Context: an optimization exercise on an open-source flow, tuned for small area, a short achievable clock period and few clock cycles. The choices shown serve that exercise and are no tape-out recipe.
Function was checked by simulation only, so behaviour that the tests miss may differ from the original.
The series may have gaps, and a smaller design here may also do less where the tests do not look.

## flow/design.v in outline (module list and top-level ports)
// module MyDesign: 1027 lines
module MyDesign (
  input   wire dut_run,
  output  reg  dut_busy,
  input   wire reset_b,
  input   wire clk,
  output wire        input_sram_write_enable,
  output wire [11:0] input_sram_write_addresss,
  output wire [15:0] input_sram_write_data,
  output reg  [11:0] input_sram_read_address,
  input  wire [15:0] input_sram_read_data,
  output reg         output_sram_write_enable,
  output reg  [11:0] output_sram_write_addresss,
  output reg  [15:0] output_sram_write_data,
  output wire [11:0] output_sram_read_address,
  input  wire [15:0] output_sram_read_data,
  output reg         scratchpad_sram_write_enable,
  output wire [11:0] scratchpad_sram_write_addresss,
  output wire [15:0] scratchpad_sram_write_data,
  output wire [11:0] scratchpad_sram_read_address,
  input  wire [15:0] scratchpad_sram_read_data,
  output wire        weights_sram_write_enable,
  output wire [11:0] weights_sram_write_addresss,
  output wire [15:0] weights_sram_write_data,
  output wire [11:0] weights_sram_read_address,
  input  wire [15:0] weights_sram_read_data
);
  // ...
==> flow/flow/run.sh <==
#!/bin/bash
# Standard layout, with one netlist pass between synthesis and floorplan:
# flow/polarity.py removes inverters between full adders (a full adder is
# self-dual, so it can take its inputs in the other polarity). Registers and
# all other logic stay as the standard synthesis made them.
set -uo pipefail
W=$PWD
R=$W/orfs/results/$FLOW_PLATFORM/MyDesign/base
LIB=$FLOW_HOME/platforms/$FLOW_PLATFORM/lib/sky130_fd_sc_hd__tt_025C_1v80.lib

bash standard.sh synth > $W/synth.log 2>&1 || { echo "synthesis failed"; exit 1; }

cp $R/1_2_yosys.v $W/1_2_yosys.standard.v
if python3 flow/polarity.py $W/1_2_yosys.standard.v $W/1_2_yosys.polarity.v "$LIB" > $W/polarity.log 2>&1; then
  # the synthesis netlist is now newer than 1_synth.odb: make rebuilds it
  cp $W/1_2_yosys.polarity.v $R/1_2_yosys.v
  echo "polarity pass applied"
else
  echo "polarity pass failed, keeping the standard netlist"
fi

bash standard.sh finish > $W/finish.log 2>&1 || { echo "layout failed"; exit 1; }
==> flow/flow/polarity.py <==
#!/usr/bin/env python3
"""Removes inverters between full adders in a mapped sky130 netlist.

A full adder is self-dual: FA(~a, ~b, ~c) = (~cout, ~sum). Each full adder may
therefore be flipped (its inputs taken in the other polarity, its outputs then
carrying the complements), and each xor2/xnor2 gate may be swapped for the
other. This picks flips that need fewest inverters, then rewires the netlist:
every inverter is replaced by at most one inverter per signal that some pin
needs in the other polarity. Registers, ports and all other cells are kept.

usage: polarity.py IN.v OUT.v LIBERTY
"""
import re, sys, random, collections

src, dst, lib = sys.argv[1], sys.argv[2], sys.argv[3]

# pin directions from the liberty file
outpins = collections.defaultdict(set)
cell = None
pin = None
for line in open(lib):
    m = re.match(r'\s*cell\s*\(\s*"?([\w]+)"?\s*\)', line)
    if m:
        cell = m.group(1); continue
    m = re.match(r'\s*pin\s*\(\s*"?([\w]+)"?\s*\)', line)
    if m:
        pin = m.group(1); continue
    m = re.match(r'\s*direction\s*:\s*"?(\w+)"?', line)
    if m and cell and pin:
        if m.group(1) == 'output':
            outpins[cell].add(pin)

text = open(src).read()
mod_start = text.index('module ')
body_start = text.index(');', mod_start) + 2
end = text.rindex('endmodule')
header = text[:body_start]
body = text[body_start:end]

inst_re = re.compile(r'((?:\s*\(\*[^*]*\*\))*)\s*(sky130_fd_sc_hd__\w+)\s+(\S+)\s*\((.*?)\);', re.S)
pin_re = re.compile(r'\.(\w+)\(\s*([^()]*?)\s*\)')

decls = []
cells = []
pos = 0
for m in inst_re.finditer(body):
    decls.append(body[pos:m.start()])
    pos = m.end()
    attrs, typ, name, pins = m.group(1), m.group(2), m.group(3), m.group(4)
    cells.append({'attrs': attrs, 'type': typ, 'name': name,
                  'pins': [(p, n) for p, n in pin_re.findall(pins)]})
decls.append(body[pos:])
decl_text = ''.join(decls)
assert 'assign' not in decl_text, 'assign statements not handled'

ports = set()
for m in re.finditer(r'^\s*(input|output)\s+(?:\[(\d+):(\d+)\]\s+)?(\S+);', header + decl_text, re.M):
    d, hi, lo, nm = m.groups()
    if hi is None:
        ports.add(nm)
    else:
        for i in range(int(lo), int(hi) + 1):
            ports.add('%s[%d]' % (nm, i))

def is_inv(c):
    return re.match(r'sky130_fd_sc_hd__(clk)?inv_\d+$', c['type']) is not None
def is_fa(c):
    return c['type'].startswith('sky130_fd_sc_hd__fa_')
def is_x(c):
    return re.match(r'sky130_fd_sc_hd__x(n)?or2_\d+$', c['type']) is not None

driver = {}
for c in cells:
    for p, n in c['pins']:
        if p in outpins[c['type']]:
            driver[n] = (c, p)

def lit(n):
    par = 0
    while n in driver and is_inv(driver[n][0]) and n not in ports:
        c = driver[n][0]
        n = dict(c['pins'])['A']
        par ^= 1
    # a port driven by an inverter stays as it is: treat the port as a base
    return n, par

# flippable drivers: full adders and xor/xnor gates, unless they drive a port
flip = {}
for c in cells:
    if is_fa(c) or is_x(c):
        outs = [n for p, n in c['pins'] if p in outpins[c['type']]]
        flip[c['name']] = 0 if not any(n in ports for n in outs) else None

def avail(base):
    d = driver.get(base)
    if d is None:
        return 0
    f = flip.get(d[0]['name'])
    return f if f else 0

# requirements: (cell, pin) -> (base, parity required before flips)
req = []
for c in cells:
    if is_inv(c):
        continue
    for p, n in c['pins']:
        if p in outpins[c['type']]:
            continue
        if re.match(r"\d+'", n) or n == '':
            continue
        b, par = lit(n)
        req.append((c, p, b, par))
# inverters that drive ports are kept: their input is a requirement
keep_inv = [c for c in cells if is_inv(c) and dict(c['pins'])['Y'] in ports]
for c in keep_inv:
    b, par = lit(dict(c['pins'])['A'])
    req.append((c, 'A', b, par))

def need(c, par):
    if is_fa(c) and flip.get(c['name']):
        return par ^ 1
    return par

def cost():
    s = set()
    for c, p, b, par in req:
        q = need(c, par)
        if q != avail(b):
            s.add(b)
    return len(s)

# local search over FA flips and xor swaps
by_cell = collections.defaultdict(list)
by_base = collections.defaultdict(list)
for r in req:
    by_cell[r[0]['name']].append(r)
    by_base[r[2]].append(r)
outs_of = {c['name']: [n for p, n in c['pins'] if p in outpins[c['type']]] for c in cells}

def local(name):
    # requirements touched by flipping `name`: its own inputs (FA) and users of its outputs
    bases = set()
    for r in by_cell[name]:
        bases.add(r[2])
    for n in outs_of[name]:
        bases.add(n)
    tot = 0
    for b in bases:
        a = avail(b)
        if any(need(c, par) != a for c, p, bb, par in by_base[b]):
            tot += 1
    return tot

cands = [n for n, f in flip.items() if f is not None]
before = cost()
random.seed(1)
for it in range(20):
    changed = 0
    random.shuffle(cands)
    for n in cands:
        c0 = local(n)
        flip[n] ^= 1
        c1 = local(n)
        if c1 < c0:
            changed += 1
        else:
            flip[n] ^= 1
    if not changed:
        break
after = cost()
ninv = sum(1 for c in cells if is_inv(c))
sys.stderr.write('inverters: %d before, %d needed after (%d kept on ports); flips %d\n'
                 % (ninv, after, len(keep_inv), sum(1 for f in flip.values() if f)))

# rewrite
newinv = {}
extra = []
def net_for(b, q):
    if q == avail(b):
        return b
    if b not in newinv:
        k = len(newinv)
        y = 'polinv_%d_y' % k
        newinv[b] = y
        extra.append((k, b, y))
    return newinv[b]

out_cells = []
for c in cells:
    if is_inv(c) and c not in keep_inv:
        continue
    if is_x(c) and flip.get(c['name']):
        t = c['type']
        if '__xor2_' in t:
            c['type'] = t.replace('__xor2_', '__xnor2_')
            c['rename'] = {'X': 'Y'}
        else:
            c['type'] = t.replace('__xnor2_', '__xor2_')
            c['rename'] = {'Y': 'X'}
    out_cells.append(c)
pinmap = {}
for c, p, b, par in req:
    pinmap[(c['name'], p)] = net_for(b, need(c, par))

lines = [header, decl_text.rstrip('\n') + '\n']
for k, b, y in extra:
    lines.append('  wire %s;\n' % y)
for c in out_cells:
    ps = []
    for p, n in c['pins']:
        n2 = pinmap.get((c['name'], p), n)
        ps.append('    .%s(%s%s)' % (c.get('rename', {}).get(p, p), n2, ' ' if n2.startswith('\\') else ''))
    lines.append('%s\n  %s %s (\n%s\n  );\n' % (c['attrs'], c['type'], c['name'], ',\n'.join(ps)))
for k, b, y in extra:
    lines.append('  sky130_fd_sc_hd__inv_1 polinv_%d (\n    .A(%s%s),\n    .Y(%s)\n  );\n' % (k, b, ' ' if b.startswith('\\') else '', y))
lines.append('endmodule\n')
open(dst, 'w').write(''.join(lines))
if len(sys.argv) > 4:
    st = collections.Counter()
    for c, p, b, par in req:
        if need(c, par) != avail(b):
            d = driver.get(b)
            dt = d[0]['type'].split('__')[1] + '.' + d[1] if d else 'port'
            st[(dt, c['type'].split('__')[1], 'flippable' if flip.get(d[0]['name'] if d else '') is not None else 'fixed')] += 1
    for k, v in st.most_common(25):
        sys.stderr.write('%s %d\n' % (k, v))
==> flow/standard.sh <==
#!/bin/bash
# synth_recipe.tcl (not shown) runs the flow's synth.tcl, then flattens the netlist and writes it again
# the make line also repeats each setting of config.mk as NAME=value (left out here)
make -C /OpenROAD-flow-scripts/flow DESIGN_CONFIG=/design/flow/config.mk WORK_HOME=/design/flow/orfs CLKGATE_MAP_FILE= SYNTH_SCRIPT=/design/flow/synth_recipe.tcl "${@:-finish}"
==> flow/config.mk <==
export PLATFORM = sky130hd
export DESIGN_NAME = MyDesign
export DESIGN_NICKNAME = MyDesign
export VERILOG_FILES = /design/flow/design.v
export SDC_FILE = /design/flow/constraint.sdc
export NUM_CORES = 4
export LEC_CHECK = 0
export ABC_AREA = 1
export CAP_MARGIN = 50
export CORE_MARGIN = 2
export CORE_UTILIZATION = 50
export SLEW_MARGIN = 70
==> flow/constraint.sdc <==
create_clock -name core_clock -period 10.0 [get_ports {clk}]
set_input_delay 2.0000 -clock core_clock [delete_from_list [all_inputs] [get_ports {clk}]]
set_output_delay 2.0000 -clock core_clock [all_outputs]
set_load 0.01 [all_outputs]
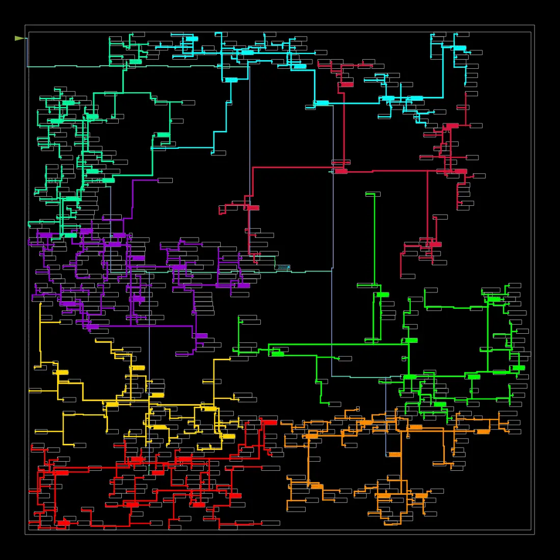
(run_1/cts_layout.png)
clk sinks: 574
H-tree depth: 3
FF+latch count: 574
CTS root buf: clkbuf_16
Num CTS Buffers: 67

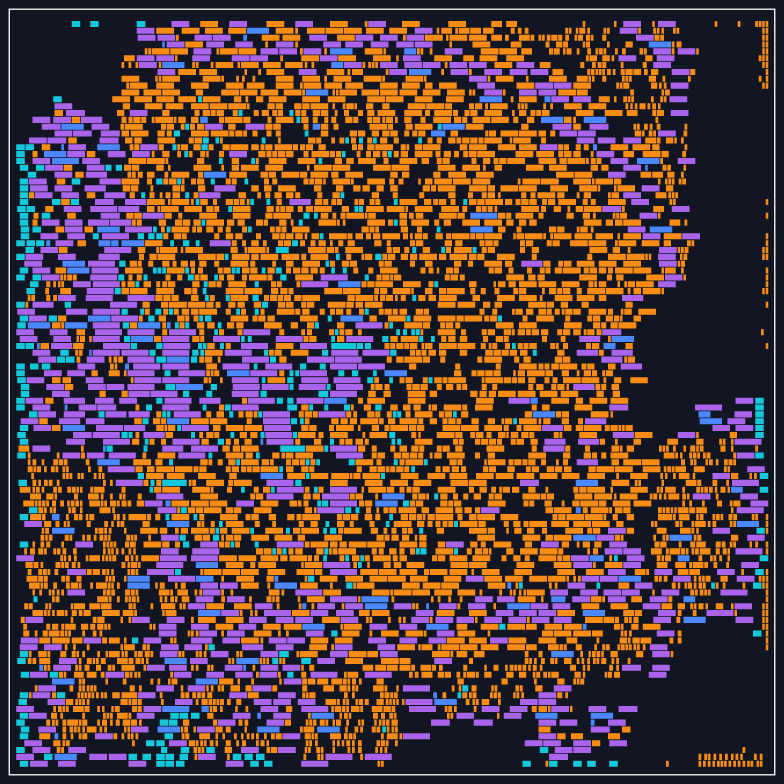
(run_1/cell_classes.png)
Key: clock drivers and dummy loads = blue [cells 122]; all other logic = orange [cells 3,553]; other buffers and delay cells = cyan [cells 404]; flip-flops = purple [cells 574]
core region area: 88,650 um2
row count: 109
sequential cell area share: 0.2596
design area: 49,910 um2
Final Core Density: 0.5630

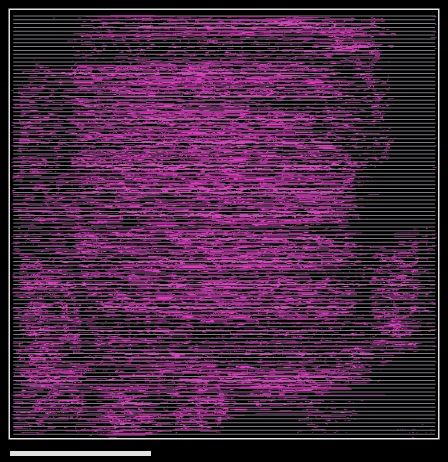
(run_1/met1.png)
Scale bar: 100 um. Supply wires on this layer in gray.
The longest straight run is 109 um. The wires run mostly horizontal. The layer carries 57.4 mm of wire.
GR Layer Usage met1: 0.4386
DR vias: 34.57k

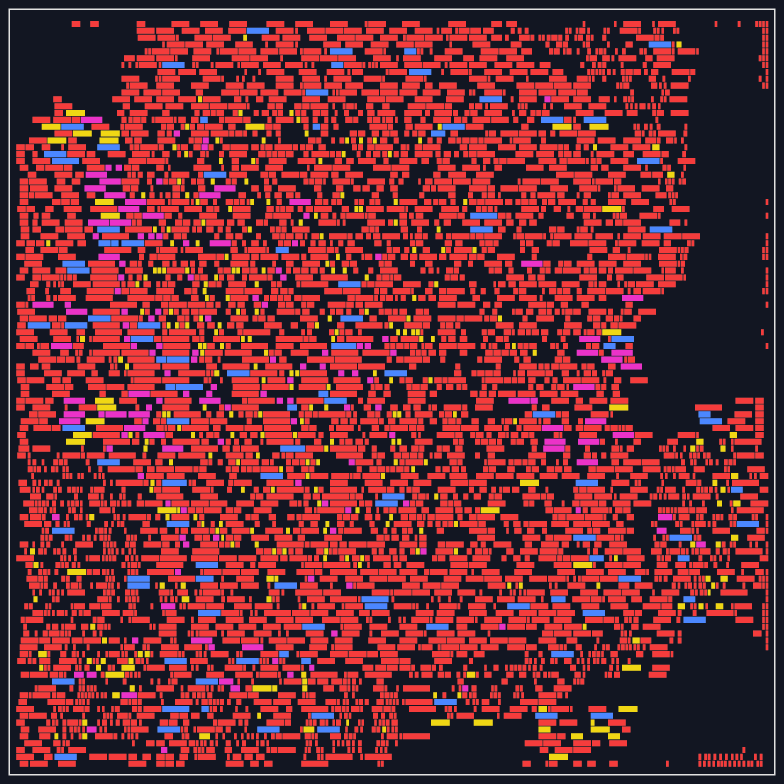
(run_1/drive_strength.png)
Key: drive 6 and up = blue [cells 103, share 2.2%]; drive 3 to 4 = magenta [cells 150, share 3.2%]; drive 1 or less = red [cells 4,106, share 88%]; drive 2 = yellow [cells 294, share 6.3%]
final worst setup slack: 5.914 ns
Syn-to-layout area delta: 11.35%
Non-clk bufs: 404

==> results.py, run 1 <==
metrics = {
    "outcome": {
        "status": "no timing/DRC/antenna violations",
    },
    "timing": {
        "rsz0062_at_grt": "false",
        "tightestPinTransition_ns": 0.5221,
        "period_minus_slack_ns": 4.086,
        "max-slew-margin-rel": 0.6498,
        "hold_violations": 0,
        "max_freq_mhz": 244.8,
        "finalClockSkew_ns": 0.03373,
        "slew_violations": 0,
        "period_share": 0.4086,
        "setup_violations": 0,
        "fin_setup_tns_ns": 0,
    },
    "critical_path": {
        "crit_cells": 9,
        "max_stage_delay_ns": 0.70,
        "worstPathRequired_ns": 10.53,
        "r2r_slack_ns": 5.91,
        "crit_buf_inv": 4,
        "r2r_cells": 9,
        "worstPathMaxFanout": 15,
        "cp_slowest_cell": "fa_1",
        "cpLargestDelayFamily": "adder cells",
        "start_kind": "flip-flop",
        "crit_arrival_ns": 4.62,
        "critPathKind": "flip-flop to flip-flop",
        "crit_top_cell": "fa_1",
        "critPathCaptureType": "flip-flop",
        "worstPathCellList": "buf_4, clkinv_1, xor2_1, fa_1, inv_1, fa_1, fa_1, fa_1, inv_1",
    },
    "cells_and_area": {
        "nNetsFinal": 5396,
        "antennaDiodeCount": 0,
        "drive_gt1_frac": 0.1176,
        "fin_cells": 5818,
    },
    "synthesis": {
        "synth_area_um2": 44820,
        "ys_warn_count": 1,
        "synthCells": 4510,
        "syn_avg_cell_area_um2": 9.937,
    },
    "clock_tree": {
        "cts_buffer_depth": 3,
        "clk_latency_ns": 0.66,
        "path_clk_slew_ns": 0.06,
        "post_cts_buffers": 0,
        "tritoncts": "done",
        "cts_resized": 0,
        "ctsHoldBuffers": 0,
    },
    "placed_design": {
        "port_buffers": 120,
        "gp_congestion": 0.9999,
        "dpl.hpwl_mm": 118.7,
        "dpl.cell_count": 5694,
    },
    "grt": {
        "overflow": 0,
        "groute.usage.overall": 0.3329,
        "antenna_found_initial": 2,
        "grt_pass1_wl_mm": 221.7,
        "grt_start_max_net_pins": 37,
        "grt_pass1_vias": 34080,
    },
    "route": {
        "dr.pass1.iters": 10,
        "drtIter0Drc": 4765,
        "routed_via_density": 5.941,
        "drc_errors": 0,
        "drt-wirelength-per-cell_um": 26.06,
        "drt_wl_total_mm": 151.6,
        "ant_nets": 0,
    },
    "hold_path": {
        "hold_depth": 0,
        "hold_class": "flip-flop to flip-flop",
    },
    "floorplanning": {
        "start_util": 0.5056,
        "die_h_um": 303.4,
        "die_area_um2": 92050,
        "dieWidth_um": 303.4,
        "boundaryPins": 232,
    },
    "run": {
        "drv_cap": 0,
    },
}
Testbench counts for the RTL of run 1, summed over its fixed seeds: cycles 34,034.
## run 1: through the flow
stage               worst slack (ns)  cell area, um2  hold WS (ns)
finish                         5.914           49910        0.3223
global route                   5.933           49910        0.3259
CTS                            6.090           49770        0.3222
detailed placement             5.906           47460        0.3128
global placement               5.492           45880        0.3095
floorplan                      6.582           45170        0.3096
## run 1: cell type report
| type | count | area (um2) |
|---|---|---|
| clock buffer | 85 | 1931 |
| clock inverter | 37 | 380.4 |
| fill | 7856 | 38740 |
| inverter | 436 | 1639 |
| multi-input combinational | 3117 | 28580 |
| sequential | 574 | 12950 |
| tap | 1165 | 1458 |
| timing repair buffer | 404 | 2958 |
## run 1: cell usage in the layout, fill, tap and decap left out, types with 125 or more instances in the layout
cell type	instances
a21oi_1	151
buf_2	186
dfxtp_1	371
edfxtp_1	125
fa_1	602
ha_1	126
inv_1	427
nand2_1	376
nor2_1	172
o22ai_1	506
xor2_1	666
## run 1: layer usage
| metal | GRT usage | up-vias | wire [um] |
|---|---|---|---|
| met3 | 0.1164 | 506 | 20870 |
| met2 | 0.4801 | 2718 | 63070 |
| met5 | 0 | - | 0 |
| li1 | - | 14737 | - |
| met1 | 0.4386 | 16604 | 57430 |
| met4 | 0.1821 | 0 | 10270 |
==> run 2: changes to the inputs <==
--- a/flow/config.mk
+++ b/flow/config.mk
@@ -10,3 +10,4 @@
 export CORE_MARGIN = 2
-export CORE_UTILIZATION = 50
+export CORE_UTILIZATION = 60
+export CTS_BUF_LIST = sky130_fd_sc_hd__clkbuf_8
 export SLEW_MARGIN = 70
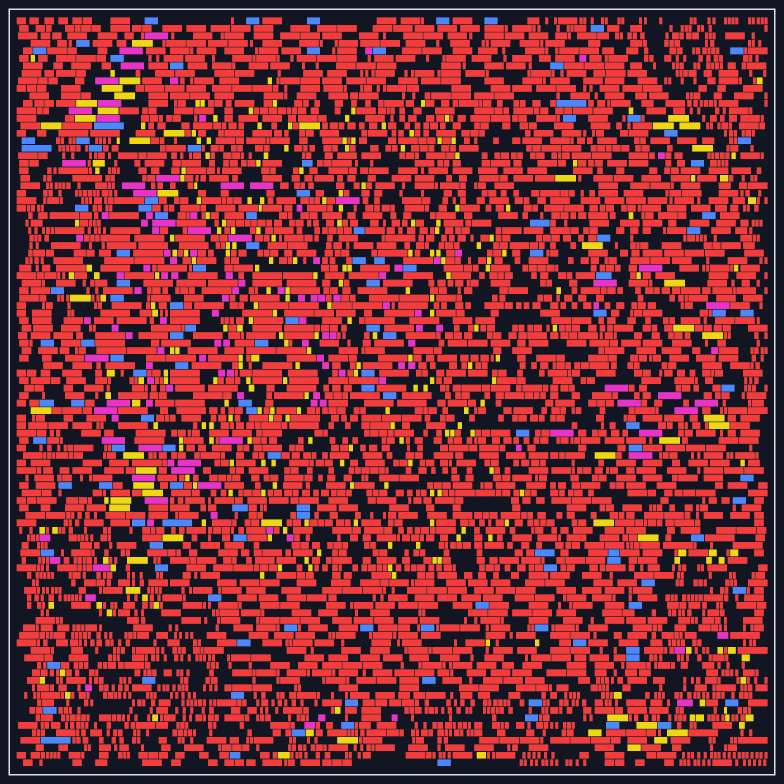
(run_2/drive_strength.png)
Key: drive 3 to 4 = magenta [cells 127, share 2.7%]; drive 2 = yellow [cells 295, share 6.3%]; drive 1 or less = red [cells 4,132, share 88%]; drive 6 and up = blue [cells 129, share 2.8%]
design area: 49,090 um2
Non-clk bufs: 374
Syn-to-layout area delta: 9.539%

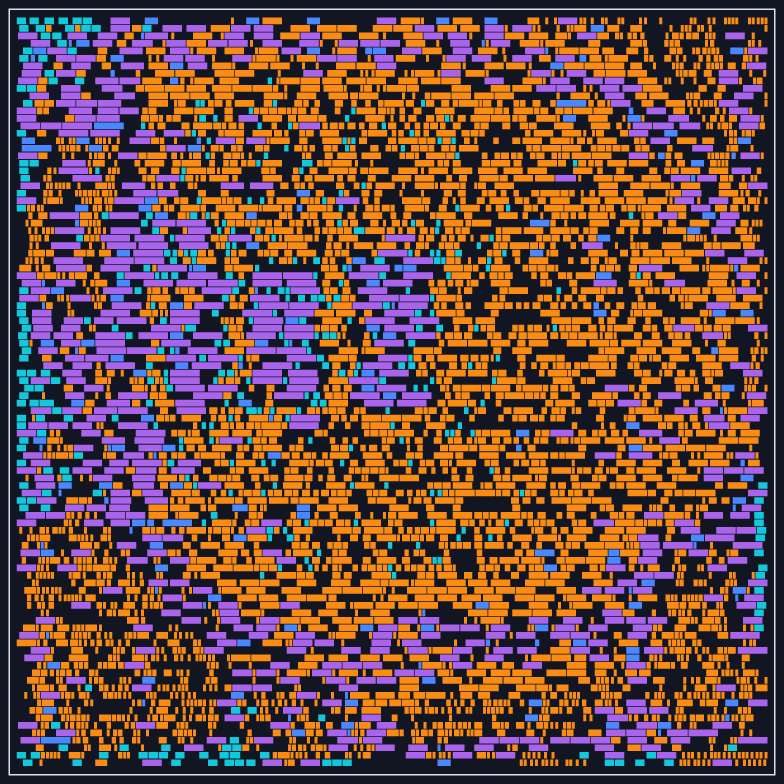
(run_2/cell_classes.png)
Key: all other logic = orange [cells 3,553]; other buffers and delay cells = cyan [cells 374]; clock drivers and dummy loads = blue [cells 182]; flip-flops = purple [cells 574]
row count: 100
Final Core Density: 0.6617
core region area: 74,200 um2
sequential cell area share: 0.2636

==> run 2 against run 1 <==
  * Global-route usage grew 5.5 points
  * Die area is 16% lower
  * Critical endpoint is now input_sram_read_address[5]
  * Hold slack better by 0.0032 ns
==> results.py, run 2 <==
metrics = {
    "outcome": {
        "status": "no timing/DRC/antenna violations",
    },
    "critical_path": {
        "critPathKind": "flip-flop to output port",
        "crit_cells": 1,
        "worstPathMaxFanout": 10,
        "start_kind": "flip-flop",
        "worstPathCellList": "clkdlybuf4s50_1",
        "critPathCaptureType": "output port",
    },
    "clock_tree": {
        "cts_sinks": 574,
        "cts_resized": 0,
        "cts-root-buf": "clkbuf_8",
        "ctsHoldBuffers": 0,
        "path_clk_slew_ns": 0.06,
        "cts_made_buffers": 98,
        "clk_latency_ns": 0.80,
    },
    "timing": {
        "max-slew-margin-rel": 0.6589,
        "finalWorstSetupSlack_ns": 6.086,
        "fin_setup_tns_ns": 0,
        "finalClockSkew_ns": 0.07775,
        "rsz0062_at_grt": "false",
        "tightestPinTransition_ns": 0.5109,
        "max_freq_mhz": 255.5,
        "setup_violations": 0,
    },
    "route": {
        "drtIter0Drc": 4766,
        "drt-wirelength-per-cell_um": 26.18,
        "dr.pass1.iters": 7,
    },
    "floorplanning": {
        "dieWidth_um": 277.3,
        "boundaryPins": 232,
        "die_area_um2": 76900,
    },
    "grt": {
        "antenna_found_initial": 2,
        "grt_pass1_wl_mm": 218.0,
        "groute.usage.overall": 0.3880,
        "overflow": 0,
        "grt_pass1_vias": 34155,
    },
    "cells_and_area": {
        "final_common_cell": "xor2_1",
        "nNetsFinal": 5397,
        "drive_gt1_frac": 0.1177,
    },
    "placed_design": {
        "dpl.hpwl_mm": 116.2,
        "port_buffers": 120,
    },
    "run": {
        "drv_cap": 0,
    },
    "synthesis": {
        "ys_warn_count": 1,
    },
    "hold_path": {
        "hold_depth": 0,
        "hold_class": "flip-flop to flip-flop",
    },
}
run 2: final cells by class:
cell class / instances / area (um2)
Multi-Input combinational cell: 3117 / 28550
Fill cell: 6070 / 25100
Sequential cell: 574 / 12940
Timing Repair Buffer: 374 / 2693
Inverter: 436 / 1639
Clock buffer: 111 / 1528
Tap cell: 969 / 1212
Clock inverter: 71 / 528.0
Antenna cell: 1 / 2.502
run 2: per-layer routing:
metal / global-route usage / share of wire / up-vias
met1: 0.5316 / 0.38 / 16613
met5: 0 / 0 / -
li1: - / - / 14755
met4: 0.2127 / 0.068 / 0
met3: 0.1332 / 0.14 / 442
met2: 0.5395 / 0.41 / 2675
run 2: stage by stage:
stage / cells / util / instance area [um2] / hold slack (ns)
6_report: 5653 / 0.6617 / 49090 / 0.3255
3_5_place_dp: 5469 / 0.6329 / 46960 / 0.3132
4_1_cts: 5651 / 0.6606 / 49010 / 0.3276
5_1_grt: 5653 / 0.6617 / 49090 / 0.3317
2_1_floorplan: 4604 / - / 45170 / 0.3096
3_3_place_gp: 5258 / 0.6146 / 45600 / 0.3136
==> run 3: changes to the inputs <==
--- a/flow/design.v
+++ b/flow/design.v
@@ -47,4 +47,3 @@
   wire       stop = isend;
-  wire       start = (mode == M_IDLE) & dut_run & ~dut_busy;
-  assign scratchpad_sram_read_address = {7'd0, phi, w};
+  wire       start = (mode == M_IDLE) & dut_run & idle;
   wire dv0  = (mode == M_PRE & ~stop) | (mode == M_STRIP);
@@ -52,2 +51,65 @@
   wire lst0 = (mode == M_STRIP) & phi & wlast & slast;
+  reg [1:0] mode_nx;
+  reg first_nx, isend_nx, phi_nx;
+  reg [3:0] w_nx, s_nx, nh_nx;
+  reg [11:0] ia_nx;
+  reg [11:0] ian;           
+  wire [11:0] ia = ~ian;
+  reg [4:0] sran;           
+  assign scratchpad_sram_read_address = {7'd0, sran};
+  always @(*) begin
+    mode_nx = mode; first_nx = first; isend_nx = isend; phi_nx = phi;
+    w_nx = w; s_nx = s; nh_nx = nh; ia_nx = ia;
+    first_nx = 1'b0;
+    isend_nx = first & endword;
+    case (mode)
+      M_IDLE: begin
+        ia_nx = 12'd0;
+        phi_nx = 1'b0; w_nx = 4'd0; s_nx = 4'd0;
+        if (start) mode_nx = M_SIZE;
+      end
+      M_SIZE: begin
+        mode_nx = M_PRE;
+        first_nx = 1'b1;
+        phi_nx = 1'b0; w_nx = 4'd0; s_nx = 4'd0;
+        ia_nx = ia + 12'd1;
+      end
+      M_PRE: begin
+        if (first)
+          nh_nx = input_sram_read_data[5:2];
+        ia_nx = ia + 12'd1;
+        if (stop) begin
+          mode_nx = M_IDLE;
+          ia_nx = 12'd0;
+        end else if (wlast & ~first & ~isend) begin
+          w_nx = 4'd0;
+          phi_nx = ~phi;
+          if (phi) begin
+            mode_nx = M_STRIP;
+            phi_nx = 1'b0;
+            s_nx = 4'd1;
+          end
+        end else
+          w_nx = w + 4'd1;
+      end
+      M_STRIP: begin
+        phi_nx = ~phi;
+        if (~phi)
+          ia_nx = ia + {7'd0, hN};
+        else if (~wlast)
+          ia_nx = ia - {7'd0, hN} + 12'd1;
+        else
+          ia_nx = ia + 12'd1;
+        if (phi) begin
+          w_nx = w + 4'd1;
+          if (wlast) begin
+            w_nx = 4'd0;
+            s_nx = s + 4'd1;
+            if (slast)
+              mode_nx = M_SIZE;
+          end
+        end
+      end
+    endcase
+  end
   always @(posedge clk) begin
@@ -62,54 +124,15 @@
       input_sram_read_address <= 12'd0;
+      ian <= 12'hfff;
+      sran <= 5'h1f;
     end else begin
-      first <= 1'b0;
-      isend <= first & endword;
-      case (mode)
-        M_IDLE: begin
-          input_sram_read_address <= 12'd0;
-          phi <= 1'b0; w <= 4'd0; s <= 4'd0;
-          if (start) mode <= M_SIZE;
-        end
-        M_SIZE: begin
-          mode <= M_PRE;
-          first <= 1'b1;
-          phi <= 1'b0; w <= 4'd0; s <= 4'd0;
-          input_sram_read_address <= input_sram_read_address + 12'd1;
-        end
-        M_PRE: begin
-          if (first)
-            nh <= input_sram_read_data[5:2];
-          input_sram_read_address <= input_sram_read_address + 12'd1;
-          if (stop) begin
-            mode <= M_IDLE;
-            input_sram_read_address <= 12'd0;
-          end else if (wlast & ~first & ~isend) begin
-            w <= 4'd0;
-            phi <= ~phi;
-            if (phi) begin
-              mode <= M_STRIP;
-              phi <= 1'b0;
-              s <= 4'd1;
-            end
-          end else
-            w <= w + 4'd1;
-        end
-        M_STRIP: begin
-          phi <= ~phi;
-          if (~phi)
-            input_sram_read_address <= input_sram_read_address + {7'd0, hN};
-          else if (~wlast)
-            input_sram_read_address <= input_sram_read_address - {7'd0, hN} + 12'd1;
-          else
-            input_sram_read_address <= input_sram_read_address + 12'd1;
-          if (phi) begin
-            w <= w + 4'd1;
-            if (wlast) begin
-              w <= 4'd0;
-              s <= s + 4'd1;
-              if (slast)
-                mode <= M_SIZE;
-            end
-          end
-        end
-      endcase
+      mode <= mode_nx;
+      first <= first_nx;
+      isend <= isend_nx;
+      phi <= phi_nx;
+      w <= w_nx;
+      s <= s_nx;
+      nh <= nh_nx;
+      input_sram_read_address <= ia_nx;
+      ian <= ~ia_nx;
+      sran <= ~{phi_nx, w_nx};
     end
@@ -190,3 +213,3 @@
     ph2n <= ~phi1;            
-    wa2 <= {phi1, w1};
+    wa2 <= ~{phi1, w1};
   end
@@ -996,2 +1019,5 @@
   reg [6:0] held;
+  reg idle;                 
+  reg [11:0] oan;           
+  wire [11:0] oa_inc = ~oan + 12'd1;
   always @(posedge clk)
@@ -1003,7 +1029,11 @@
       output_sram_write_addresss <= 12'hfff;
+      oan <= 12'h000;
       dut_busy <= 1'b0;
+      idle <= 1'b1;
     end else begin
       output_sram_write_enable <= 1'b0;
-      if (~dut_busy)
+      if (idle) begin
         output_sram_write_addresss <= 12'hfff;
+        oan <= 12'h000;
+      end
       if (pvd[4]) begin
@@ -1011,3 +1041,4 @@
           output_sram_write_enable <= 1'b1;
-          output_sram_write_addresss <= output_sram_write_addresss + 12'd1;
+          output_sram_write_addresss <= oa_inc;
+          oan <= ~oa_inc;
           have <= 1'b0;
@@ -1015,3 +1046,4 @@
           output_sram_write_enable <= 1'b1;
-          output_sram_write_addresss <= output_sram_write_addresss + 12'd1;
+          output_sram_write_addresss <= oa_inc;
+          oan <= ~oa_inc;
         end else begin
@@ -1021,5 +1053,5 @@
       end
-      if (~dut_busy) have <= 1'b0;
-      if (start) dut_busy <= 1'b1;
-      if (ed[2]) dut_busy <= 1'b0;
+      if (idle) have <= 1'b0;
+      if (start) begin dut_busy <= 1'b1; idle <= 1'b0; end
+      if (ed[2]) begin dut_busy <= 1'b0; idle <= 1'b1; end
     end
--- a/flow/flow/polarity.py
+++ b/flow/flow/polarity.py
@@ -102,2 +102,3 @@
 req = []
+xin = []   # inputs of xor/xnor gates: any polarity will do (the gate type absorbs it)
 for c in cells:
@@ -106,2 +107,7 @@
     for p, n in c['pins']:
+        if is_x(c) and p not in outpins[c['type']]:
+            if not (re.match(r"\d+'", n) or n == ''):
+                b, par = lit(n)
+                xin.append((c, p, b, par))
+            continue
         if p in outpins[c['type']]:
@@ -156,15 +162,28 @@
 random.seed(1)
-for it in range(20):
-    changed = 0
-    random.shuffle(cands)
-    for n in cands:
-        c0 = local(n)
+def descend():
+    for it in range(50):
+        changed = 0
+        random.shuffle(cands)
+        for n in cands:
+            c0 = local(n)
+            flip[n] ^= 1
+            c1 = local(n)
+            if c1 < c0 or (c1 == c0 and random.random() < 0.3):
+                changed += c1 < c0
+            else:
+                flip[n] ^= 1
+        if not changed:
+            break
+descend()
+best = cost(); best_flip = dict(flip)
+for rnd in range(30):
+    # perturb: flip a few random adders and descend again
+    for n in random.sample(cands, max(1, len(cands) // 20)):
         flip[n] ^= 1
-        c1 = local(n)
-        if c1 < c0:
-            changed += 1
-        else:
-            flip[n] ^= 1
-    if not changed:
-        break
+    descend()
+    c = cost()
+    if c < best:
+        best = c; best_flip = dict(flip)
+    else:
+        flip.clear(); flip.update(best_flip)
 after = cost()
@@ -188,2 +207,6 @@
 out_cells = []
+pinmap = {}
+xin_by_cell = collections.defaultdict(list)
+for r in xin:
+    xin_by_cell[r[0]['name']].append(r)
 for c in cells:
@@ -191,12 +214,16 @@
         continue
-    if is_x(c) and flip.get(c['name']):
+    if is_x(c):
+        dev = flip.get(c['name']) or 0
+        for cc, p, b, par in xin_by_cell.get(c['name'], []):
+            dev ^= avail(b) ^ par
+            pinmap[(c['name'], p)] = b
         t = c['type']
-        if '__xor2_' in t:
-            c['type'] = t.replace('__xor2_', '__xnor2_')
-            c['rename'] = {'X': 'Y'}
-        else:
-            c['type'] = t.replace('__xnor2_', '__xor2_')
-            c['rename'] = {'Y': 'X'}
+        if dev:
+            if '__xor2_' in t:
+                c['type'] = t.replace('__xor2_', '__xnor2_')
+                c['rename'] = {'X': 'Y'}
+            else:
+                c['type'] = t.replace('__xnor2_', '__xor2_')
+                c['rename'] = {'Y': 'X'}
     out_cells.append(c)
-pinmap = {}
 for c, p, b, par in req:
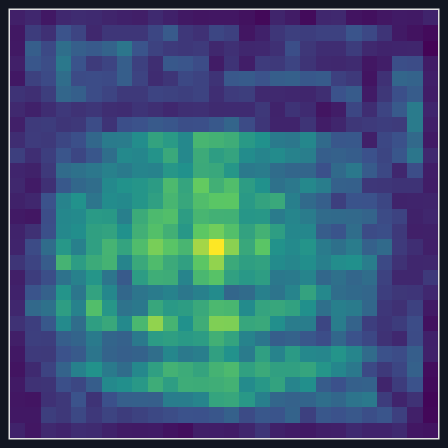
(run_3/wire_density.png)
28 x 28 tiles, from dark purple (low) to yellow (high), scaled to the fullest tile. Values are wire area over tile area, all layers added.
The mean over all tiles is 0.35. The emptiest ninth of the die: top right. The fullest tile reaches 1.1.
DR vias: 35.01k
WL/cell: 25.92 um
aggregate routed wire length: 148.7 mm
GR Util All Layers: 0.3828

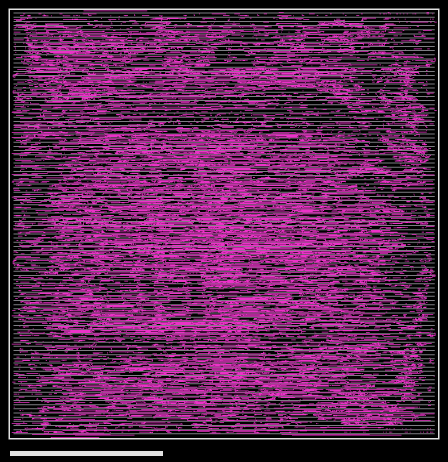
(run_3/met1.png)
Scale bar: 100 um. Supply wires on this layer in gray.
The wires run mostly horizontal. The longest straight run is 200 um. The layer carries 58.8 mm of wire. The layer holds 40% of the routed length. 4,939 nets have wire on it.
GR Layer Usage met1: 0.5413

==> run 3 against run 2 <==
  * Count of clock-buffer cells in the layout up 13
  * Die area up 1.6%
  * Register-to-register slack worse by 0.23 ns
  * Maximum frequency down 2.5%
  * Critical path type is now flip-flop to flip-flop
  * Critical endpoint is now so_r[14]
==> results.py, run 3 <==
metrics = {
    "route": {
        "dr.pass1.iters": 8,
        "ant_nets": 0,
        "drc_errors": 0,
        "routed_via_density": 6.102,
        "drtIter0Drc": 4834,
    },
    "timing": {
        "max_freq_mhz": 249.1,
        "tightestPinTransition_ns": 0.4987,
        "period_minus_slack_ns": 4.014,
        "max-slew-margin-rel": 0.6666,
        "setup_violations": 0,
        "rsz0062_at_grt": "false",
        "slew_violations": 0,
        "finalWorstSetupSlack_ns": 5.986,
        "fin_setup_tns_ns": 0,
        "hold_violations": 0,
        "finalClockSkew_ns": 0.07043,
        "period_share": 0.4014,
    },
    "hold_path": {
        "hold_depth": 0,
        "hold_class": "flip-flop to flip-flop",
    },
    "synthesis": {
        "synth_area_um2": 45530,
        "syn_avg_cell_area_um2": 9.941,
        "ys_warn_count": 1,
    },
    "placed_design": {
        "pre_cts_ws_ns": 6.075,
        "dpl.hpwl_mm": 114.4,
        "dpl.cell_count": 5547,
        "place_area_um2": 47790,
        "gp_congestion": 1.005,
    },
    "cells_and_area": {
        "drive_gt1_frac": 0.1200,
        "final_cell_area_um2": 50170,
        "area_delta_synth_final_pct": 10.20,
        "nNetsFinal": 5472,
    },
    "clock_tree": {
        "cts-root-buf": "clkbuf_8",
        "ctsHoldBuffers": 0,
        "cts_resized": 0,
        "cts_sinks": 603,
        "tritoncts": "done",
        "h-tree-depth": 3,
        "cts_made_buffers": 100,
        "cts_buffer_depth": 3,
        "clk_latency_ns": 0.78,
        "path_clk_slew_ns": 0.06,
        "post_cts_buffers": 0,
    },
    "critical_path": {
        "start_kind": "flip-flop",
        "r2r_cells": 12,
        "worstPathRequired_ns": 10.60,
        "crit_arrival_ns": 4.61,
        "critPathCaptureType": "flip-flop",
        "worstPathMaxFanout": 4,
        "r2r_slack_ns": 5.99,
    },
    "outcome": {
        "status": "no timing/DRC/antenna violations",
    },
    "floorplanning": {
        "boundaryPins": 232,
        "die_h_um": 279.5,
        "die_area_um2": 78100,
        "start_util": 0.6025,
        "rows": 101,
        "core_um2": 75570,
        "dieWidth_um": 279.5,
    },
    "grt": {
        "overflow": 0,
        "grt_pass1_vias": 33897,
        "antenna_found_initial": 3,
        "grt_pass1_wl_mm": 217.6,
        "grt_start_max_net_pins": 44,
    },
    "run": {
        "drv_cap": 0,
    },
}
Testbench counts for the RTL of run 3, summed over its fixed seeds: cycles 34,034.
-- run 3: cell types whose count changed in the layout (fill, tap and decap cells not counted), sizes merged, moves of 7 or more --
cell	delta
xnor2	+94
xor2	-94
nand2	+31
dfxtp	+29
clkbuf	+13
inv	-13
buf	+10
nand3	+7
o21ai	+7
-- run 3: critical path, stage by stage, from the launching register on --
cell and delay [ns]:
dfxtp_1 0.32, fa_1 0.57, fa_1 0.44, fa_1 0.53, fa_1 0.42, ha_1 0.37, a21oi_1 0.30, a21boi_0 0.31
o211ai_1 0.21, clkbuf_1 0.17, nand2_1 0.06, nand2_1 0.05, xor2_1 0.15
-- run 3: cell type report --
type	instances	area [um2]
flip-flops and latches	603	13540
clock buffers	124	1707
fillers	6185	25400
inverters	432	1623
repair buffers	383	2869
multi-input cells	3156	28750
well taps	978	1224
clock inverters	59	451.7
diodes	2	5.005
-- run 3: layer usage --
| layer | GRT usage | vias up | wire length (um) |
|---|---|---|---|
| li1 | - | 14992 | - |
| met1 | 0.5413 | 16777 | 58820 |
| met2 | 0.5091 | 2850 | 57540 |
| met3 | 0.1701 | 385 | 24800 |
| met4 | 0.1559 | 4 | 7501 |
| met5 | 0 | - | 36 |
-- run 3: stage by stage --
step	hold slack [ns]	util
after floorplan	0.3258	-
after global placement	0.3336	0.6135
after detailed placement	0.3357	0.6324
after CTS	0.3497	0.6609
after global routing	0.3607	0.6639
final	0.3484	0.6639
==> run 4: changes to the inputs <==
--- a/flow/design.v
+++ b/flow/design.v
@@ -195,3 +195,3 @@
   end
-  reg dv1, phi1, ph2n;
+  reg dv1, phi1, ph2;
   reg [3:0] w1;
@@ -212,3 +212,3 @@
     phi1 <= phi; w1 <= w;
-    ph2n <= ~phi1;            
+    ph2 <= phi1;              
     wa2 <= ~{phi1, w1};
@@ -222,6 +222,6 @@
   assign scratchpad_sram_write_data = ri1;
-  wire [7:0] in0 = ~ph2n ? rs2[7:0] : rs1[15:8];
-  wire [7:0] in1 = ~ph2n ? rs1[7:0] : scratchpad_sram_read_data[15:8];
-  wire [7:0] in2 = ~ph2n ? ri2[7:0] : ri1[15:8];
-  wire [7:0] in3 = ~ph2n ? ri1[7:0] : input_sram_read_data[15:8];
+  wire [7:0] in0 = ph2 ? rs2[7:0] : rs1[15:8];
+  wire [7:0] in1 = ph2 ? rs1[7:0] : scratchpad_sram_read_data[15:8];
+  wire [7:0] in2 = ph2 ? ri2[7:0] : ri1[15:8];
+  wire [7:0] in3 = ph2 ? ri1[7:0] : input_sram_read_data[15:8];
   reg [7:0] w0_0, w0_1, w0_2, w1_0, w1_1, w1_2, w2_0, w2_1, w2_2, w3_0, w3_1, w3_2;
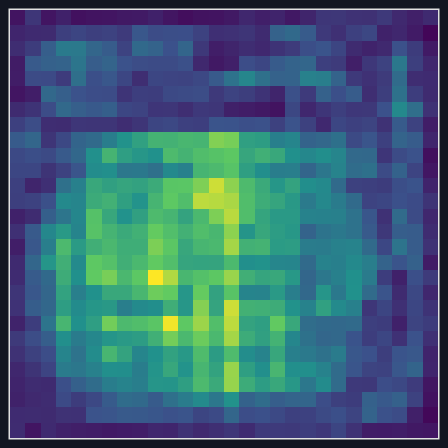
(run_4/wire_density.png)
28 x 28 tiles, from dark purple (low) to yellow (high), scaled to the fullest tile. Values are wire area over tile area, all layers added.
The fullest tile reaches 0.96. 26% of the tiles are over half the peak. The mean over all tiles is 0.34. The densest ninth of the die: middle.
aggregate routed wire length: 149.2 mm
GR Util All Layers: 0.3862
WL/cell: 25.90 um
DR vias: 35.16k

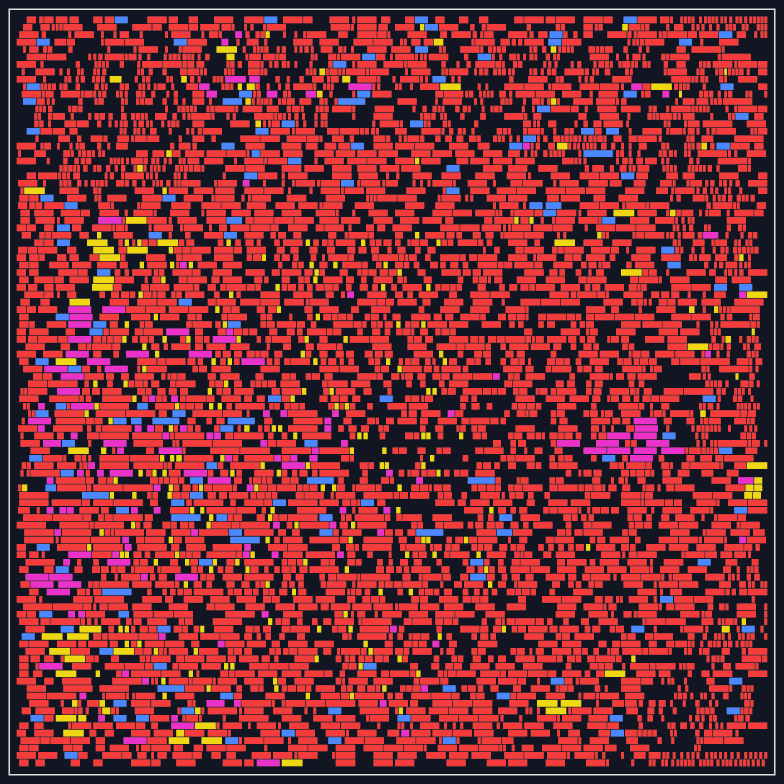
(run_4/drive_strength.png)
Key: drive 1 or less = red [cells 4,221, share 88%]; drive 3 to 4 = magenta [cells 143, share 3.0%]; drive 2 = yellow [cells 269, share 5.6%]; drive 6 and up = blue [cells 148, share 3.1%]
design area: 50,290 um2
Non-clk bufs: 384
Syn-to-layout area delta: 10.29%

==> run 4 against run 3 <==
  * Non-clock buffer count is 1 higher
  * Cell count is 0.44% higher
  * Hold slack worse by 0.0068 ns
  * Routed wire length is 0.35% higher
==> results.py, run 4 <==
metrics = {
    "placed_design": {
        "gp_congestion": 1.008,
        "dpl.hpwl_mm": 114.8,
        "port_buffers": 120,
    },
    "clock_tree": {
        "cts_made_buffers": 100,
        "post_cts_buffers": 0,
        "clk_latency_ns": 0.76,
        "tritoncts": "done",
        "path_clk_slew_ns": 0.06,
        "cts_resized": 0,
        "ctsHoldBuffers": 0,
        "cts_sinks": 604,
        "cts-root-buf": "clkbuf_8",
    },
    "cells_and_area": {
        "drive_gt1_frac": 0.1171,
        "num-fill-cells": 6151,
        "nNetsFinal": 5495,
        "final_cell_mix": "fa_1, xor2_1, o22ai_1",
    },
    "timing": {
        "period_minus_slack_ns": 3.823,
        "setup_violations": 0,
        "rsz0062_at_grt": "false",
        "hold_violations": 0,
        "fin_setup_tns_ns": 0,
        "hold_ws_ns": 0.3416,
        "finalClockSkew_ns": 0.06077,
        "period_share": 0.3823,
        "max_freq_mhz": 261.6,
        "max-slew-margin-rel": 0.6625,
    },
    "critical_path": {
        "critPathCaptureType": "flip-flop",
        "r2r_slack_ns": 6.18,
        "critPathKind": "flip-flop to flip-flop",
        "r2r_cells": 10,
        "crit_arrival_ns": 4.45,
        "worstPathMaxFanout": 5,
    },
    "floorplanning": {
        "die_area_um2": 78220,
        "die_h_um": 279.7,
        "core_um2": 75570,
        "start_util": 0.6034,
        "boundaryPins": 232,
        "rows": 101,
    },
    "outcome": {
        "status": "no timing/DRC/antenna violations",
    },
    "hold_path": {
        "hold_depth": 1,
    },
    "route": {
        "dr.pass1.iters": 9,
        "drtIter0Drc": 4782,
        "ant_nets": 0,
        "drc_errors": 0,
    },
    "run": {
        "drv_cap": 0,
    },
    "grt": {
        "grt_pass1_vias": 34738,
        "antenna_found_initial": 3,
        "grt_pass1_wl_mm": 220.5,
        "overflow": 0,
        "grt_start_max_net_pins": 46,
    },
    "synthesis": {
        "ys_warn_count": 1,
    },
}
Testbench counts for the RTL of run 4, summed over its fixed seeds: cycles 34,034.
==> run 4: cell types whose count changed in the layout (fill, tap and decap cells not counted), sizes merged, moves of 5 or more <==
cell / delta
inv: +18
nand3: +7
xnor2: -8
nand2: -6
a21oi: +5
xor2: +11
clkinv: -6
==> run 4: layout make-up <==
| cell class | instances | area [um2] | share of cell area |
|---|---|---|---|
| antenna | 3 | 7.507 | 0.0001493 |
| multi-input combinational | 3165 | 28760 | 0.5719 |
| sequential | 604 | 13580 | 0.2699 |
| clock buffer | 121 | 1665 | 0.03311 |
| clock inverter | 63 | 445.4 | 0.008857 |
| inverter | 444 | 1667 | 0.03314 |
| tap | 978 | 1224 | 0.02433 |
| timing repair buffer | 384 | 2947 | 0.05859 |
==> run 4: stage by stage <==
step / area (um2) / std cells / worst slack, ns / utilization
4_1_cts: 50040 / 5753 / 6.164 / 0.6622
5_1_grt: 50290 / 5760 / 5.999 / 0.6654
3_5_place_dp: 47930 / 5569 / 6.149 / 0.6342
2_1_floorplan: 45950 / 4693 / 6.429 / -
3_3_place_gp: 46450 / 5360 / 5.485 / 0.6146
6_report: 50290 / 5762 / 6.177 / 0.6655
==> run 4: metal layers <==
| layer | track usage | up-vias | part of all wire | wire (um) |
|---|---|---|---|---|
| met5 | 0 | - | 0.000047 | 7 |
| met4 | 0.1536 | 2 | 0.047 | 6999 |
| met2 | 0.5173 | 2833 | 0.39 | 58600 |
| li1 | - | 15018 | - | - |
| met1 | 0.5439 | 16934 | 0.40 | 59280 |
| met3 | 0.1716 | 371 | 0.16 | 24330 |
==> run 4: worst max-delay path: stages, from the launching register on <==
cell and delay [ns]:
dfxtp_1 0.32, fa_1 0.56, fa_1 0.45, fa_1 0.60, fa_1 0.48, ha_1 0.41, a21oi_1 0.25, o21ai_0 0.20
a21oi_1 0.16, o21ai_0 0.12, xor2_1 0.16
==> run 5: changes to the inputs <==
--- a/flow/config.mk
+++ b/flow/config.mk
@@ -11,3 +11,5 @@
 export CORE_UTILIZATION = 60
-export CTS_BUF_LIST = sky130_fd_sc_hd__clkbuf_8
+export CTS_BUF_LIST = sky130_fd_sc_hd__clkbuf_16
+export CTS_CLUSTER_DIAMETER = 80
+export CTS_CLUSTER_SIZE = 16
 export SLEW_MARGIN = 70
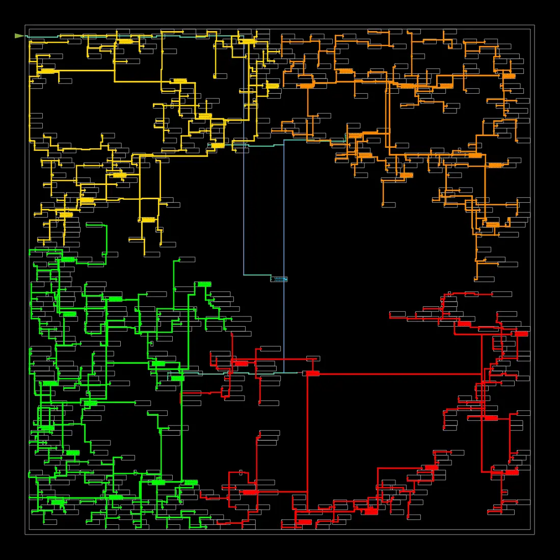
(run_5/cts_layout.png)
H-tree depth: 2
FF+latch count: 604
Num CTS Buffers: 47

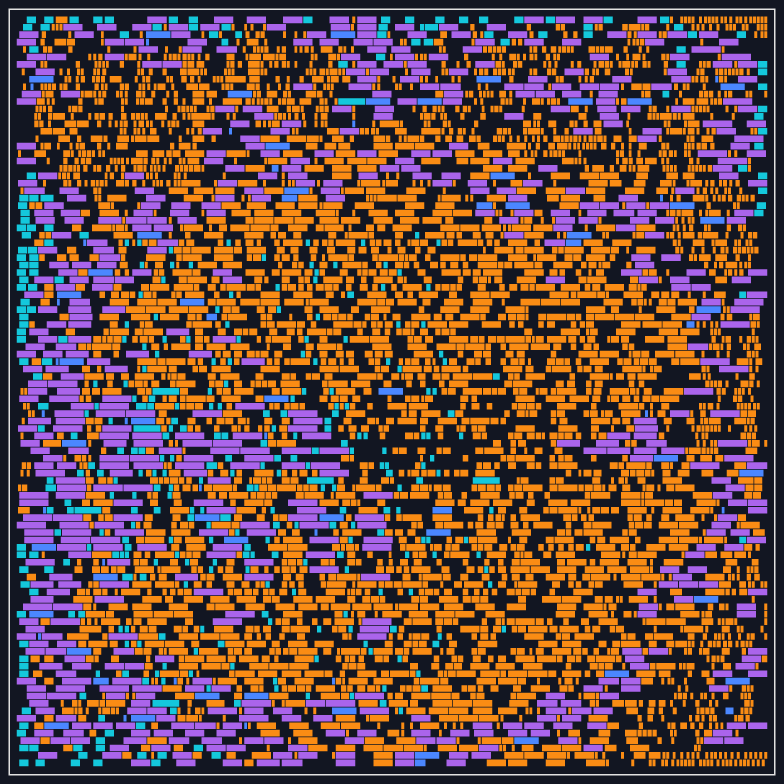
(run_5/cell_classes.png)
Key: all other logic = orange [cells 3,609]; other buffers and delay cells = cyan [cells 383]; clock drivers and dummy loads = blue [cells 80]; flip-flops = purple [cells 604]
row count: 101
sequential cell area share: 0.2740

==> run 5 against run 4 <==
  * Critical endpoint unchanged
  * Area after synthesis is the same
  * Hold slack better by 0.0026 ns
  * Still clean
  * Die area did not move
  * Critical path depth unchanged
  * Setup slack better by 0.011 ns
==> results.py, run 5 <==
metrics = {
    "cells_and_area": {
        "area_delta_synth_final_pct": 8.641,
        "num-fill-cells": 6218,
        "final_util": 0.6555,
        "final_cell_mix": "fa_1, xor2_1, o22ai_1",
        "nNetsFinal": 5441,
        "final_common_cell": "fa_1",
        "fin_cells": 5655,
        "drive_gt1_frac": 0.09880,
    },
    "route": {
        "drt_wl_total_mm": 147.9,
        "via_count": 34600,
        "ant_nets": 0,
        "drt-wirelength-per-cell_um": 26.15,
        "drc_errors": 0,
        "dr.pass1.iters": 10,
        "drtIter0Drc": 4766,
        "routed_via_density": 6.118,
    },
    "hold_path": {
        "hold_depth": 0,
        "hold_class": "flip-flop to flip-flop",
    },
    "placed_design": {
        "dpl.hpwl_mm": 114.8,
        "gp_congestion": 1.008,
        "dpl.cell_count": 5569,
        "port_buffers": 120,
    },
    "grt": {
        "antenna_found_initial": 3,
        "grt_pass1_vias": 34183,
        "groute.usage.overall": 0.3822,
        "grt_pass1_wl_mm": 218.4,
        "overflow": 0,
        "grt_start_max_net_pins": 46,
    },
    "critical_path": {
        "start_kind": "flip-flop",
        "r2r_cells": 10,
        "critPathKind": "flip-flop to flip-flop",
        "r2r_slack_ns": 6.19,
        "crit_arrival_ns": 4.34,
        "worstPathRequired_ns": 10.52,
        "worstPathMaxFanout": 5,
        "critPathCaptureType": "flip-flop",
    },
    "run": {
        "drv_cap": 0,
    },
    "timing": {
        "max-slew-margin-rel": 0.6466,
        "finalClockSkew_ns": 0.07213,
        "slew_violations": 0,
        "tightestPinTransition_ns": 0.5293,
        "setup_violations": 0,
        "period_minus_slack_ns": 3.811,
        "fin_setup_tns_ns": 0,
        "rsz0062_at_grt": "false",
        "hold_violations": 0,
        "period_share": 0.3811,
        "max_freq_mhz": 262.4,
        "hold_ws_ns": 0.3442,
    },
    "clock_tree": {
        "clk_latency_ns": 0.65,
        "cts_sinks": 604,
        "tritoncts": "done",
        "cts_buffer_depth": 3,
        "ctsHoldBuffers": 0,
        "cts-root-buf": "clkbuf_16",
        "cts_resized": 0,
        "post_cts_buffers": 0,
        "path_clk_slew_ns": 0.08,
    },
    "outcome": {
        "status": "no timing/DRC/antenna violations",
    },
    "floorplanning": {
        "die_h_um": 279.7,
        "die_area_um2": 78220,
        "boundaryPins": 232,
        "core_um2": 75570,
        "start_util": 0.6034,
        "dieWidth_um": 279.7,
    },
    "synthesis": {
        "synthCells": 4599,
        "syn_avg_cell_area_um2": 9.915,
        "ys_warn_count": 1,
        "synth_area_um2": 45600,
    },
}
[run 5: area by class of cell]
type | instances | area [um2] | share of cell area
Timing Repair Buffer | 383 | 2919 | 0.05892
Multi-Input combinational cell | 3165 | 28760 | 0.5806
Inverter | 444 | 1667 | 0.03364
Antenna cell | 1 | 2.502 | 0.00005051
Tap cell | 978 | 1224 | 0.02470
Clock buffer | 47 | 1176 | 0.02374
Clock inverter | 33 | 219.0 | 0.004420
Sequential cell | 604 | 13570 | 0.2740
[run 5: routing by layer]
metal  routed length [um]  track usage  part of all wire
met1                58890       0.5408              0.40
met2                57980       0.5142              0.39
met3                23990       0.1677              0.16
met4                 7019       0.1440             0.047
met5                   15     0.001876           0.00010
[run 5: critical path: stages, from the launching register on]
cell     delay [ns]
dfxtp_1        0.32
fa_1           0.52
fa_1           0.48
fa_1           0.62
fa_1           0.48
ha_1           0.41
a21oi_1        0.25
o21ai_0        0.19
a21oi_1        0.16
o21ai_0        0.12
xor2_1         0.16
[run 5: per-stage QoR]
stage | instance area [um2] | worst slack [ns]
final | 49540 | 6.189
after global routing | 49540 | 5.990
after CTS | 49320 | 6.133
after detailed placement | 47930 | 6.149
after global placement | 46450 | 5.485
after floorplan | 45950 | 6.429
==> run 6: changes to the inputs <==
--- a/flow/design.v
+++ b/flow/design.v
@@ -197,4 +197,4 @@
   reg [3:0] w1;
-  reg [4:0] pvd, lstd;
-  reg [2:0] ed;
+  reg [5:0] pvd, lstd;
+  reg [3:0] ed;
   reg [4:0] wa2;
@@ -202,3 +202,3 @@
     if (~reset_b) begin
-      dv1 <= 1'b0; pvd <= 5'd0; lstd <= 5'd0; ed <= 3'd0;
+      dv1 <= 1'b0; pvd <= 6'd0; lstd <= 6'd0; ed <= 4'd0;
       scratchpad_sram_write_enable <= 1'b0;
@@ -206,5 +206,5 @@
       dv1 <= dv0;
-      pvd <= {pvd[3:0], cv0};
-      lstd <= {lstd[3:0], lst0};
-      ed <= {ed[1:0], stop};
+      pvd <= {pvd[4:0], cv0};
+      lstd <= {lstd[4:0], lst0};
+      ed <= {ed[2:0], stop};
       scratchpad_sram_write_enable <= dv1;
@@ -620,3 +620,5 @@
   wire uef_100, uef_101; assign {uef_101, uef_100} = {1'b0, uef_73} + {1'b0, ue_r16_0};
-  wire [18:0] ue_s = {1'b1, uef_101, uef_99, uef_97, uef_95, uef_93, uef_91, uef_89, uef_87, uef_85, uef_83, uef_81, uef_79, uef_77, uef_75, uef_74, ue_r2_0, ue_r1_0, ue_r0_0} + {1'b0, ue_r17_0, uef_100, uef_98, uef_96, uef_94, uef_92, uef_90, uef_88, uef_86, uef_84, uef_82, uef_80, uef_78, uef_76, ue_r3_2, 1'b0, ue_r1_1, ue_r0_1};
+  reg [18:0] ue_c0, ue_c1;
+  always @(posedge clk) begin ue_c0 <= {1'b1, uef_101, uef_99, uef_97, uef_95, uef_93, uef_91, uef_89, uef_87, uef_85, uef_83, uef_81, uef_79, uef_77, uef_75, uef_74, ue_r2_0, ue_r1_0, ue_r0_0}; ue_c1 <= {1'b0, ue_r17_0, uef_100, uef_98, uef_96, uef_94, uef_92, uef_90, uef_88, uef_86, uef_84, uef_82, uef_80, uef_78, uef_76, ue_r3_2, 1'b0, ue_r1_1, ue_r0_1}; end
+  wire [18:0] ue_s = ue_c0 + ue_c1;
   wire uo_0, uo_1; assign {uo_1, uo_0} = {1'b0, (~ngn0[0] ^ (~onn0[0] & ~w1_0[0]))} + {1'b0, (~ngn1[0] ^ (~onn1[0] & ~w1_1[0]))} + {1'b0, (~ngn2[0] ^ (~onn2[0] & ~w1_2[0]))};
@@ -1008,7 +1010,10 @@
   wire uof_100, uof_101; assign {uof_101, uof_100} = {1'b0, uof_73} + {1'b0, uo_r16_0};
-  wire [18:0] uo_s = {1'b1, uof_101, uof_99, uof_97, uof_95, uof_93, uof_91, uof_89, uof_87, uof_85, uof_83, uof_81, uof_79, uof_77, uof_75, uof_74, uo_r2_0, uo_r1_0, uo_r0_0} + {1'b0, uo_r17_0, uof_100, uof_98, uof_96, uof_94, uof_92, uof_90, uof_88, uof_86, uof_84, uof_82, uof_80, uof_78, uof_76, uo_r3_2, 1'b0, uo_r1_1, uo_r0_1};
-  reg  [18:0] se_r, so_r;
-  always @(posedge clk) begin se_r <= ue_s; so_r <= uo_s; end
-  wire [6:0] qe_r = se_r[18] ? 7'd0 : (|se_r[17:7]) ? 7'd127 : se_r[6:0];
-  wire [6:0] qo_r = so_r[18] ? 7'd0 : (|so_r[17:7]) ? 7'd127 : so_r[6:0];
+  reg [18:0] uo_c0, uo_c1;
+  always @(posedge clk) begin uo_c0 <= {1'b1, uof_101, uof_99, uof_97, uof_95, uof_93, uof_91, uof_89, uof_87, uof_85, uof_83, uof_81, uof_79, uof_77, uof_75, uof_74, uo_r2_0, uo_r1_0, uo_r0_0}; uo_c1 <= {1'b0, uo_r17_0, uof_100, uof_98, uof_96, uof_94, uof_92, uof_90, uof_88, uof_86, uof_84, uof_82, uof_80, uof_78, uof_76, uo_r3_2, 1'b0, uo_r1_1, uo_r0_1}; end
+  wire [18:0] uo_s = uo_c0 + uo_c1;
+  reg  [6:0] qe_r, qo_r;
+  always @(posedge clk) begin
+    qe_r <= ue_s[18] ? 7'd0 : (|ue_s[17:7]) ? 7'd127 : ue_s[6:0];
+    qo_r <= uo_s[18] ? 7'd0 : (|uo_s[17:7]) ? 7'd127 : uo_s[6:0];
+  end
   reg  [6:0] mo;
@@ -1038,3 +1043,3 @@
       end
-      if (pvd[4]) begin
+      if (pvd[5]) begin
         if (have) begin
@@ -1044,3 +1049,3 @@
           have <= 1'b0;
-        end else if (lstd[4]) begin
+        end else if (lstd[5]) begin
           output_sram_write_enable <= 1'b1;
@@ -1055,3 +1060,3 @@
       if (start) begin dut_busy <= 1'b1; idle <= 1'b0; end
-      if (ed[2]) begin dut_busy <= 1'b0; idle <= 1'b1; end
+      if (ed[3]) begin dut_busy <= 1'b0; idle <= 1'b1; end
     end
--- a/flow/config.mk
+++ b/flow/config.mk
@@ -11,5 +11,3 @@
 export CORE_UTILIZATION = 60
-export CTS_BUF_LIST = sky130_fd_sc_hd__clkbuf_16
-export CTS_CLUSTER_DIAMETER = 80
-export CTS_CLUSTER_SIZE = 16
+export CTS_BUF_LIST = sky130_fd_sc_hd__clkbuf_8
 export SLEW_MARGIN = 70
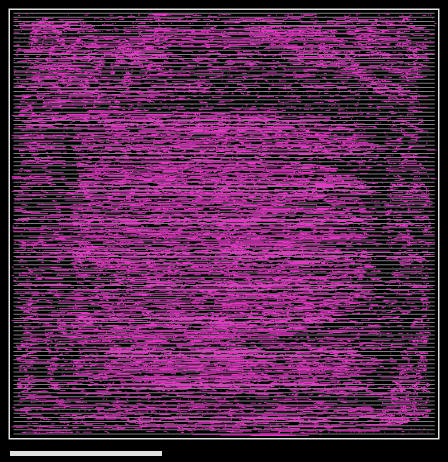
(run_6/met1.png)
Scale bar: 100 um. Supply wires on this layer in gray.
The longest straight run is 148 um. 4,962 nets have wire on it.
GR Layer Usage met1: 0.5109
DR vias: 34.74k
aggregate routed wire length: 144.4 mm

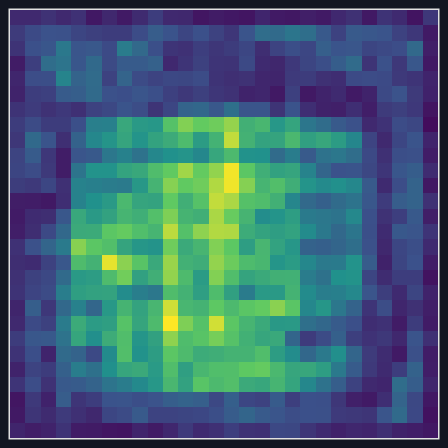
(run_6/wire_density.png)
28 x 28 tiles, from dark purple (low) to yellow (high), scaled to the fullest tile. Values are wire area over tile area, all layers added.
The densest ninth of the die: middle. The mean over all tiles is 0.32. The fullest tile reaches 0.90. 30% of the tiles are over half the peak.
WL/cell: 24.57 um
GR Util All Layers: 0.3690

==> run 6 against run 5 <==
  * Still clean on timing, DRC and antenna
  * Utilization up 1.0 points
  * Cell count up 4.0%
  * Die area up 1.9%
  * Hold slack worse by 0.021 ns
  * Clock skew down 0.0035 ns
  * Critical path type is now flip-flop to output port
  * Critical endpoint is now weights_sram_read_address[2]
==> results.py, run 6 <==
metrics = {
    "clock_tree": {
        "tritoncts": "done",
        "h-tree-depth": 3,
        "cts_sinks": 651,
        "cts-root-buf": "clkbuf_8",
        "clk_latency_ns": 0.77,
        "path_clk_slew_ns": 0.06,
        "cts_made_buffers": 107,
        "cts_resized": 0,
        "post_cts_buffers": 0,
        "cts_buffer_depth": 3,
        "ctsHoldBuffers": 0,
    },
    "timing": {
        "fin_setup_tns_ns": 0,
        "period_share": 0.3680,
        "period_minus_slack_ns": 3.680,
        "max_freq_mhz": 271.8,
        "hold_ws_ns": 0.3228,
        "hold_violations": 0,
        "rsz0062_at_grt": "false",
        "setup_violations": 0,
        "finalClockSkew_ns": 0.06858,
        "slew_violations": 0,
    },
    "grt": {
        "grt_pass1_vias": 34644,
        "grt_pass1_wl_mm": 214.7,
        "grt_start_max_net_pins": 49,
        "antenna_found_initial": 5,
        "overflow": 0,
    },
    "cells_and_area": {
        "fin_cells": 5879,
        "nNetsFinal": 5544,
        "final_cell_mix": "fa_1, xor2_1, o22ai_1",
        "area_delta_synth_final_pct": 10.49,
        "final_util": 0.6660,
        "final_common_cell": "fa_1",
        "drive_gt1_frac": 0.1146,
    },
    "hold_path": {
        "hold_depth": 0,
        "hold_class": "flip-flop to flip-flop",
    },
    "outcome": {
        "status": "no timing/DRC/antenna violations",
    },
    "run": {
        "drv_cap": 0,
    },
    "route": {
        "routed_via_density": 5.908,
        "dr.pass1.iters": 8,
        "drc_errors": 0,
        "drtIter0Drc": 4815,
        "ant_nets": 0,
    },
    "synthesis": {
        "synth_area_um2": 46470,
        "ys_warn_count": 1,
        "syn_avg_cell_area_um2": 10.01,
        "synthCells": 4643,
    },
    "floorplanning": {
        "boundaryPins": 232,
        "rows": 102,
        "start_util": 0.6028,
        "dieWidth_um": 282.3,
        "core_um2": 77080,
        "die_area_um2": 79680,
        "die_h_um": 282.3,
    },
    "placed_design": {
        "gp_congestion": 0.9661,
        "dpl.hpwl_mm": 112.1,
        "dpl.cell_count": 5675,
        "port_buffers": 120,
    },
    "critical_path": {
        "worstPathMaxFanout": 3,
        "start_kind": "flip-flop",
        "crit_cells": 1,
        "r2r_cells": 10,
        "critPathKind": "flip-flop to output port",
        "max_stage_delay_ns": 0.56,
        "worstPathCellList": "clkdlybuf4s50_1",
        "r2r_slack_ns": 6.40,
        "cp_slowest_cell": "clkdlybuf4s50_1",
        "crit_arrival_ns": 1.68,
        "crit_buf_inv": 1,
        "critPathCaptureType": "output port",
        "cpLargestDelayFamily": "buffers and inverters",
        "worstPathRequired_ns": 8.00,
    },
}
Testbench counts for the RTL of run 6, summed over its fixed seeds: cycles 34,066.
==> run 6: cell type report <==
cell class / count / area [um2]
multi-input cells: 3140 / 28560
well taps: 1040 / 1301
repair buffers: 380 / 2810
flip-flops and latches: 651 / 14500
diodes: 3 / 7.507
clock inverters: 66 / 599.3
inverters: 468 / 1757
clock buffers: 131 / 1803
fillers: 6358 / 25740
==> run 6: worst reg2reg max path, delay by kind of cell, from the launching register on <==
kind / cells / cell delay (ns)
adders and majority gates: 4 / 1.94
buffers and inverters: 4 / 0.65
DFF: 1 / 0.46
xor gates and xnor gates: 1 / 0.23
AOI/OAI and AO/OA: 1 / 0.22
==> run 6: per-stage QoR <==
step                cell area (um2)  setup WS [ns]
floorplan                     46820          6.587
global placement              47410          6.104
detailed placement            48800          6.316
CTS                           51200          6.247
global route                  51330          6.226
finish                        51340          6.320
==> run 6: layer usage <==
metal | vias to the layer above | wire length, um | GRT usage
met1 | 16609 | 56820 | 0.5109
met3 | 363 | 22050 | 0.1388
li1 | 15096 | - | -
met2 | 2668 | 58080 | 0.5136
met4 | 0 | 7500 | 0.1674
met5 | - | 0 | 0.002442
==> run 7: changes to the inputs <==
--- a/flow/flow/run.sh
+++ b/flow/flow/run.sh
@@ -4,3 +4,4 @@
 # self-dual, so it can take its inputs in the other polarity). Registers and
-# all other logic stay as the standard synthesis made them.
+# all other logic stay as the standard synthesis made them. Every port still
+# gets a buffer, of a faster cell (buf_2) than the one buffer_ports picks.
 set -uo pipefail
@@ -21,2 +22,2 @@
 
-bash standard.sh finish > $W/finish.log 2>&1 || { echo "layout failed"; exit 1; }
+bash standard.sh "BUFFER_PORTS_ARGS=-buffer_cell sky130_fd_sc_hd__buf_2" finish > $W/finish.log 2>&1 || { echo "layout failed"; exit 1; }
--- a/flow/config.mk
+++ b/flow/config.mk
@@ -11,3 +11,5 @@
 export CORE_UTILIZATION = 60
-export CTS_BUF_LIST = sky130_fd_sc_hd__clkbuf_8
+export CTS_BUF_LIST = sky130_fd_sc_hd__clkbuf_16
+export CTS_CLUSTER_DIAMETER = 80
+export CTS_CLUSTER_SIZE = 16
 export SLEW_MARGIN = 70
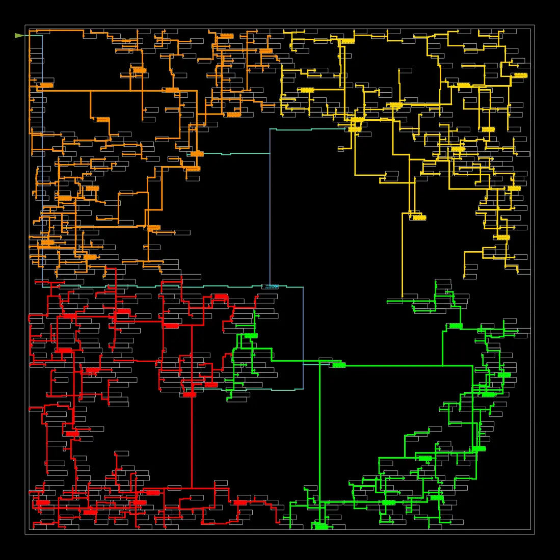
(run_7/cts_layout.png)
Num CTS Buffers: 51
clk sinks: 651
FF+latch count: 651

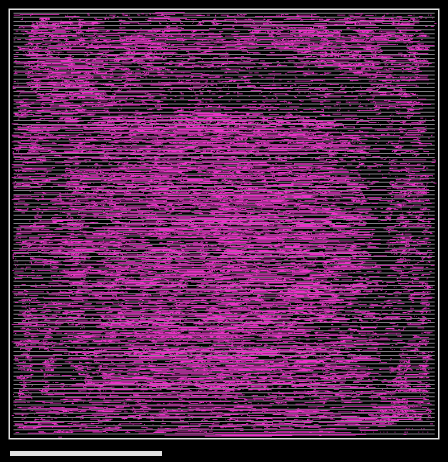
(run_7/met1.png)
Scale bar: 100 um. Supply wires on this layer in gray.
The layer carries 57.2 mm of wire. The longest straight run is 126 um. The layer holds 40% of the routed length. The wires run mostly horizontal. 4,923 nets have wire on it.
aggregate routed wire length: 144.2 mm
GR Layer Usage met1: 0.5226
DR vias: 34.37k

==> run 7 against run 6 <==
  * Setup slack improved by 0.097 ns
  * Flip-flop and latch count did not move
  * Sequential share of layout area rose by 0.80 points
  * Synthesized cell count did not move
  * Routed wire length fell by 0.16%
  * Non-clock buffer count fell by 2
  * Die area did not move
  * Critical path depth rose by 8
  * Highest routed layer is now met5
==> results.py, run 7 <==
metrics = {
    "cells_and_area": {
        "final_common_cell": "fa_1",
        "nNetsFinal": 5486,
        "antennaDiodeCount": 0,
        "num-fill-cells": 6399,
        "final_cell_area_um2": 49930,
        "final_cell_mix": "fa_1, xor2_1, o22ai_1",
        "drive_gt1_frac": 0.1220,
        "final_util": 0.6477,
        "fin_cells": 5762,
        "area_delta_synth_final_pct": 7.456,
    },
    "synthesis": {
        "ys_warn_count": 1,
        "synth_area_um2": 46470,
        "syn_avg_cell_area_um2": 10.01,
        "synthCells": 4643,
    },
    "clock_tree": {
        "cts_resized": 0,
        "h-tree-depth": 2,
        "clk_latency_ns": 0.65,
        "cts-root-buf": "clkbuf_16",
        "post_cts_buffers": 0,
        "tritoncts": "done",
        "cts_buffer_depth": 3,
        "ctsHoldBuffers": 0,
        "path_clk_slew_ns": 0.07,
    },
    "critical_path": {
        "worstPathMaxFanout": 6,
        "max_stage_delay_ns": 0.60,
        "critPathCaptureType": "flip-flop",
        "crit_top_cell": "fa_1",
        "worstPathRequired_ns": 10.51,
        "cpLargestDelayFamily": "adder cells",
        "r2r_cells": 9,
        "crit_arrival_ns": 4.09,
        "crit_buf_inv": 3,
        "r2r_slack_ns": 6.42,
        "cp_slowest_cell": "fa_1",
        "critPathKind": "flip-flop to flip-flop",
        "worstPathCellList": "buf_4, buf_2, o22ai_1, xor2_1, fa_1, fa_1, fa_1, inv_1, fa_1",
        "crit_cells": 9,
        "start_kind": "flip-flop",
    },
    "timing": {
        "finalClockSkew_ns": 0.03121,
        "slew_violations": 0,
        "hold_ws_ns": 0.3232,
        "rsz0062_at_grt": "false",
        "period_share": 0.3582,
        "max_freq_mhz": 279.1,
        "period_minus_slack_ns": 3.582,
        "setup_violations": 0,
        "hold_violations": 0,
        "fin_setup_tns_ns": 0,
    },
    "placed_design": {
        "gp_congestion": 0.9745,
        "port_buffers": 120,
        "dpl.hpwl_mm": 112.6,
        "dpl.cell_count": 5672,
        "place_area_um2": 48210,
    },
    "grt": {
        "groute.usage.overall": 0.3702,
        "overflow": 0,
        "grt_pass1_vias": 33970,
        "antenna_found_initial": 4,
        "grt_pass1_wl_mm": 215.2,
        "grt_start_max_net_pins": 49,
    },
    "route": {
        "ant_nets": 0,
        "drc_errors": 0,
        "drt-wirelength-per-cell_um": 25.03,
        "dr.pass1.iters": 9,
        "drtIter0Drc": 4686,
        "routed_via_density": 5.965,
    },
    "floorplanning": {
        "die_h_um": 282.3,
        "die_area_um2": 79680,
        "dieWidth_um": 282.3,
        "boundaryPins": 232,
        "core_um2": 77080,
        "start_util": 0.6028,
        "rows": 102,
    },
    "hold_path": {
        "hold_depth": 0,
        "hold_class": "flip-flop to flip-flop",
    },
    "run": {
        "drv_cap": 0,
    },
    "outcome": {
        "status": "no timing/DRC/antenna violations",
    },
}
-- run 7: cell type report --
cell class | count | area, um2 | area share
tap | 1040 | 1301 | 0.02606
inverter | 468 | 1757 | 0.03518
timing repair buffer | 378 | 2255 | 0.04516
clock inverter | 32 | 222.7 | 0.004460
clock buffer | 53 | 1326 | 0.02656
sequential | 651 | 14500 | 0.2903
multi-input combinational | 3140 | 28570 | 0.5722
-- run 7: layer usage --
layer | up-vias | wire length [um] | track usage
met5 | - | 26 | 0.001221
met4 | 4 | 7864 | 0.1609
met3 | 349 | 21850 | 0.1377
met2 | 2620 | 57240 | 0.5086
met1 | 16474 | 57240 | 0.5226
li1 | 14926 | - | -
-- run 7: worst reg2reg max path, delay by kind of cell (launching register included) --
family / cells / cell delay [ns]
xor+xnor: 1 / 0.20
flops: 1 / 0.51
compound gates: 1 / 0.21
buf+inv: 3 / 0.46
fa+ha+maj: 4 / 2.07
-- run 7: per-stage QoR --
step	worst slack, ns
3_3_place_gp	5.606
5_1_grt	6.309
6_report	6.418
2_1_floorplan	6.587
4_1_cts	6.453
3_5_place_dp	6.288
## Run 8: large edit since run 7, in outline
flow/design.v: 1064 -> 1126 lines; modules unchanged: 0
  MyDesign: edited, 1064 -> 1126 lines
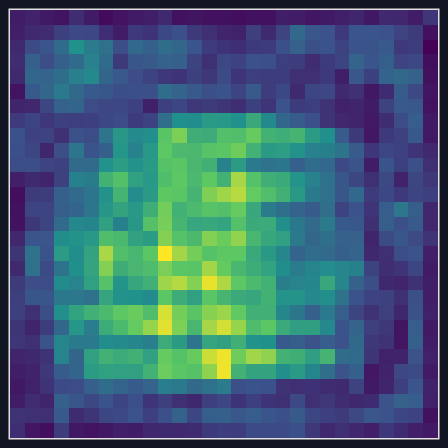
(run_8/wire_density.png)
29 x 29 tiles, from dark purple (low) to yellow (high), scaled to the fullest tile. Values are wire area over tile area, all layers added.
The densest ninth of the die: middle. 0.10% of the tiles are nearly empty. The fullest tile reaches 0.92.
WL/cell: 25.02 um
DR vias: 34.90k

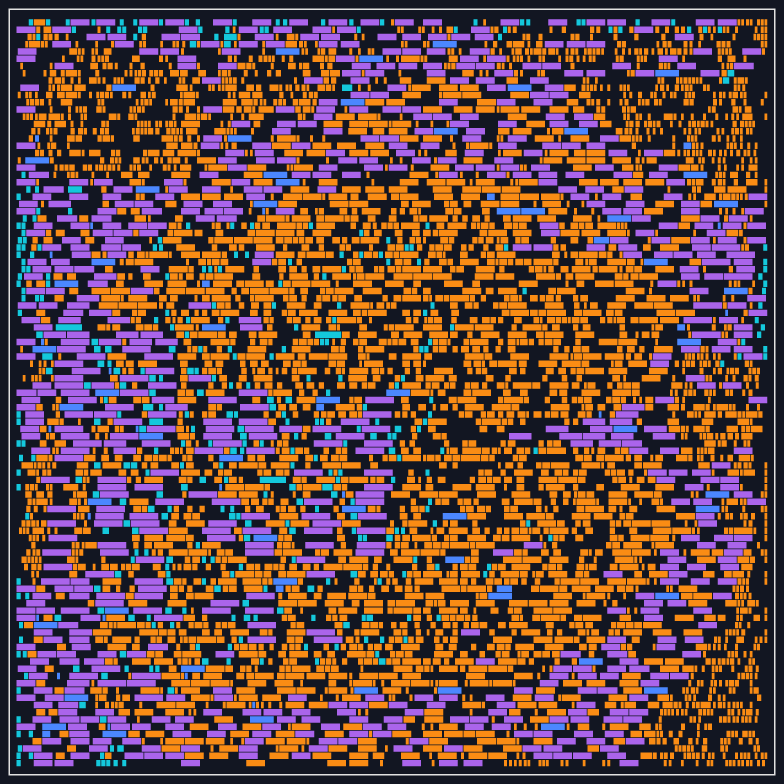
(run_8/cell_classes.png)
Key: flip-flops = purple [cells 712]; other buffers and delay cells = cyan [cells 380]; all other logic = orange [cells 3,647]; clock drivers and dummy loads = blue [cells 85]
core region area: 78,870 um2
design area: 51,240 um2
Final Core Density: 0.6496

==> run 8 against run 7 <==
  * Die area increased by 2.8%
  * Cell area increased by 2.6%
  * Hold slack improved by 0.0020 ns
  * Flip-flop and latch count increased by 61
  * Global-route usage decreased by 0.77 points
  * Setup slack improved by 0.37 ns
  * Count of clock-buffer cells in the layout increased by 2
==> results.py, run 8 <==
metrics = {
    "placed_design": {
        "gp_congestion": 0.9810,
        "port_buffers": 120,
        "dpl.cell_count": 5782,
        "dpl.hpwl_mm": 114.8,
        "pre_cts_ws_ns": 6.471,
        "place_area_um2": 49520,
    },
    "route": {
        "drc_errors": 0,
        "ant_nets": 0,
        "drt_wl_total_mm": 147.0,
        "dr.pass1.iters": 8,
        "routed_via_density": 5.940,
        "drtIter0Drc": 4717,
    },
    "clock_tree": {
        "ctsHoldBuffers": 0,
        "cts-root-buf": "clkbuf_16",
        "cts_sinks": 712,
        "cts_made_buffers": 54,
        "path_clk_slew_ns": 0.07,
        "cts_buffer_depth": 3,
        "post_cts_buffers": 0,
        "cts_resized": 0,
        "h-tree-depth": 2,
        "tritoncts": "done",
        "clk_latency_ns": 0.66,
    },
    "cells_and_area": {
        "fin_cells": 5875,
        "area_delta_synth_final_pct": 7.258,
        "final_common_cell": "fa_1",
        "final_cell_mix": "fa_1, xor2_1, inv_1",
        "nNetsFinal": 5593,
        "drive_gt1_frac": 0.1180,
    },
    "timing": {
        "slew_violations": 0,
        "hold_violations": 0,
        "period_share": 0.3208,
        "finalWorstSetupSlack_ns": 6.792,
        "max_freq_mhz": 311.7,
        "fin_setup_tns_ns": 0,
        "max-slew-margin-rel": 0.6674,
        "rsz0062_at_grt": "false",
        "setup_violations": 0,
        "hold_ws_ns": 0.3252,
        "finalClockSkew_ns": 0.05059,
        "period_minus_slack_ns": 3.208,
        "tightestPinTransition_ns": 0.4982,
    },
    "floorplanning": {
        "die_h_um": 286.2,
        "die_area_um2": 81890,
        "rows": 103,
        "start_util": 0.6057,
        "boundaryPins": 232,
        "dieWidth_um": 286.2,
    },
    "critical_path": {
        "critPathCaptureType": "output port",
        "crit_arrival_ns": 1.21,
        "cp_slowest_cell": "dfxtp_1",
        "worstPathCellList": "buf_2",
        "worstPathRequired_ns": 8.00,
        "worstPathMaxFanout": 3,
        "crit_cells": 1,
        "start_kind": "flip-flop",
        "max_stage_delay_ns": 0.41,
        "cpLargestDelayFamily": "flip-flops",
        "r2r_cells": 8,
        "r2r_slack_ns": 6.83,
        "crit_buf_inv": 1,
        "critPathKind": "flip-flop to output port",
    },
    "hold_path": {
        "hold_class": "flip-flop to flip-flop",
        "hold_depth": 0,
    },
    "grt": {
        "grt_pass1_wl_mm": 217.2,
        "grt_start_max_net_pins": 50,
        "overflow": 0,
        "antenna_found_initial": 4,
        "grt_pass1_vias": 34180,
        "groute.usage.overall": 0.3625,
    },
    "synthesis": {
        "synthCells": 4743,
        "synth_area_um2": 47770,
        "ys_warn_count": 1,
        "syn_avg_cell_area_um2": 10.07,
    },
    "outcome": {
        "status": "no timing/DRC/antenna violations",
    },
    "run": {
        "drv_cap": 0,
    },
}
Testbench counts for the RTL of run 8, summed over its fixed seeds: cycles 34,066.
==> run 8: final cells by class <==
cell class / instances / area, um2
diodes: 1 / 2.502
clock buffers: 55 / 1376
clock inverters: 30 / 190.2
fillers: 6616 / 27640
inverters: 517 / 1941
multi-input cells: 3130 / 28490
flip-flops and latches: 712 / 15700
well taps: 1050 / 1314
repair buffers: 380 / 2221
==> run 8: routing by layer <==
| metal | track usage | vias to the layer above | routed length, um | part of all wire |
|---|---|---|---|---|
| met2 | 0.4906 | 2678 | 58120 | 0.40 |
| met1 | 0.5166 | 16669 | 59360 | 0.40 |
| li1 | - | 15215 | - | - |
| met5 | 0 | - | 0 | 0 |
| met4 | 0.1476 | 0 | 7429 | 0.051 |
| met3 | 0.1445 | 336 | 22050 | 0.15 |
==> run 8: worst reg2reg max path: stages, from the launching register on <==
cell,delay (ns)
edfxtp_1,0.47
buf_4,0.22
buf_2,0.19
o22ai_1,0.20
xor2_1,0.21
fa_1,0.49
fa_1,0.56
fa_1,0.63
inv_1,0.05
==> run 9: changes to the inputs <==
--- a/flow/config.mk
+++ b/flow/config.mk
@@ -14,2 +14,3 @@
 export CTS_CLUSTER_SIZE = 16
+export GPL_TIMING_DRIVEN = 1
 export SLEW_MARGIN = 70
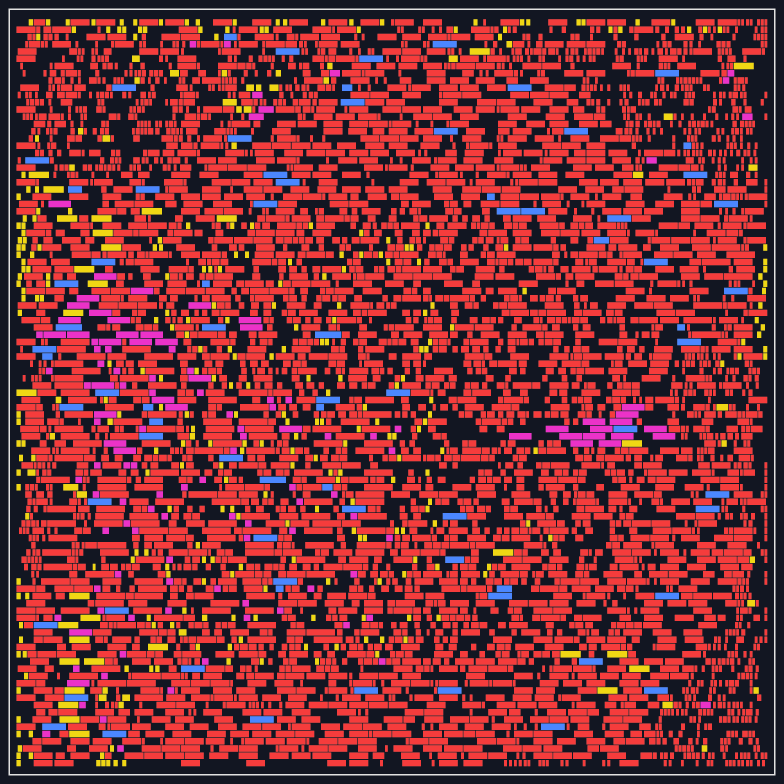
(run_9/drive_strength.png)
Key: drive 6 and up = blue [cells 74, share 1.5%]; drive 1 or less = red [cells 4,255, share 88%]; drive 2 = yellow [cells 366, share 7.6%]; drive 3 to 4 = magenta [cells 129, share 2.7%]
final worst setup slack: 6.792 ns
Non-clk bufs: 380

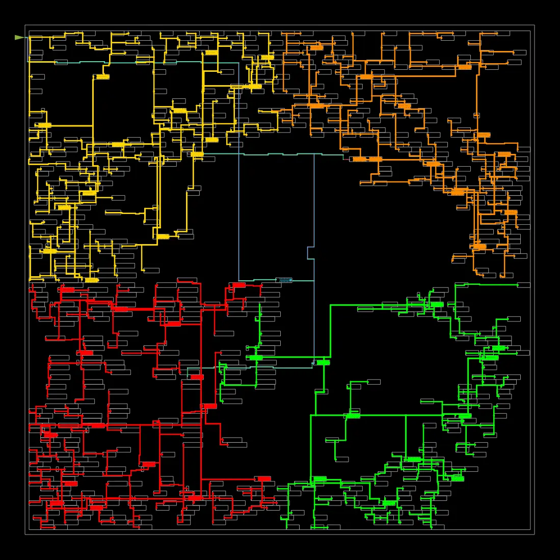
(run_9/cts_layout.png)
FF+latch count: 712
Num CTS Buffers: 54

==> run 9 against run 8 <==
  * Global-route usage unchanged
  * Via count unchanged
  * Flip-flop and latch count did not move
  * Cell area did not move
  * Die area is the same
==> results.py, run 9 <==
metrics = {
    "outcome": {
        "status": "no timing/DRC/antenna violations",
    },
    "synthesis": {
        "syn_avg_cell_area_um2": 10.07,
        "synth_area_um2": 47770,
        "ys_warn_count": 1,
        "synthCells": 4743,
    },
    "cells_and_area": {
        "ff_latch_area_um2": 15700,
        "nNetsFinal": 5593,
        "multi_input_comb_area_um2": 28490,
        "final_cell_mix": "fa_1, xor2_1, inv_1",
        "area_delta_synth_final_pct": 7.258,
        "drive_gt1_frac": 0.1180,
    },
    "route": {
        "via_count": 34898,
        "drc_errors": 0,
        "drt-wirelength-per-cell_um": 25.02,
        "ant_nets": 0,
        "drtIter0Drc": 4717,
        "dr.pass1.iters": 8,
    },
    "clock_tree": {
        "h-tree-depth": 2,
        "post_cts_buffers": 0,
        "cts_buffer_depth": 3,
        "clk_latency_ns": 0.66,
        "path_clk_slew_ns": 0.07,
        "ctsHoldBuffers": 0,
        "cts_resized": 0,
        "cts_sinks": 712,
    },
    "grt": {
        "grt_pass1_vias": 34180,
        "grt_start_max_net_pins": 50,
        "overflow": 0,
        "use_met2": 0.4906,
        "groute.usage.overall": 0.3625,
        "top_usage_layer": "met1",
        "antenna_found_initial": 4,
        "grt_util_met3": 0.1445,
        "grtUsageMet1": 0.5166,
        "grt_pass1_wl_mm": 217.2,
    },
    "critical_path": {
        "crit_buf_inv": 1,
        "crit_cells": 1,
        "critPathCaptureType": "output port",
        "worstPathRequired_ns": 8.00,
        "crit_arrival_ns": 1.21,
        "cp_slowest_cell": "dfxtp_1",
        "r2r_slack_ns": 6.83,
        "max_stage_delay_ns": 0.41,
        "critPathKind": "flip-flop to output port",
        "worstPathCellList": "buf_2",
        "worstPathMaxFanout": 3,
    },
    "floorplanning": {
        "die_h_um": 286.2,
        "core_um2": 78870,
        "rows": 103,
        "dieWidth_um": 286.2,
        "die_area_um2": 81890,
    },
    "timing": {
        "setup_violations": 0,
        "max-slew-margin-rel": 0.6674,
        "rsz0062_at_grt": "false",
        "period_share": 0.3208,
        "hold_ws_ns": 0.3252,
        "slew_violations": 0,
    },
    "placed_design": {
        "dpl.hpwl_mm": 114.8,
        "port_buffers": 120,
        "pre_cts_ws_ns": 6.471,
    },
    "hold_path": {
        "hold_class": "flip-flop to flip-flop",
    },
    "run": {
        "drv_cap": 0,
    },
}
## run 9: cell counts in the layout (fill, tap and decap cells not counted)
No cell type changed its count.
## run 9: per-stage QoR
step | area (um2) | instances | utilization
finish | 51240 | 5875 | 0.6496
global route | 51230 | 5874 | 0.6496
CTS | 51090 | 5867 | 0.6477
detailed placement | 49520 | 5782 | 0.6279
global placement | 48190 | 5579 | 0.6110
floorplan | 48120 | 4837 | -
## run 9: metal layers
metal / up-vias / share of wire
li1: 15215 / -
met1: 16669 / 0.40
met2: 2678 / 0.40
met3: 336 / 0.15
met4: 0 / 0.051
met5: - / 0
## run 9: final cells by class
cell class	count	share of cell area
antenna	1	0.00004884
tap	1050	0.02564
multi-input combinational	3130	0.5561
clock buffer	55	0.02686
timing repair buffer	380	0.04335
inverter	517	0.03788
clock inverter	30	0.003712
sequential	712	0.3065
==> run 10: changes to the inputs <==
--- a/flow/config.mk
+++ b/flow/config.mk
@@ -14,3 +14,3 @@
 export CTS_CLUSTER_SIZE = 16
-export GPL_TIMING_DRIVEN = 1
+export PLACE_DENSITY = 0.72
 export SLEW_MARGIN = 70
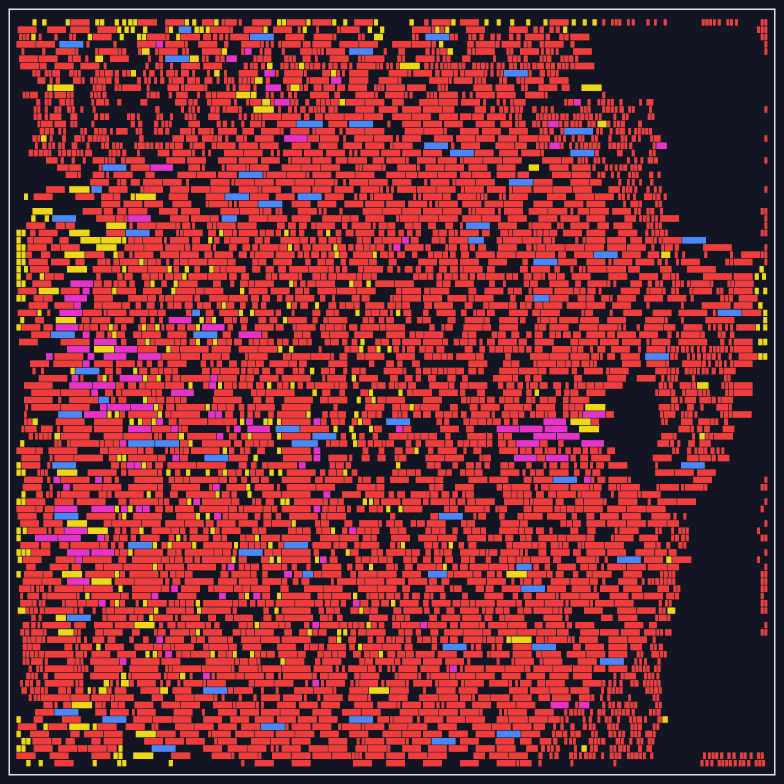
(run_10/drive_strength.png)
Key: drive 2 = yellow [cells 371, share 7.7%]; drive 3 to 4 = magenta [cells 117, share 2.4%]; drive 6 and up = blue [cells 69, share 1.4%]; drive 1 or less = red [cells 4,251, share 88%]
Non-clk bufs: 365
Syn-to-layout area delta: 7.072%
design area: 51,150 um2

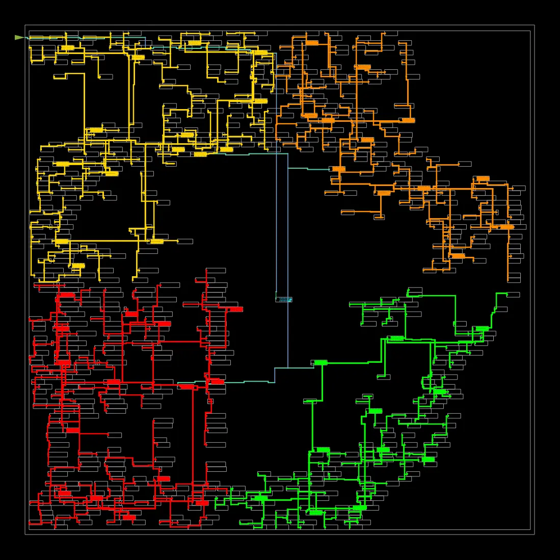
(run_10/cts_layout.png)
clk sinks: 712

==> run 10 against run 9 <==
  * Die area stayed put
  * Sequential share of layout area increased by 0.066 points
  * Routed wire length is 1.9% lower
  * Synthesized cell count did not move
  * Hold slack gained 0.0050 ns
==> results.py, run 10 <==
metrics = {
    "outcome": {
        "status": "no timing/DRC/antenna violations",
    },
    "critical_path": {
        "worstPathRequired_ns": 8.00,
        "crit_cells": 1,
        "crit_arrival_ns": 1.25,
        "max_stage_delay_ns": 0.43,
        "worstPathCellList": "buf_2",
        "cpLargestDelayFamily": "flip-flops",
        "r2r_slack_ns": 6.82,
        "crit_buf_inv": 1,
        "critPathCaptureType": "output port",
    },
    "synthesis": {
        "synthCells": 4743,
        "syn_avg_cell_area_um2": 10.07,
        "ys_warn_count": 1,
    },
    "grt": {
        "groute.usage.overall": 0.3532,
        "antenna_found_initial": 5,
        "top_usage_layer": "met2",
        "overflow": 0,
        "grt_pass1_wl_mm": 215.1,
        "grt_start_max_net_pins": 50,
        "use_met2": 0.4835,
    },
    "cells_and_area": {
        "drive_gt1_frac": 0.1158,
        "num-fill-cells": 6187,
        "final_common_cell": "fa_1",
        "final_cell_mix": "fa_1, xor2_1, inv_1",
    },
    "floorplanning": {
        "rows": 103,
        "die_h_um": 286.2,
        "start_util": 0.6057,
        "die_area_um2": 81890,
        "boundaryPins": 232,
        "dieWidth_um": 286.2,
    },
    "clock_tree": {
        "tritoncts": "done",
        "post_cts_buffers": 0,
        "cts_made_buffers": 54,
        "path_clk_slew_ns": 0.08,
        "clk_latency_ns": 0.65,
        "cts_resized": 0,
        "cts_buffer_depth": 3,
        "ctsHoldBuffers": 0,
    },
    "timing": {
        "period_minus_slack_ns": 3.249,
        "rsz0062_at_grt": "false",
        "slew_violations": 0,
        "hold_violations": 0,
        "hold_ws_ns": 0.3302,
        "max_freq_mhz": 307.8,
    },
    "hold_path": {
        "hold_depth": 0,
    },
    "route": {
        "drc_errors": 0,
        "ant_nets": 0,
        "routed_via_density": 6.123,
    },
    "placed_design": {
        "gp_congestion": 1.013,
    },
    "run": {
        "drv_cap": 0,
    },
}
[run 10: metal layers]
| layer | vias up | wire (um) |
|---|---|---|
| li1 | 15181 | - |
| met1 | 17091 | 53620 |
| met2 | 3098 | 57190 |
| met3 | 513 | 23050 |
| met4 | 0 | 10290 |
| met5 | - | 0 |
[run 10: metrics by stage]
step | setup WS, ns | cells | cell area, um2
6_report | 6.751 | 5860 | 51150
5_1_grt | 6.744 | 5858 | 51140
4_1_cts | 6.748 | 5855 | 51040
3_5_place_dp | 6.401 | 5771 | 49440
3_3_place_gp | 5.897 | 5574 | 48150
2_1_floorplan | 6.634 | 4837 | 48120
[run 10: cell type report]
class	instances	area [um2]	share of cell area
multi-input cells	3130	28510	0.5574
clock inverters	29	219.0	0.004281
clock buffers	55	1376	0.02691
diodes	2	5.005	0.00009785
flip-flops and latches	712	15710	0.3071
inverters	517	1941	0.03794
well taps	1050	1314	0.02569
repair buffers	365	2074	0.04056
==> run 11: changes to the inputs <==
--- a/flow/config.mk
+++ b/flow/config.mk
@@ -10,3 +10,3 @@
 export CORE_MARGIN = 2
-export CORE_UTILIZATION = 60
+export CORE_UTILIZATION = 65
 export CTS_BUF_LIST = sky130_fd_sc_hd__clkbuf_16
@@ -14,3 +14,2 @@
 export CTS_CLUSTER_SIZE = 16
-export PLACE_DENSITY = 0.72
 export SLEW_MARGIN = 70
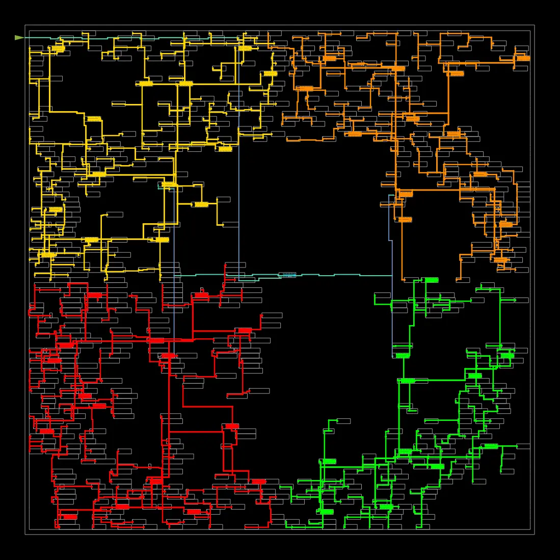
(run_11/cts_layout.png)
Num CTS Buffers: 55

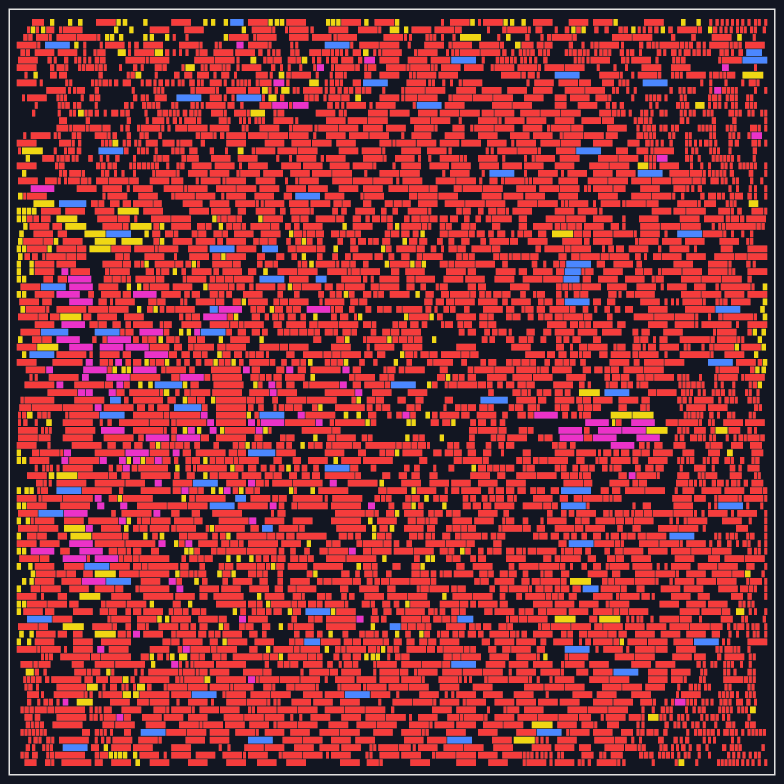
(run_11/drive_strength.png)
Key: drive 6 and up = blue [cells 76, share 1.6%]; drive 3 to 4 = magenta [cells 119, share 2.5%]; drive 1 or less = red [cells 4,253, share 88%]; drive 2 = yellow [cells 366, share 7.6%]
design area: 51,150 um2
Non-clk bufs: 370
Syn-to-layout area delta: 7.075%

==> run 11 against run 10 <==
  * Via count fell by 1.3%
  * Clock skew rose by 0.0021 ns
  * Non-clock buffer count rose by 5
  * First-iteration DRC count rose by 1.9%
  * Register-to-register slack got worse by 0.02 ns
  * Critical endpoint is now uo_r8_9
  * Routed wire length rose by 1.9%
==> results.py, run 11 <==
metrics = {
    "placed_design": {
        "gp_congestion": 0.9987,
        "place_area_um2": 49370,
        "dpl.cell_count": 5683,
        "port_buffers": 120,
        "dpl.hpwl_mm": 114.0,
    },
    "cells_and_area": {
        "final_common_cell": "fa_1",
        "fin_cells": 5775,
        "final_cell_mix": "fa_1, xor2_1, inv_1",
        "nNetsFinal": 5584,
        "num-fill-cells": 5618,
        "drive_gt1_frac": 0.1165,
    },
    "grt": {
        "grt_pass1_vias": 34755,
        "grt_start_max_net_pins": 50,
        "antenna_found_initial": 5,
        "grt_pass1_wl_mm": 214.8,
        "overflow": 0,
        "groute.usage.overall": 0.3905,
    },
    "route": {
        "drtIter0Drc": 5402,
        "drc_errors": 0,
        "routed_via_density": 6.130,
        "ant_nets": 0,
        "drt_wl_total_mm": 146.9,
        "drt-wirelength-per-cell_um": 25.43,
        "dr.pass1.iters": 9,
        "via_count": 35400,
    },
    "floorplanning": {
        "core_um2": 72830,
        "boundaryPins": 232,
        "dieWidth_um": 275.1,
        "start_util": 0.6558,
        "die_h_um": 275.1,
        "rows": 99,
        "die_area_um2": 75670,
    },
    "timing": {
        "period_minus_slack_ns": 3.204,
        "slew_violations": 0,
        "max-slew-margin-rel": 0.6584,
        "rsz0062_at_grt": "false",
        "finalClockSkew_ns": 0.04955,
        "max_freq_mhz": 312.1,
        "setup_violations": 0,
        "hold_violations": 0,
        "fin_setup_tns_ns": 0,
        "period_share": 0.3204,
        "tightestPinTransition_ns": 0.5117,
    },
    "critical_path": {
        "critPathKind": "flip-flop to flip-flop",
        "r2r_slack_ns": 6.80,
        "worstPathRequired_ns": 10.53,
        "worstPathMaxFanout": 9,
        "r2r_cells": 8,
        "critPathCaptureType": "flip-flop",
        "crit_arrival_ns": 3.73,
        "start_kind": "flip-flop",
    },
    "hold_path": {
        "hold_class": "flip-flop to flip-flop",
        "hold_depth": 0,
    },
    "clock_tree": {
        "cts-root-buf": "clkbuf_16",
        "path_clk_slew_ns": 0.07,
        "post_cts_buffers": 0,
        "tritoncts": "done",
        "cts_resized": 0,
        "cts_buffer_depth": 3,
        "h-tree-depth": 2,
        "ctsHoldBuffers": 0,
        "clk_latency_ns": 0.67,
        "cts_sinks": 712,
    },
    "synthesis": {
        "syn_avg_cell_area_um2": 10.07,
        "synth_area_um2": 47770,
        "ys_warn_count": 1,
        "synthCells": 4743,
    },
    "outcome": {
        "status": "no timing/DRC/antenna violations",
    },
    "run": {
        "drv_cap": 0,
    },
}
## run 11: layout make-up
type                    count  area (um2)  share of cell area
multi-input cells        3130       28490              0.5570
flip-flops and latches    712       15710              0.3071
repair buffers            370        2195             0.04291
inverters                 517        1941             0.03794
clock buffers              55        1376             0.02691
well taps                 959        1200             0.02346
clock inverters            30       236.5            0.004623
diodes                      2       5.005          0.00009785
## run 11: metrics by stage
stage,utilization,setup slack (ns),hold slack [ns]
2_1_floorplan,-,6.634,0.3096
3_3_place_gp,0.6598,6.191,0.3116
3_5_place_dp,0.6778,6.302,0.3121
4_1_cts,0.6999,6.765,0.3263
5_1_grt,0.7022,6.733,0.3336
6_report,0.7022,6.796,0.3265
## run 11: layer usage
metal / GRT usage / vias to the layer above / wire length [um]
li1: - / 15198 / -
met1: 0.5529 / 16877 / 57430
met2: 0.5253 / 2911 / 57690
met3: 0.1531 / 412 / 22980
met4: 0.1817 / 2 / 8771
met5: 0.004386 / - / 13
## run 11: critical path: stages, from the launching register on
cell      delay, ns
edfxtp_1       0.42
buf_2          0.27
buf_2          0.23
buf_4          0.26
xnor2_1        0.13
fa_1           0.53
fa_1           0.55
fa_1           0.63
inv_1          0.05
==> run 12: changes to the inputs <==
--- a/flow/config.mk
+++ b/flow/config.mk
@@ -8,5 +8,5 @@
 export ABC_AREA = 1
-export CAP_MARGIN = 50
+export CAP_MARGIN = 30
 export CORE_MARGIN = 2
-export CORE_UTILIZATION = 65
+export CORE_UTILIZATION = 60
 export CTS_BUF_LIST = sky130_fd_sc_hd__clkbuf_16
@@ -14,2 +14,2 @@
 export CTS_CLUSTER_SIZE = 16
-export SLEW_MARGIN = 70
+export SLEW_MARGIN = 50
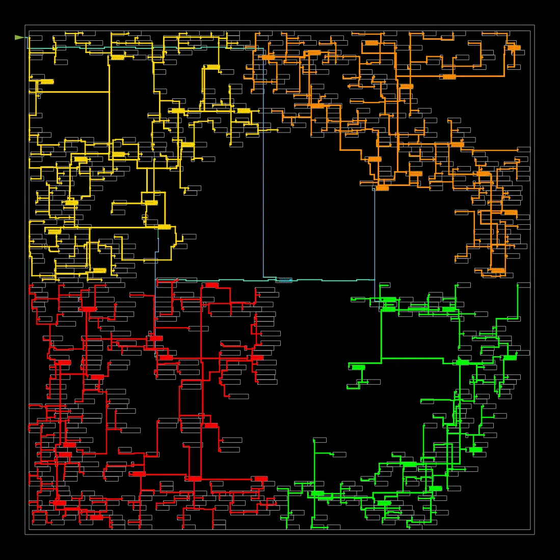
(run_12/cts_layout.png)
Num CTS Buffers: 54

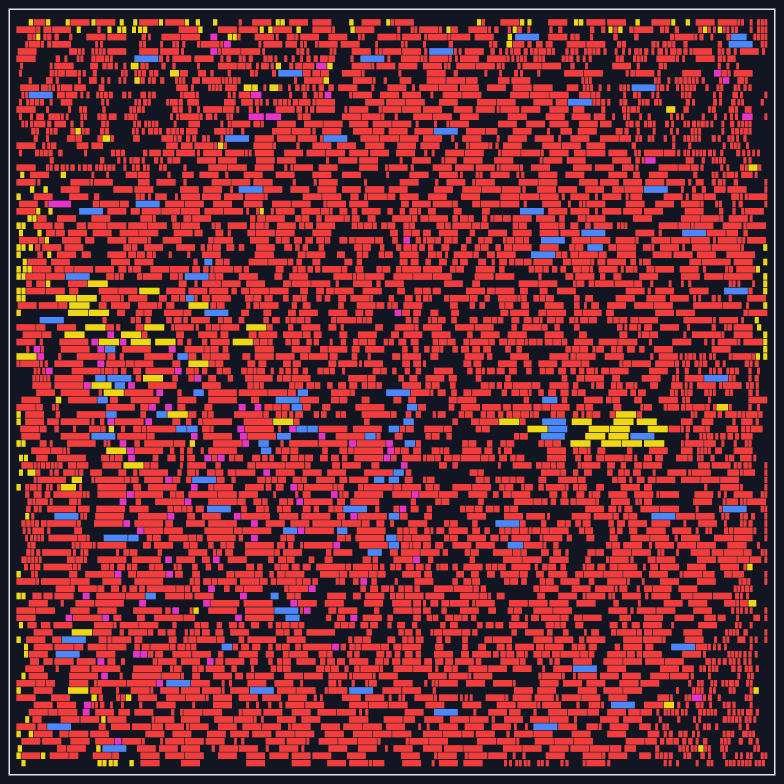
(run_12/drive_strength.png)
Key: drive 6 and up = blue [cells 98, share 2.1%]; drive 3 to 4 = magenta [cells 101, share 2.2%]; drive 2 = yellow [cells 195, share 4.2%]; drive 1 or less = red [cells 4,297, share 92%]
Non-clk bufs: 248
Syn-to-layout area delta: 5.820%
final worst setup slack: 6.752 ns

==> run 12 against run 11 <==
  * Sequential share of layout area increased by 0.082 points
  * Critical endpoint is now scratchpad_sram_write_data[2]
  * Routed wire length decreased by 0.24%
  * Largest cell class unchanged
  * Highest routed layer unchanged
  * Setup slack got worse by 0.045 ns
  * Hold slack got worse by 0.0032 ns
  * Register-to-register slack got worse by 0.02 ns
  * Cell area decreased by 1.2%
==> results.py, run 12 <==
metrics = {
    "clock_tree": {
        "post_cts_buffers": 0,
        "path_clk_slew_ns": 0.07,
        "clk_latency_ns": 0.64,
        "tritoncts": "done",
        "cts_sinks": 712,
        "ctsHoldBuffers": 0,
    },
    "placed_design": {
        "pre_cts_ws_ns": 6.339,
    },
    "critical_path": {
        "worstPathCellList": "buf_2",
        "critPathCaptureType": "output port",
        "worstPathRequired_ns": 8.00,
        "r2r_slack_ns": 6.78,
        "cpLargestDelayFamily": "flip-flops",
        "start_kind": "flip-flop",
    },
    "synthesis": {
        "synth_area_um2": 47770,
        "syn_avg_cell_area_um2": 10.07,
    },
    "floorplanning": {
        "dieWidth_um": 286.2,
        "die_h_um": 286.2,
        "rows": 103,
        "start_util": 0.6057,
    },
    "grt": {
        "grt_pass1_vias": 33786,
        "overflow": 0,
        "antenna_found_initial": 5,
        "grt_pass1_wl_mm": 214.6,
    },
    "timing": {
        "rsz0062_at_grt": "false",
        "finalClockSkew_ns": 0.04637,
        "max-slew-margin-rel": 0.4867,
        "hold_ws_ns": 0.3233,
        "setup_violations": 0,
        "max_freq_mhz": 307.8,
        "period_share": 0.3248,
        "period_minus_slack_ns": 3.248,
        "fin_setup_tns_ns": 0,
        "slew_violations": 0,
    },
    "route": {
        "drtIter0Drc": 5029,
        "drt-wirelength-per-cell_um": 25.52,
        "routed_via_density": 6.018,
        "drc_errors": 0,
        "drt_wl_total_mm": 146.5,
    },
    "outcome": {
        "status": "no timing/DRC/antenna violations",
    },
    "hold_path": {
        "hold_depth": 0,
    },
    "run": {
        "drv_cap": 0,
    },
    "cells_and_area": {
        "final_cell_mix": "fa_1, xor2_1, dfxtp_1",
    },
}
## run 12: area by class of cell
class                           instances  area [um2]  area share
Multi-Input combinational cell       3130       28450      0.5629
Sequential cell                       712       15560      0.3079
Inverter                              517        1941     0.03839
Timing Repair Buffer                  248        1708     0.03379
Clock buffer                           55        1376     0.02723
Tap cell                             1050        1314     0.02599
Clock inverter                         29       191.4    0.003787
Antenna cell                            1       2.502  0.00004950
## run 12: per-layer routing
layer | part of all wire | vias to the layer above | routed length [um] | GRT usage
met5 | 0.000089 | - | 13 | 0.001744
met4 | 0.050 | 2 | 7265 | 0.1454
met3 | 0.15 | 336 | 22290 | 0.1446
met2 | 0.40 | 2643 | 58160 | 0.4916
met1 | 0.40 | 16629 | 58810 | 0.5064
li1 | - | 14945 | - | -
## run 12: worst register-to-register path: stages, from the launching register on
cell	delay, ns
edfxtp_1	0.71
buf_4	0.35
o22ai_1	0.13
xor2_1	0.18
fa_1	0.58
fa_1	0.50
fa_1	0.61
inv_1	0.05
## run 12: through the flow
stage          cell area, um2  utilization
4_1_cts                 50540       0.6409
6_report                50550       0.6409
3_3_place_gp            48190       0.6110
5_1_grt                 50550       0.6409
3_5_place_dp            48980       0.6210
2_1_floorplan           48120            -
==> run 13: changes to the inputs <==
--- a/flow/config.mk
+++ b/flow/config.mk
@@ -8,3 +8,3 @@
 export ABC_AREA = 1
-export CAP_MARGIN = 30
+export CAP_MARGIN = 70
 export CORE_MARGIN = 2
@@ -14,2 +14,2 @@
 export CTS_CLUSTER_SIZE = 16
-export SLEW_MARGIN = 50
+export SLEW_MARGIN = 85
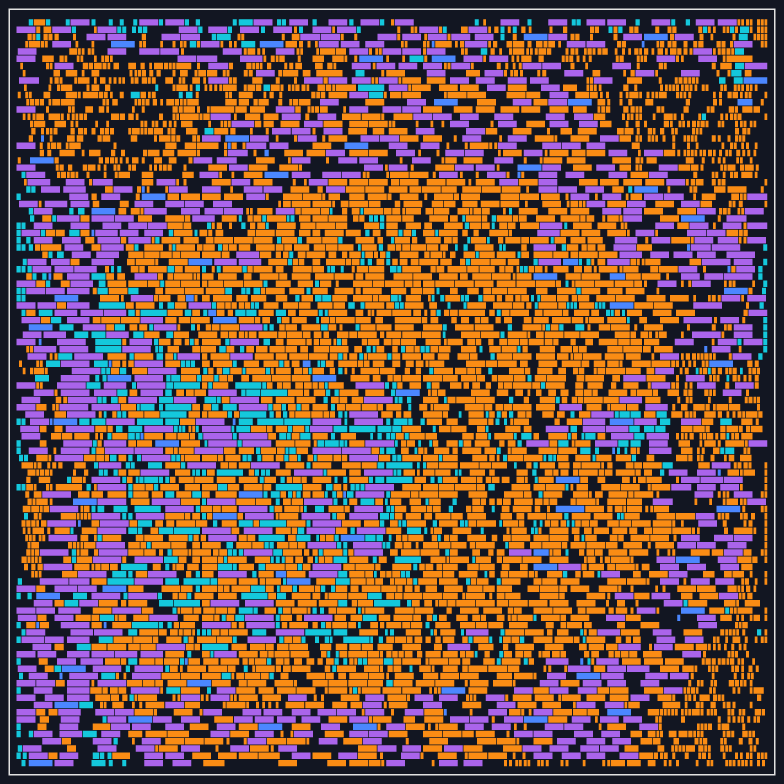
(run_13/cell_classes.png)
Key: all other logic = orange [cells 3,647]; clock drivers and dummy loads = blue [cells 92]; other buffers and delay cells = cyan [cells 832]; flip-flops = purple [cells 712]
design area: 59,720 um2
Final Core Density: 0.7572
row count: 103

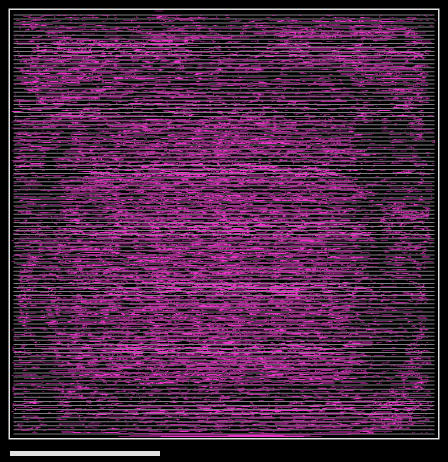
(run_13/met1.png)
Scale bar: 100 um. Supply wires on this layer in gray.
The longest straight run is 143 um. 5,415 nets have wire on it. The wires run mostly horizontal. The layer holds 37% of the routed length.
GR Layer Usage met1: 0.5301
aggregate routed wire length: 163.9 mm
DR vias: 38.27k

==> run 13 against run 12 <==
  * Utilization up 12 points
  * Critical endpoint is now have
  * Critical path type is now input port to flip-flop
  * Global-route usage grew 1.9 points
==> results.py, run 13 <==
metrics = {
    "outcome": {
        "status": "no timing/DRC/antenna violations",
    },
    "clock_tree": {
        "cts_resized": 0,
        "tritoncts": "done",
        "cts-root-buf": "clkbuf_16",
        "cts_made_buffers": 54,
        "ctsHoldBuffers": 0,
        "path_clk_slew_ns": 0.07,
        "clk_latency_ns": 0.70,
        "post_cts_buffers": 0,
    },
    "critical_path": {
        "worstPathMaxFanout": 21,
        "critPathCaptureType": "flip-flop",
        "r2r_slack_ns": 6.18,
        "critPathKind": "input port to flip-flop",
        "worstPathRequired_ns": 10.57,
        "crit_arrival_ns": 4.74,
        "start_kind": "input port",
    },
    "route": {
        "dr.pass1.iters": 7,
        "drtIter0Drc": 5623,
        "routed_via_density": 6.042,
        "drt-wirelength-per-cell_um": 25.87,
    },
    "cells_and_area": {
        "multi_input_comb_area_um2": 33140,
        "ff_latch_area_um2": 15910,
        "drive_gt1_frac": 0.3004,
        "area_delta_synth_final_pct": 25.01,
        "nNetsFinal": 6045,
        "final_cell_mix": "fa_1, inv_1, dfxtp_1",
        "final_common_cell": "fa_1",
    },
    "timing": {
        "period_share": 0.4168,
        "hold_violations": 0,
        "slew_violations": 0,
        "finalClockSkew_ns": 0.08710,
        "fin_setup_tns_ns": 0,
        "setup_violations": 0,
        "max_freq_mhz": 239.9,
    },
    "placed_design": {
        "place_area_um2": 54280,
        "gp_congestion": 0.9810,
        "dpl.hpwl_mm": 129.1,
    },
    "floorplanning": {
        "die_h_um": 286.2,
        "start_util": 0.6057,
        "core_um2": 78870,
    },
    "grt": {
        "grt_util_met3": 0.1370,
        "antenna_found_initial": 4,
        "grt_pass1_vias": 36841,
        "groute.usage.overall": 0.3777,
        "top_usage_layer": "met1",
        "grt_pass1_wl_mm": 228.2,
    },
    "synthesis": {
        "syn_avg_cell_area_um2": 10.07,
        "ys_warn_count": 1,
    },
    "run": {
        "drv_cap": 0,
    },
    "hold_path": {
        "hold_depth": 0,
    },
}
-- run 13: per-stage QoR --
stage / std cells / hold WS (ns) / setup WS [ns]
after floorplan: 4837 / 0.3096 / 6.634
after global placement: 5579 / 0.3104 / 6.361
after detailed placement: 6211 / 0.3118 / 6.147
after CTS: 6303 / 0.3241 / 6.274
after global routing: 6333 / 0.3324 / 5.727
final: 6334 / 0.3235 / 5.832
-- run 13: routing by layer --
layer  up-vias  wire [um]
met1     18292      60490
met5         -         99
met3       728      25160
li1      15934          -
met2      3314      65630
met4         2      12480
-- run 13: cell type report --
cell class | instances | area share
antenna | 1 | 0.00004190
clock buffer | 55 | 0.02305
inverter | 517 | 0.03258
clock inverter | 37 | 0.004002
tap | 1050 | 0.02200
multi-input combinational | 3130 | 0.5549
timing repair buffer | 832 | 0.09699
sequential | 712 | 0.2665
-- run 13: worst max-delay path, cell delays in order --
cell             delay [ns]
buf_2                  0.09
buf_8                  0.14
inv_1                  0.08
buf_8                  0.17
a2111oi_4              0.28
clkdlybuf4s50_1        0.53
clkdlybuf4s50_1        0.47
clkdlybuf4s50_1        0.47
clkdlybuf4s50_1        0.47

==> notes/layouts.md <==
Pictures saved along the way, in no particular order.

Placement by cell class.
Plate I
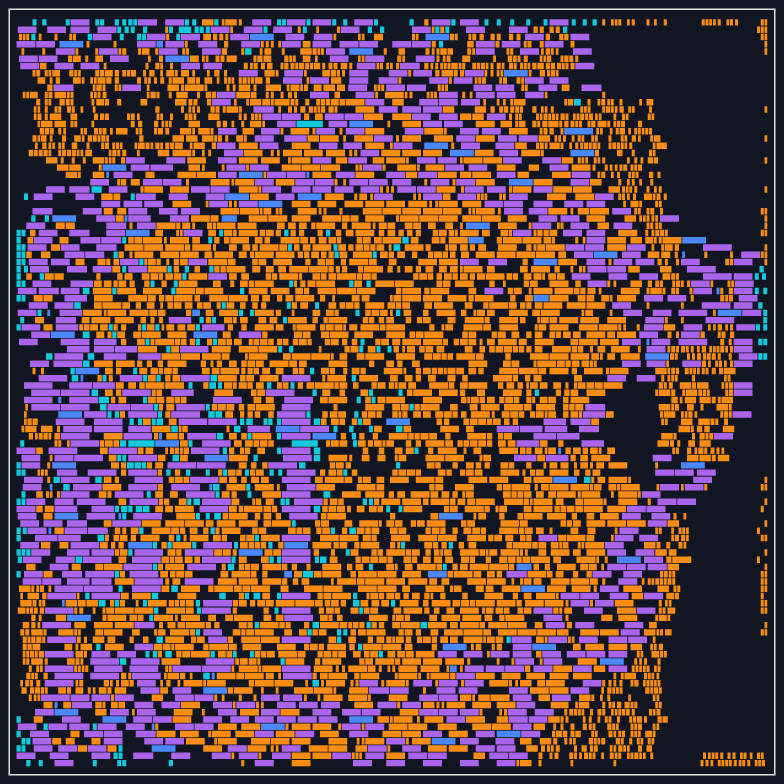
Plate II
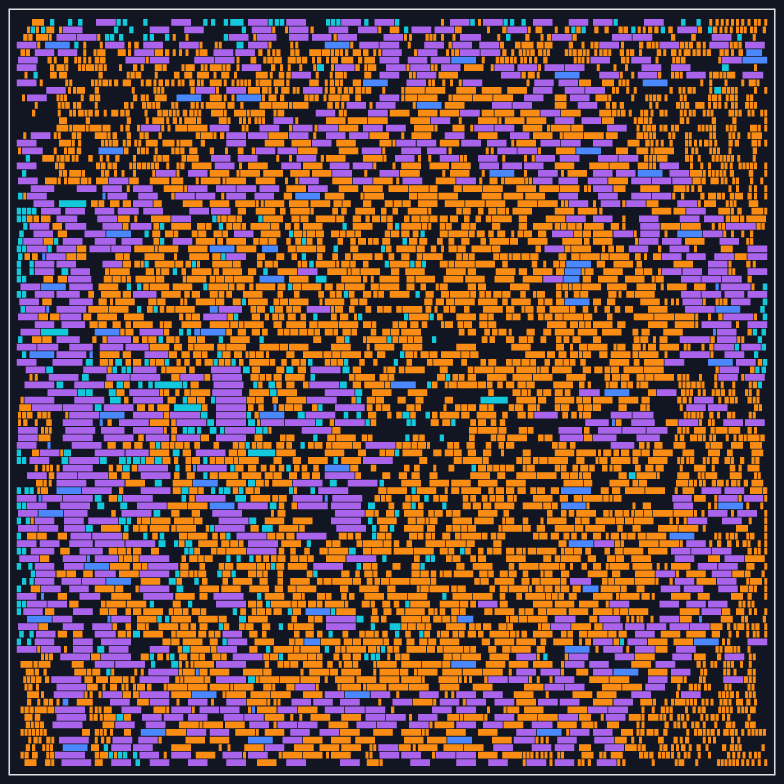
Run 10 is Plate I.
Run 11 is Plate II.


==> gallery <==
Metal 1.
Scale bar: 100 um. Supply wires on this layer in gray.
image #1
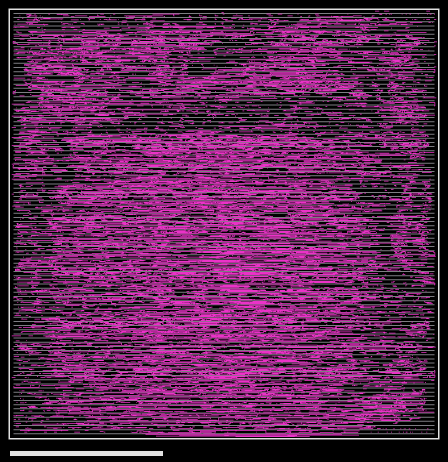
image #2
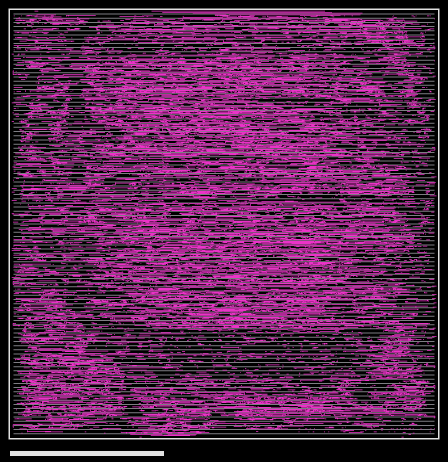
image #2: run 2
image #1: run 4

Key to image #2:
The layer holds 38% of the routed length. The layer carries 56.7 mm of wire. The wires run mostly horizontal. The longest straight run is 112 um.

==> separate check: timing with driven ports <==
Ports are ideal in the flow. The routed layouts listed here were re-timed in OpenROAD. Step 1, drivers: a clkbuf_16 drives clk and a buf_2 each remaining input, both assumed. Step 2 also shifts input and output timing later by t, the mid clock arrival at the registers, as if the neighbouring blocks saw the same clock. a / b / c = no drivers / after step 1 / after step 2; a / b = the first two.
| run | t (ns) | slack for setup (ns) | worst setup path at the end |
|---|---|---|---|
| run 1 | 0.712 | 5.914 / 5.914 / 5.914 | register to register |
| run 2 | 0.828 | 6.086 / 6.016 / 5.870 | input to register |
| run 3 | 0.805 | 5.986 / 5.972 / 5.986 | register to register |
| run 4 | 0.794 | 6.177 / 6.177 / 6.177 | register to register |
| run 5 | 0.679 | 6.189 / 6.189 / 6.189 | register to register |
| run 6 | 0.801 | 6.320 / 6.259 / 6.294 | input to register |
| run 7 | 0.702 | 6.418 / 6.418 / 6.400 | input to register |
| run 8 | 0.706 | 6.792 / 6.720 / 6.472 | input to register |
| run 9 | 0.706 | 6.792 / 6.720 / 6.472 | input to register |
| run 10 | 0.698 | 6.751 / 6.681 / 6.411 | input to register |
| run 11 | 0.707 | 6.796 / 6.732 / 6.301 | input to register |
| run 12 | 0.691 | 6.752 / 6.681 / 6.331 | input to register |
| run 13 | 0.719 | 5.832 / 5.881 / 5.163 | input to register |
After both steps every run listed still meets setup and hold. The setup slack of run 13, which loses most, moves by +0.049 ns with the drivers and by -0.669 ns with both steps.
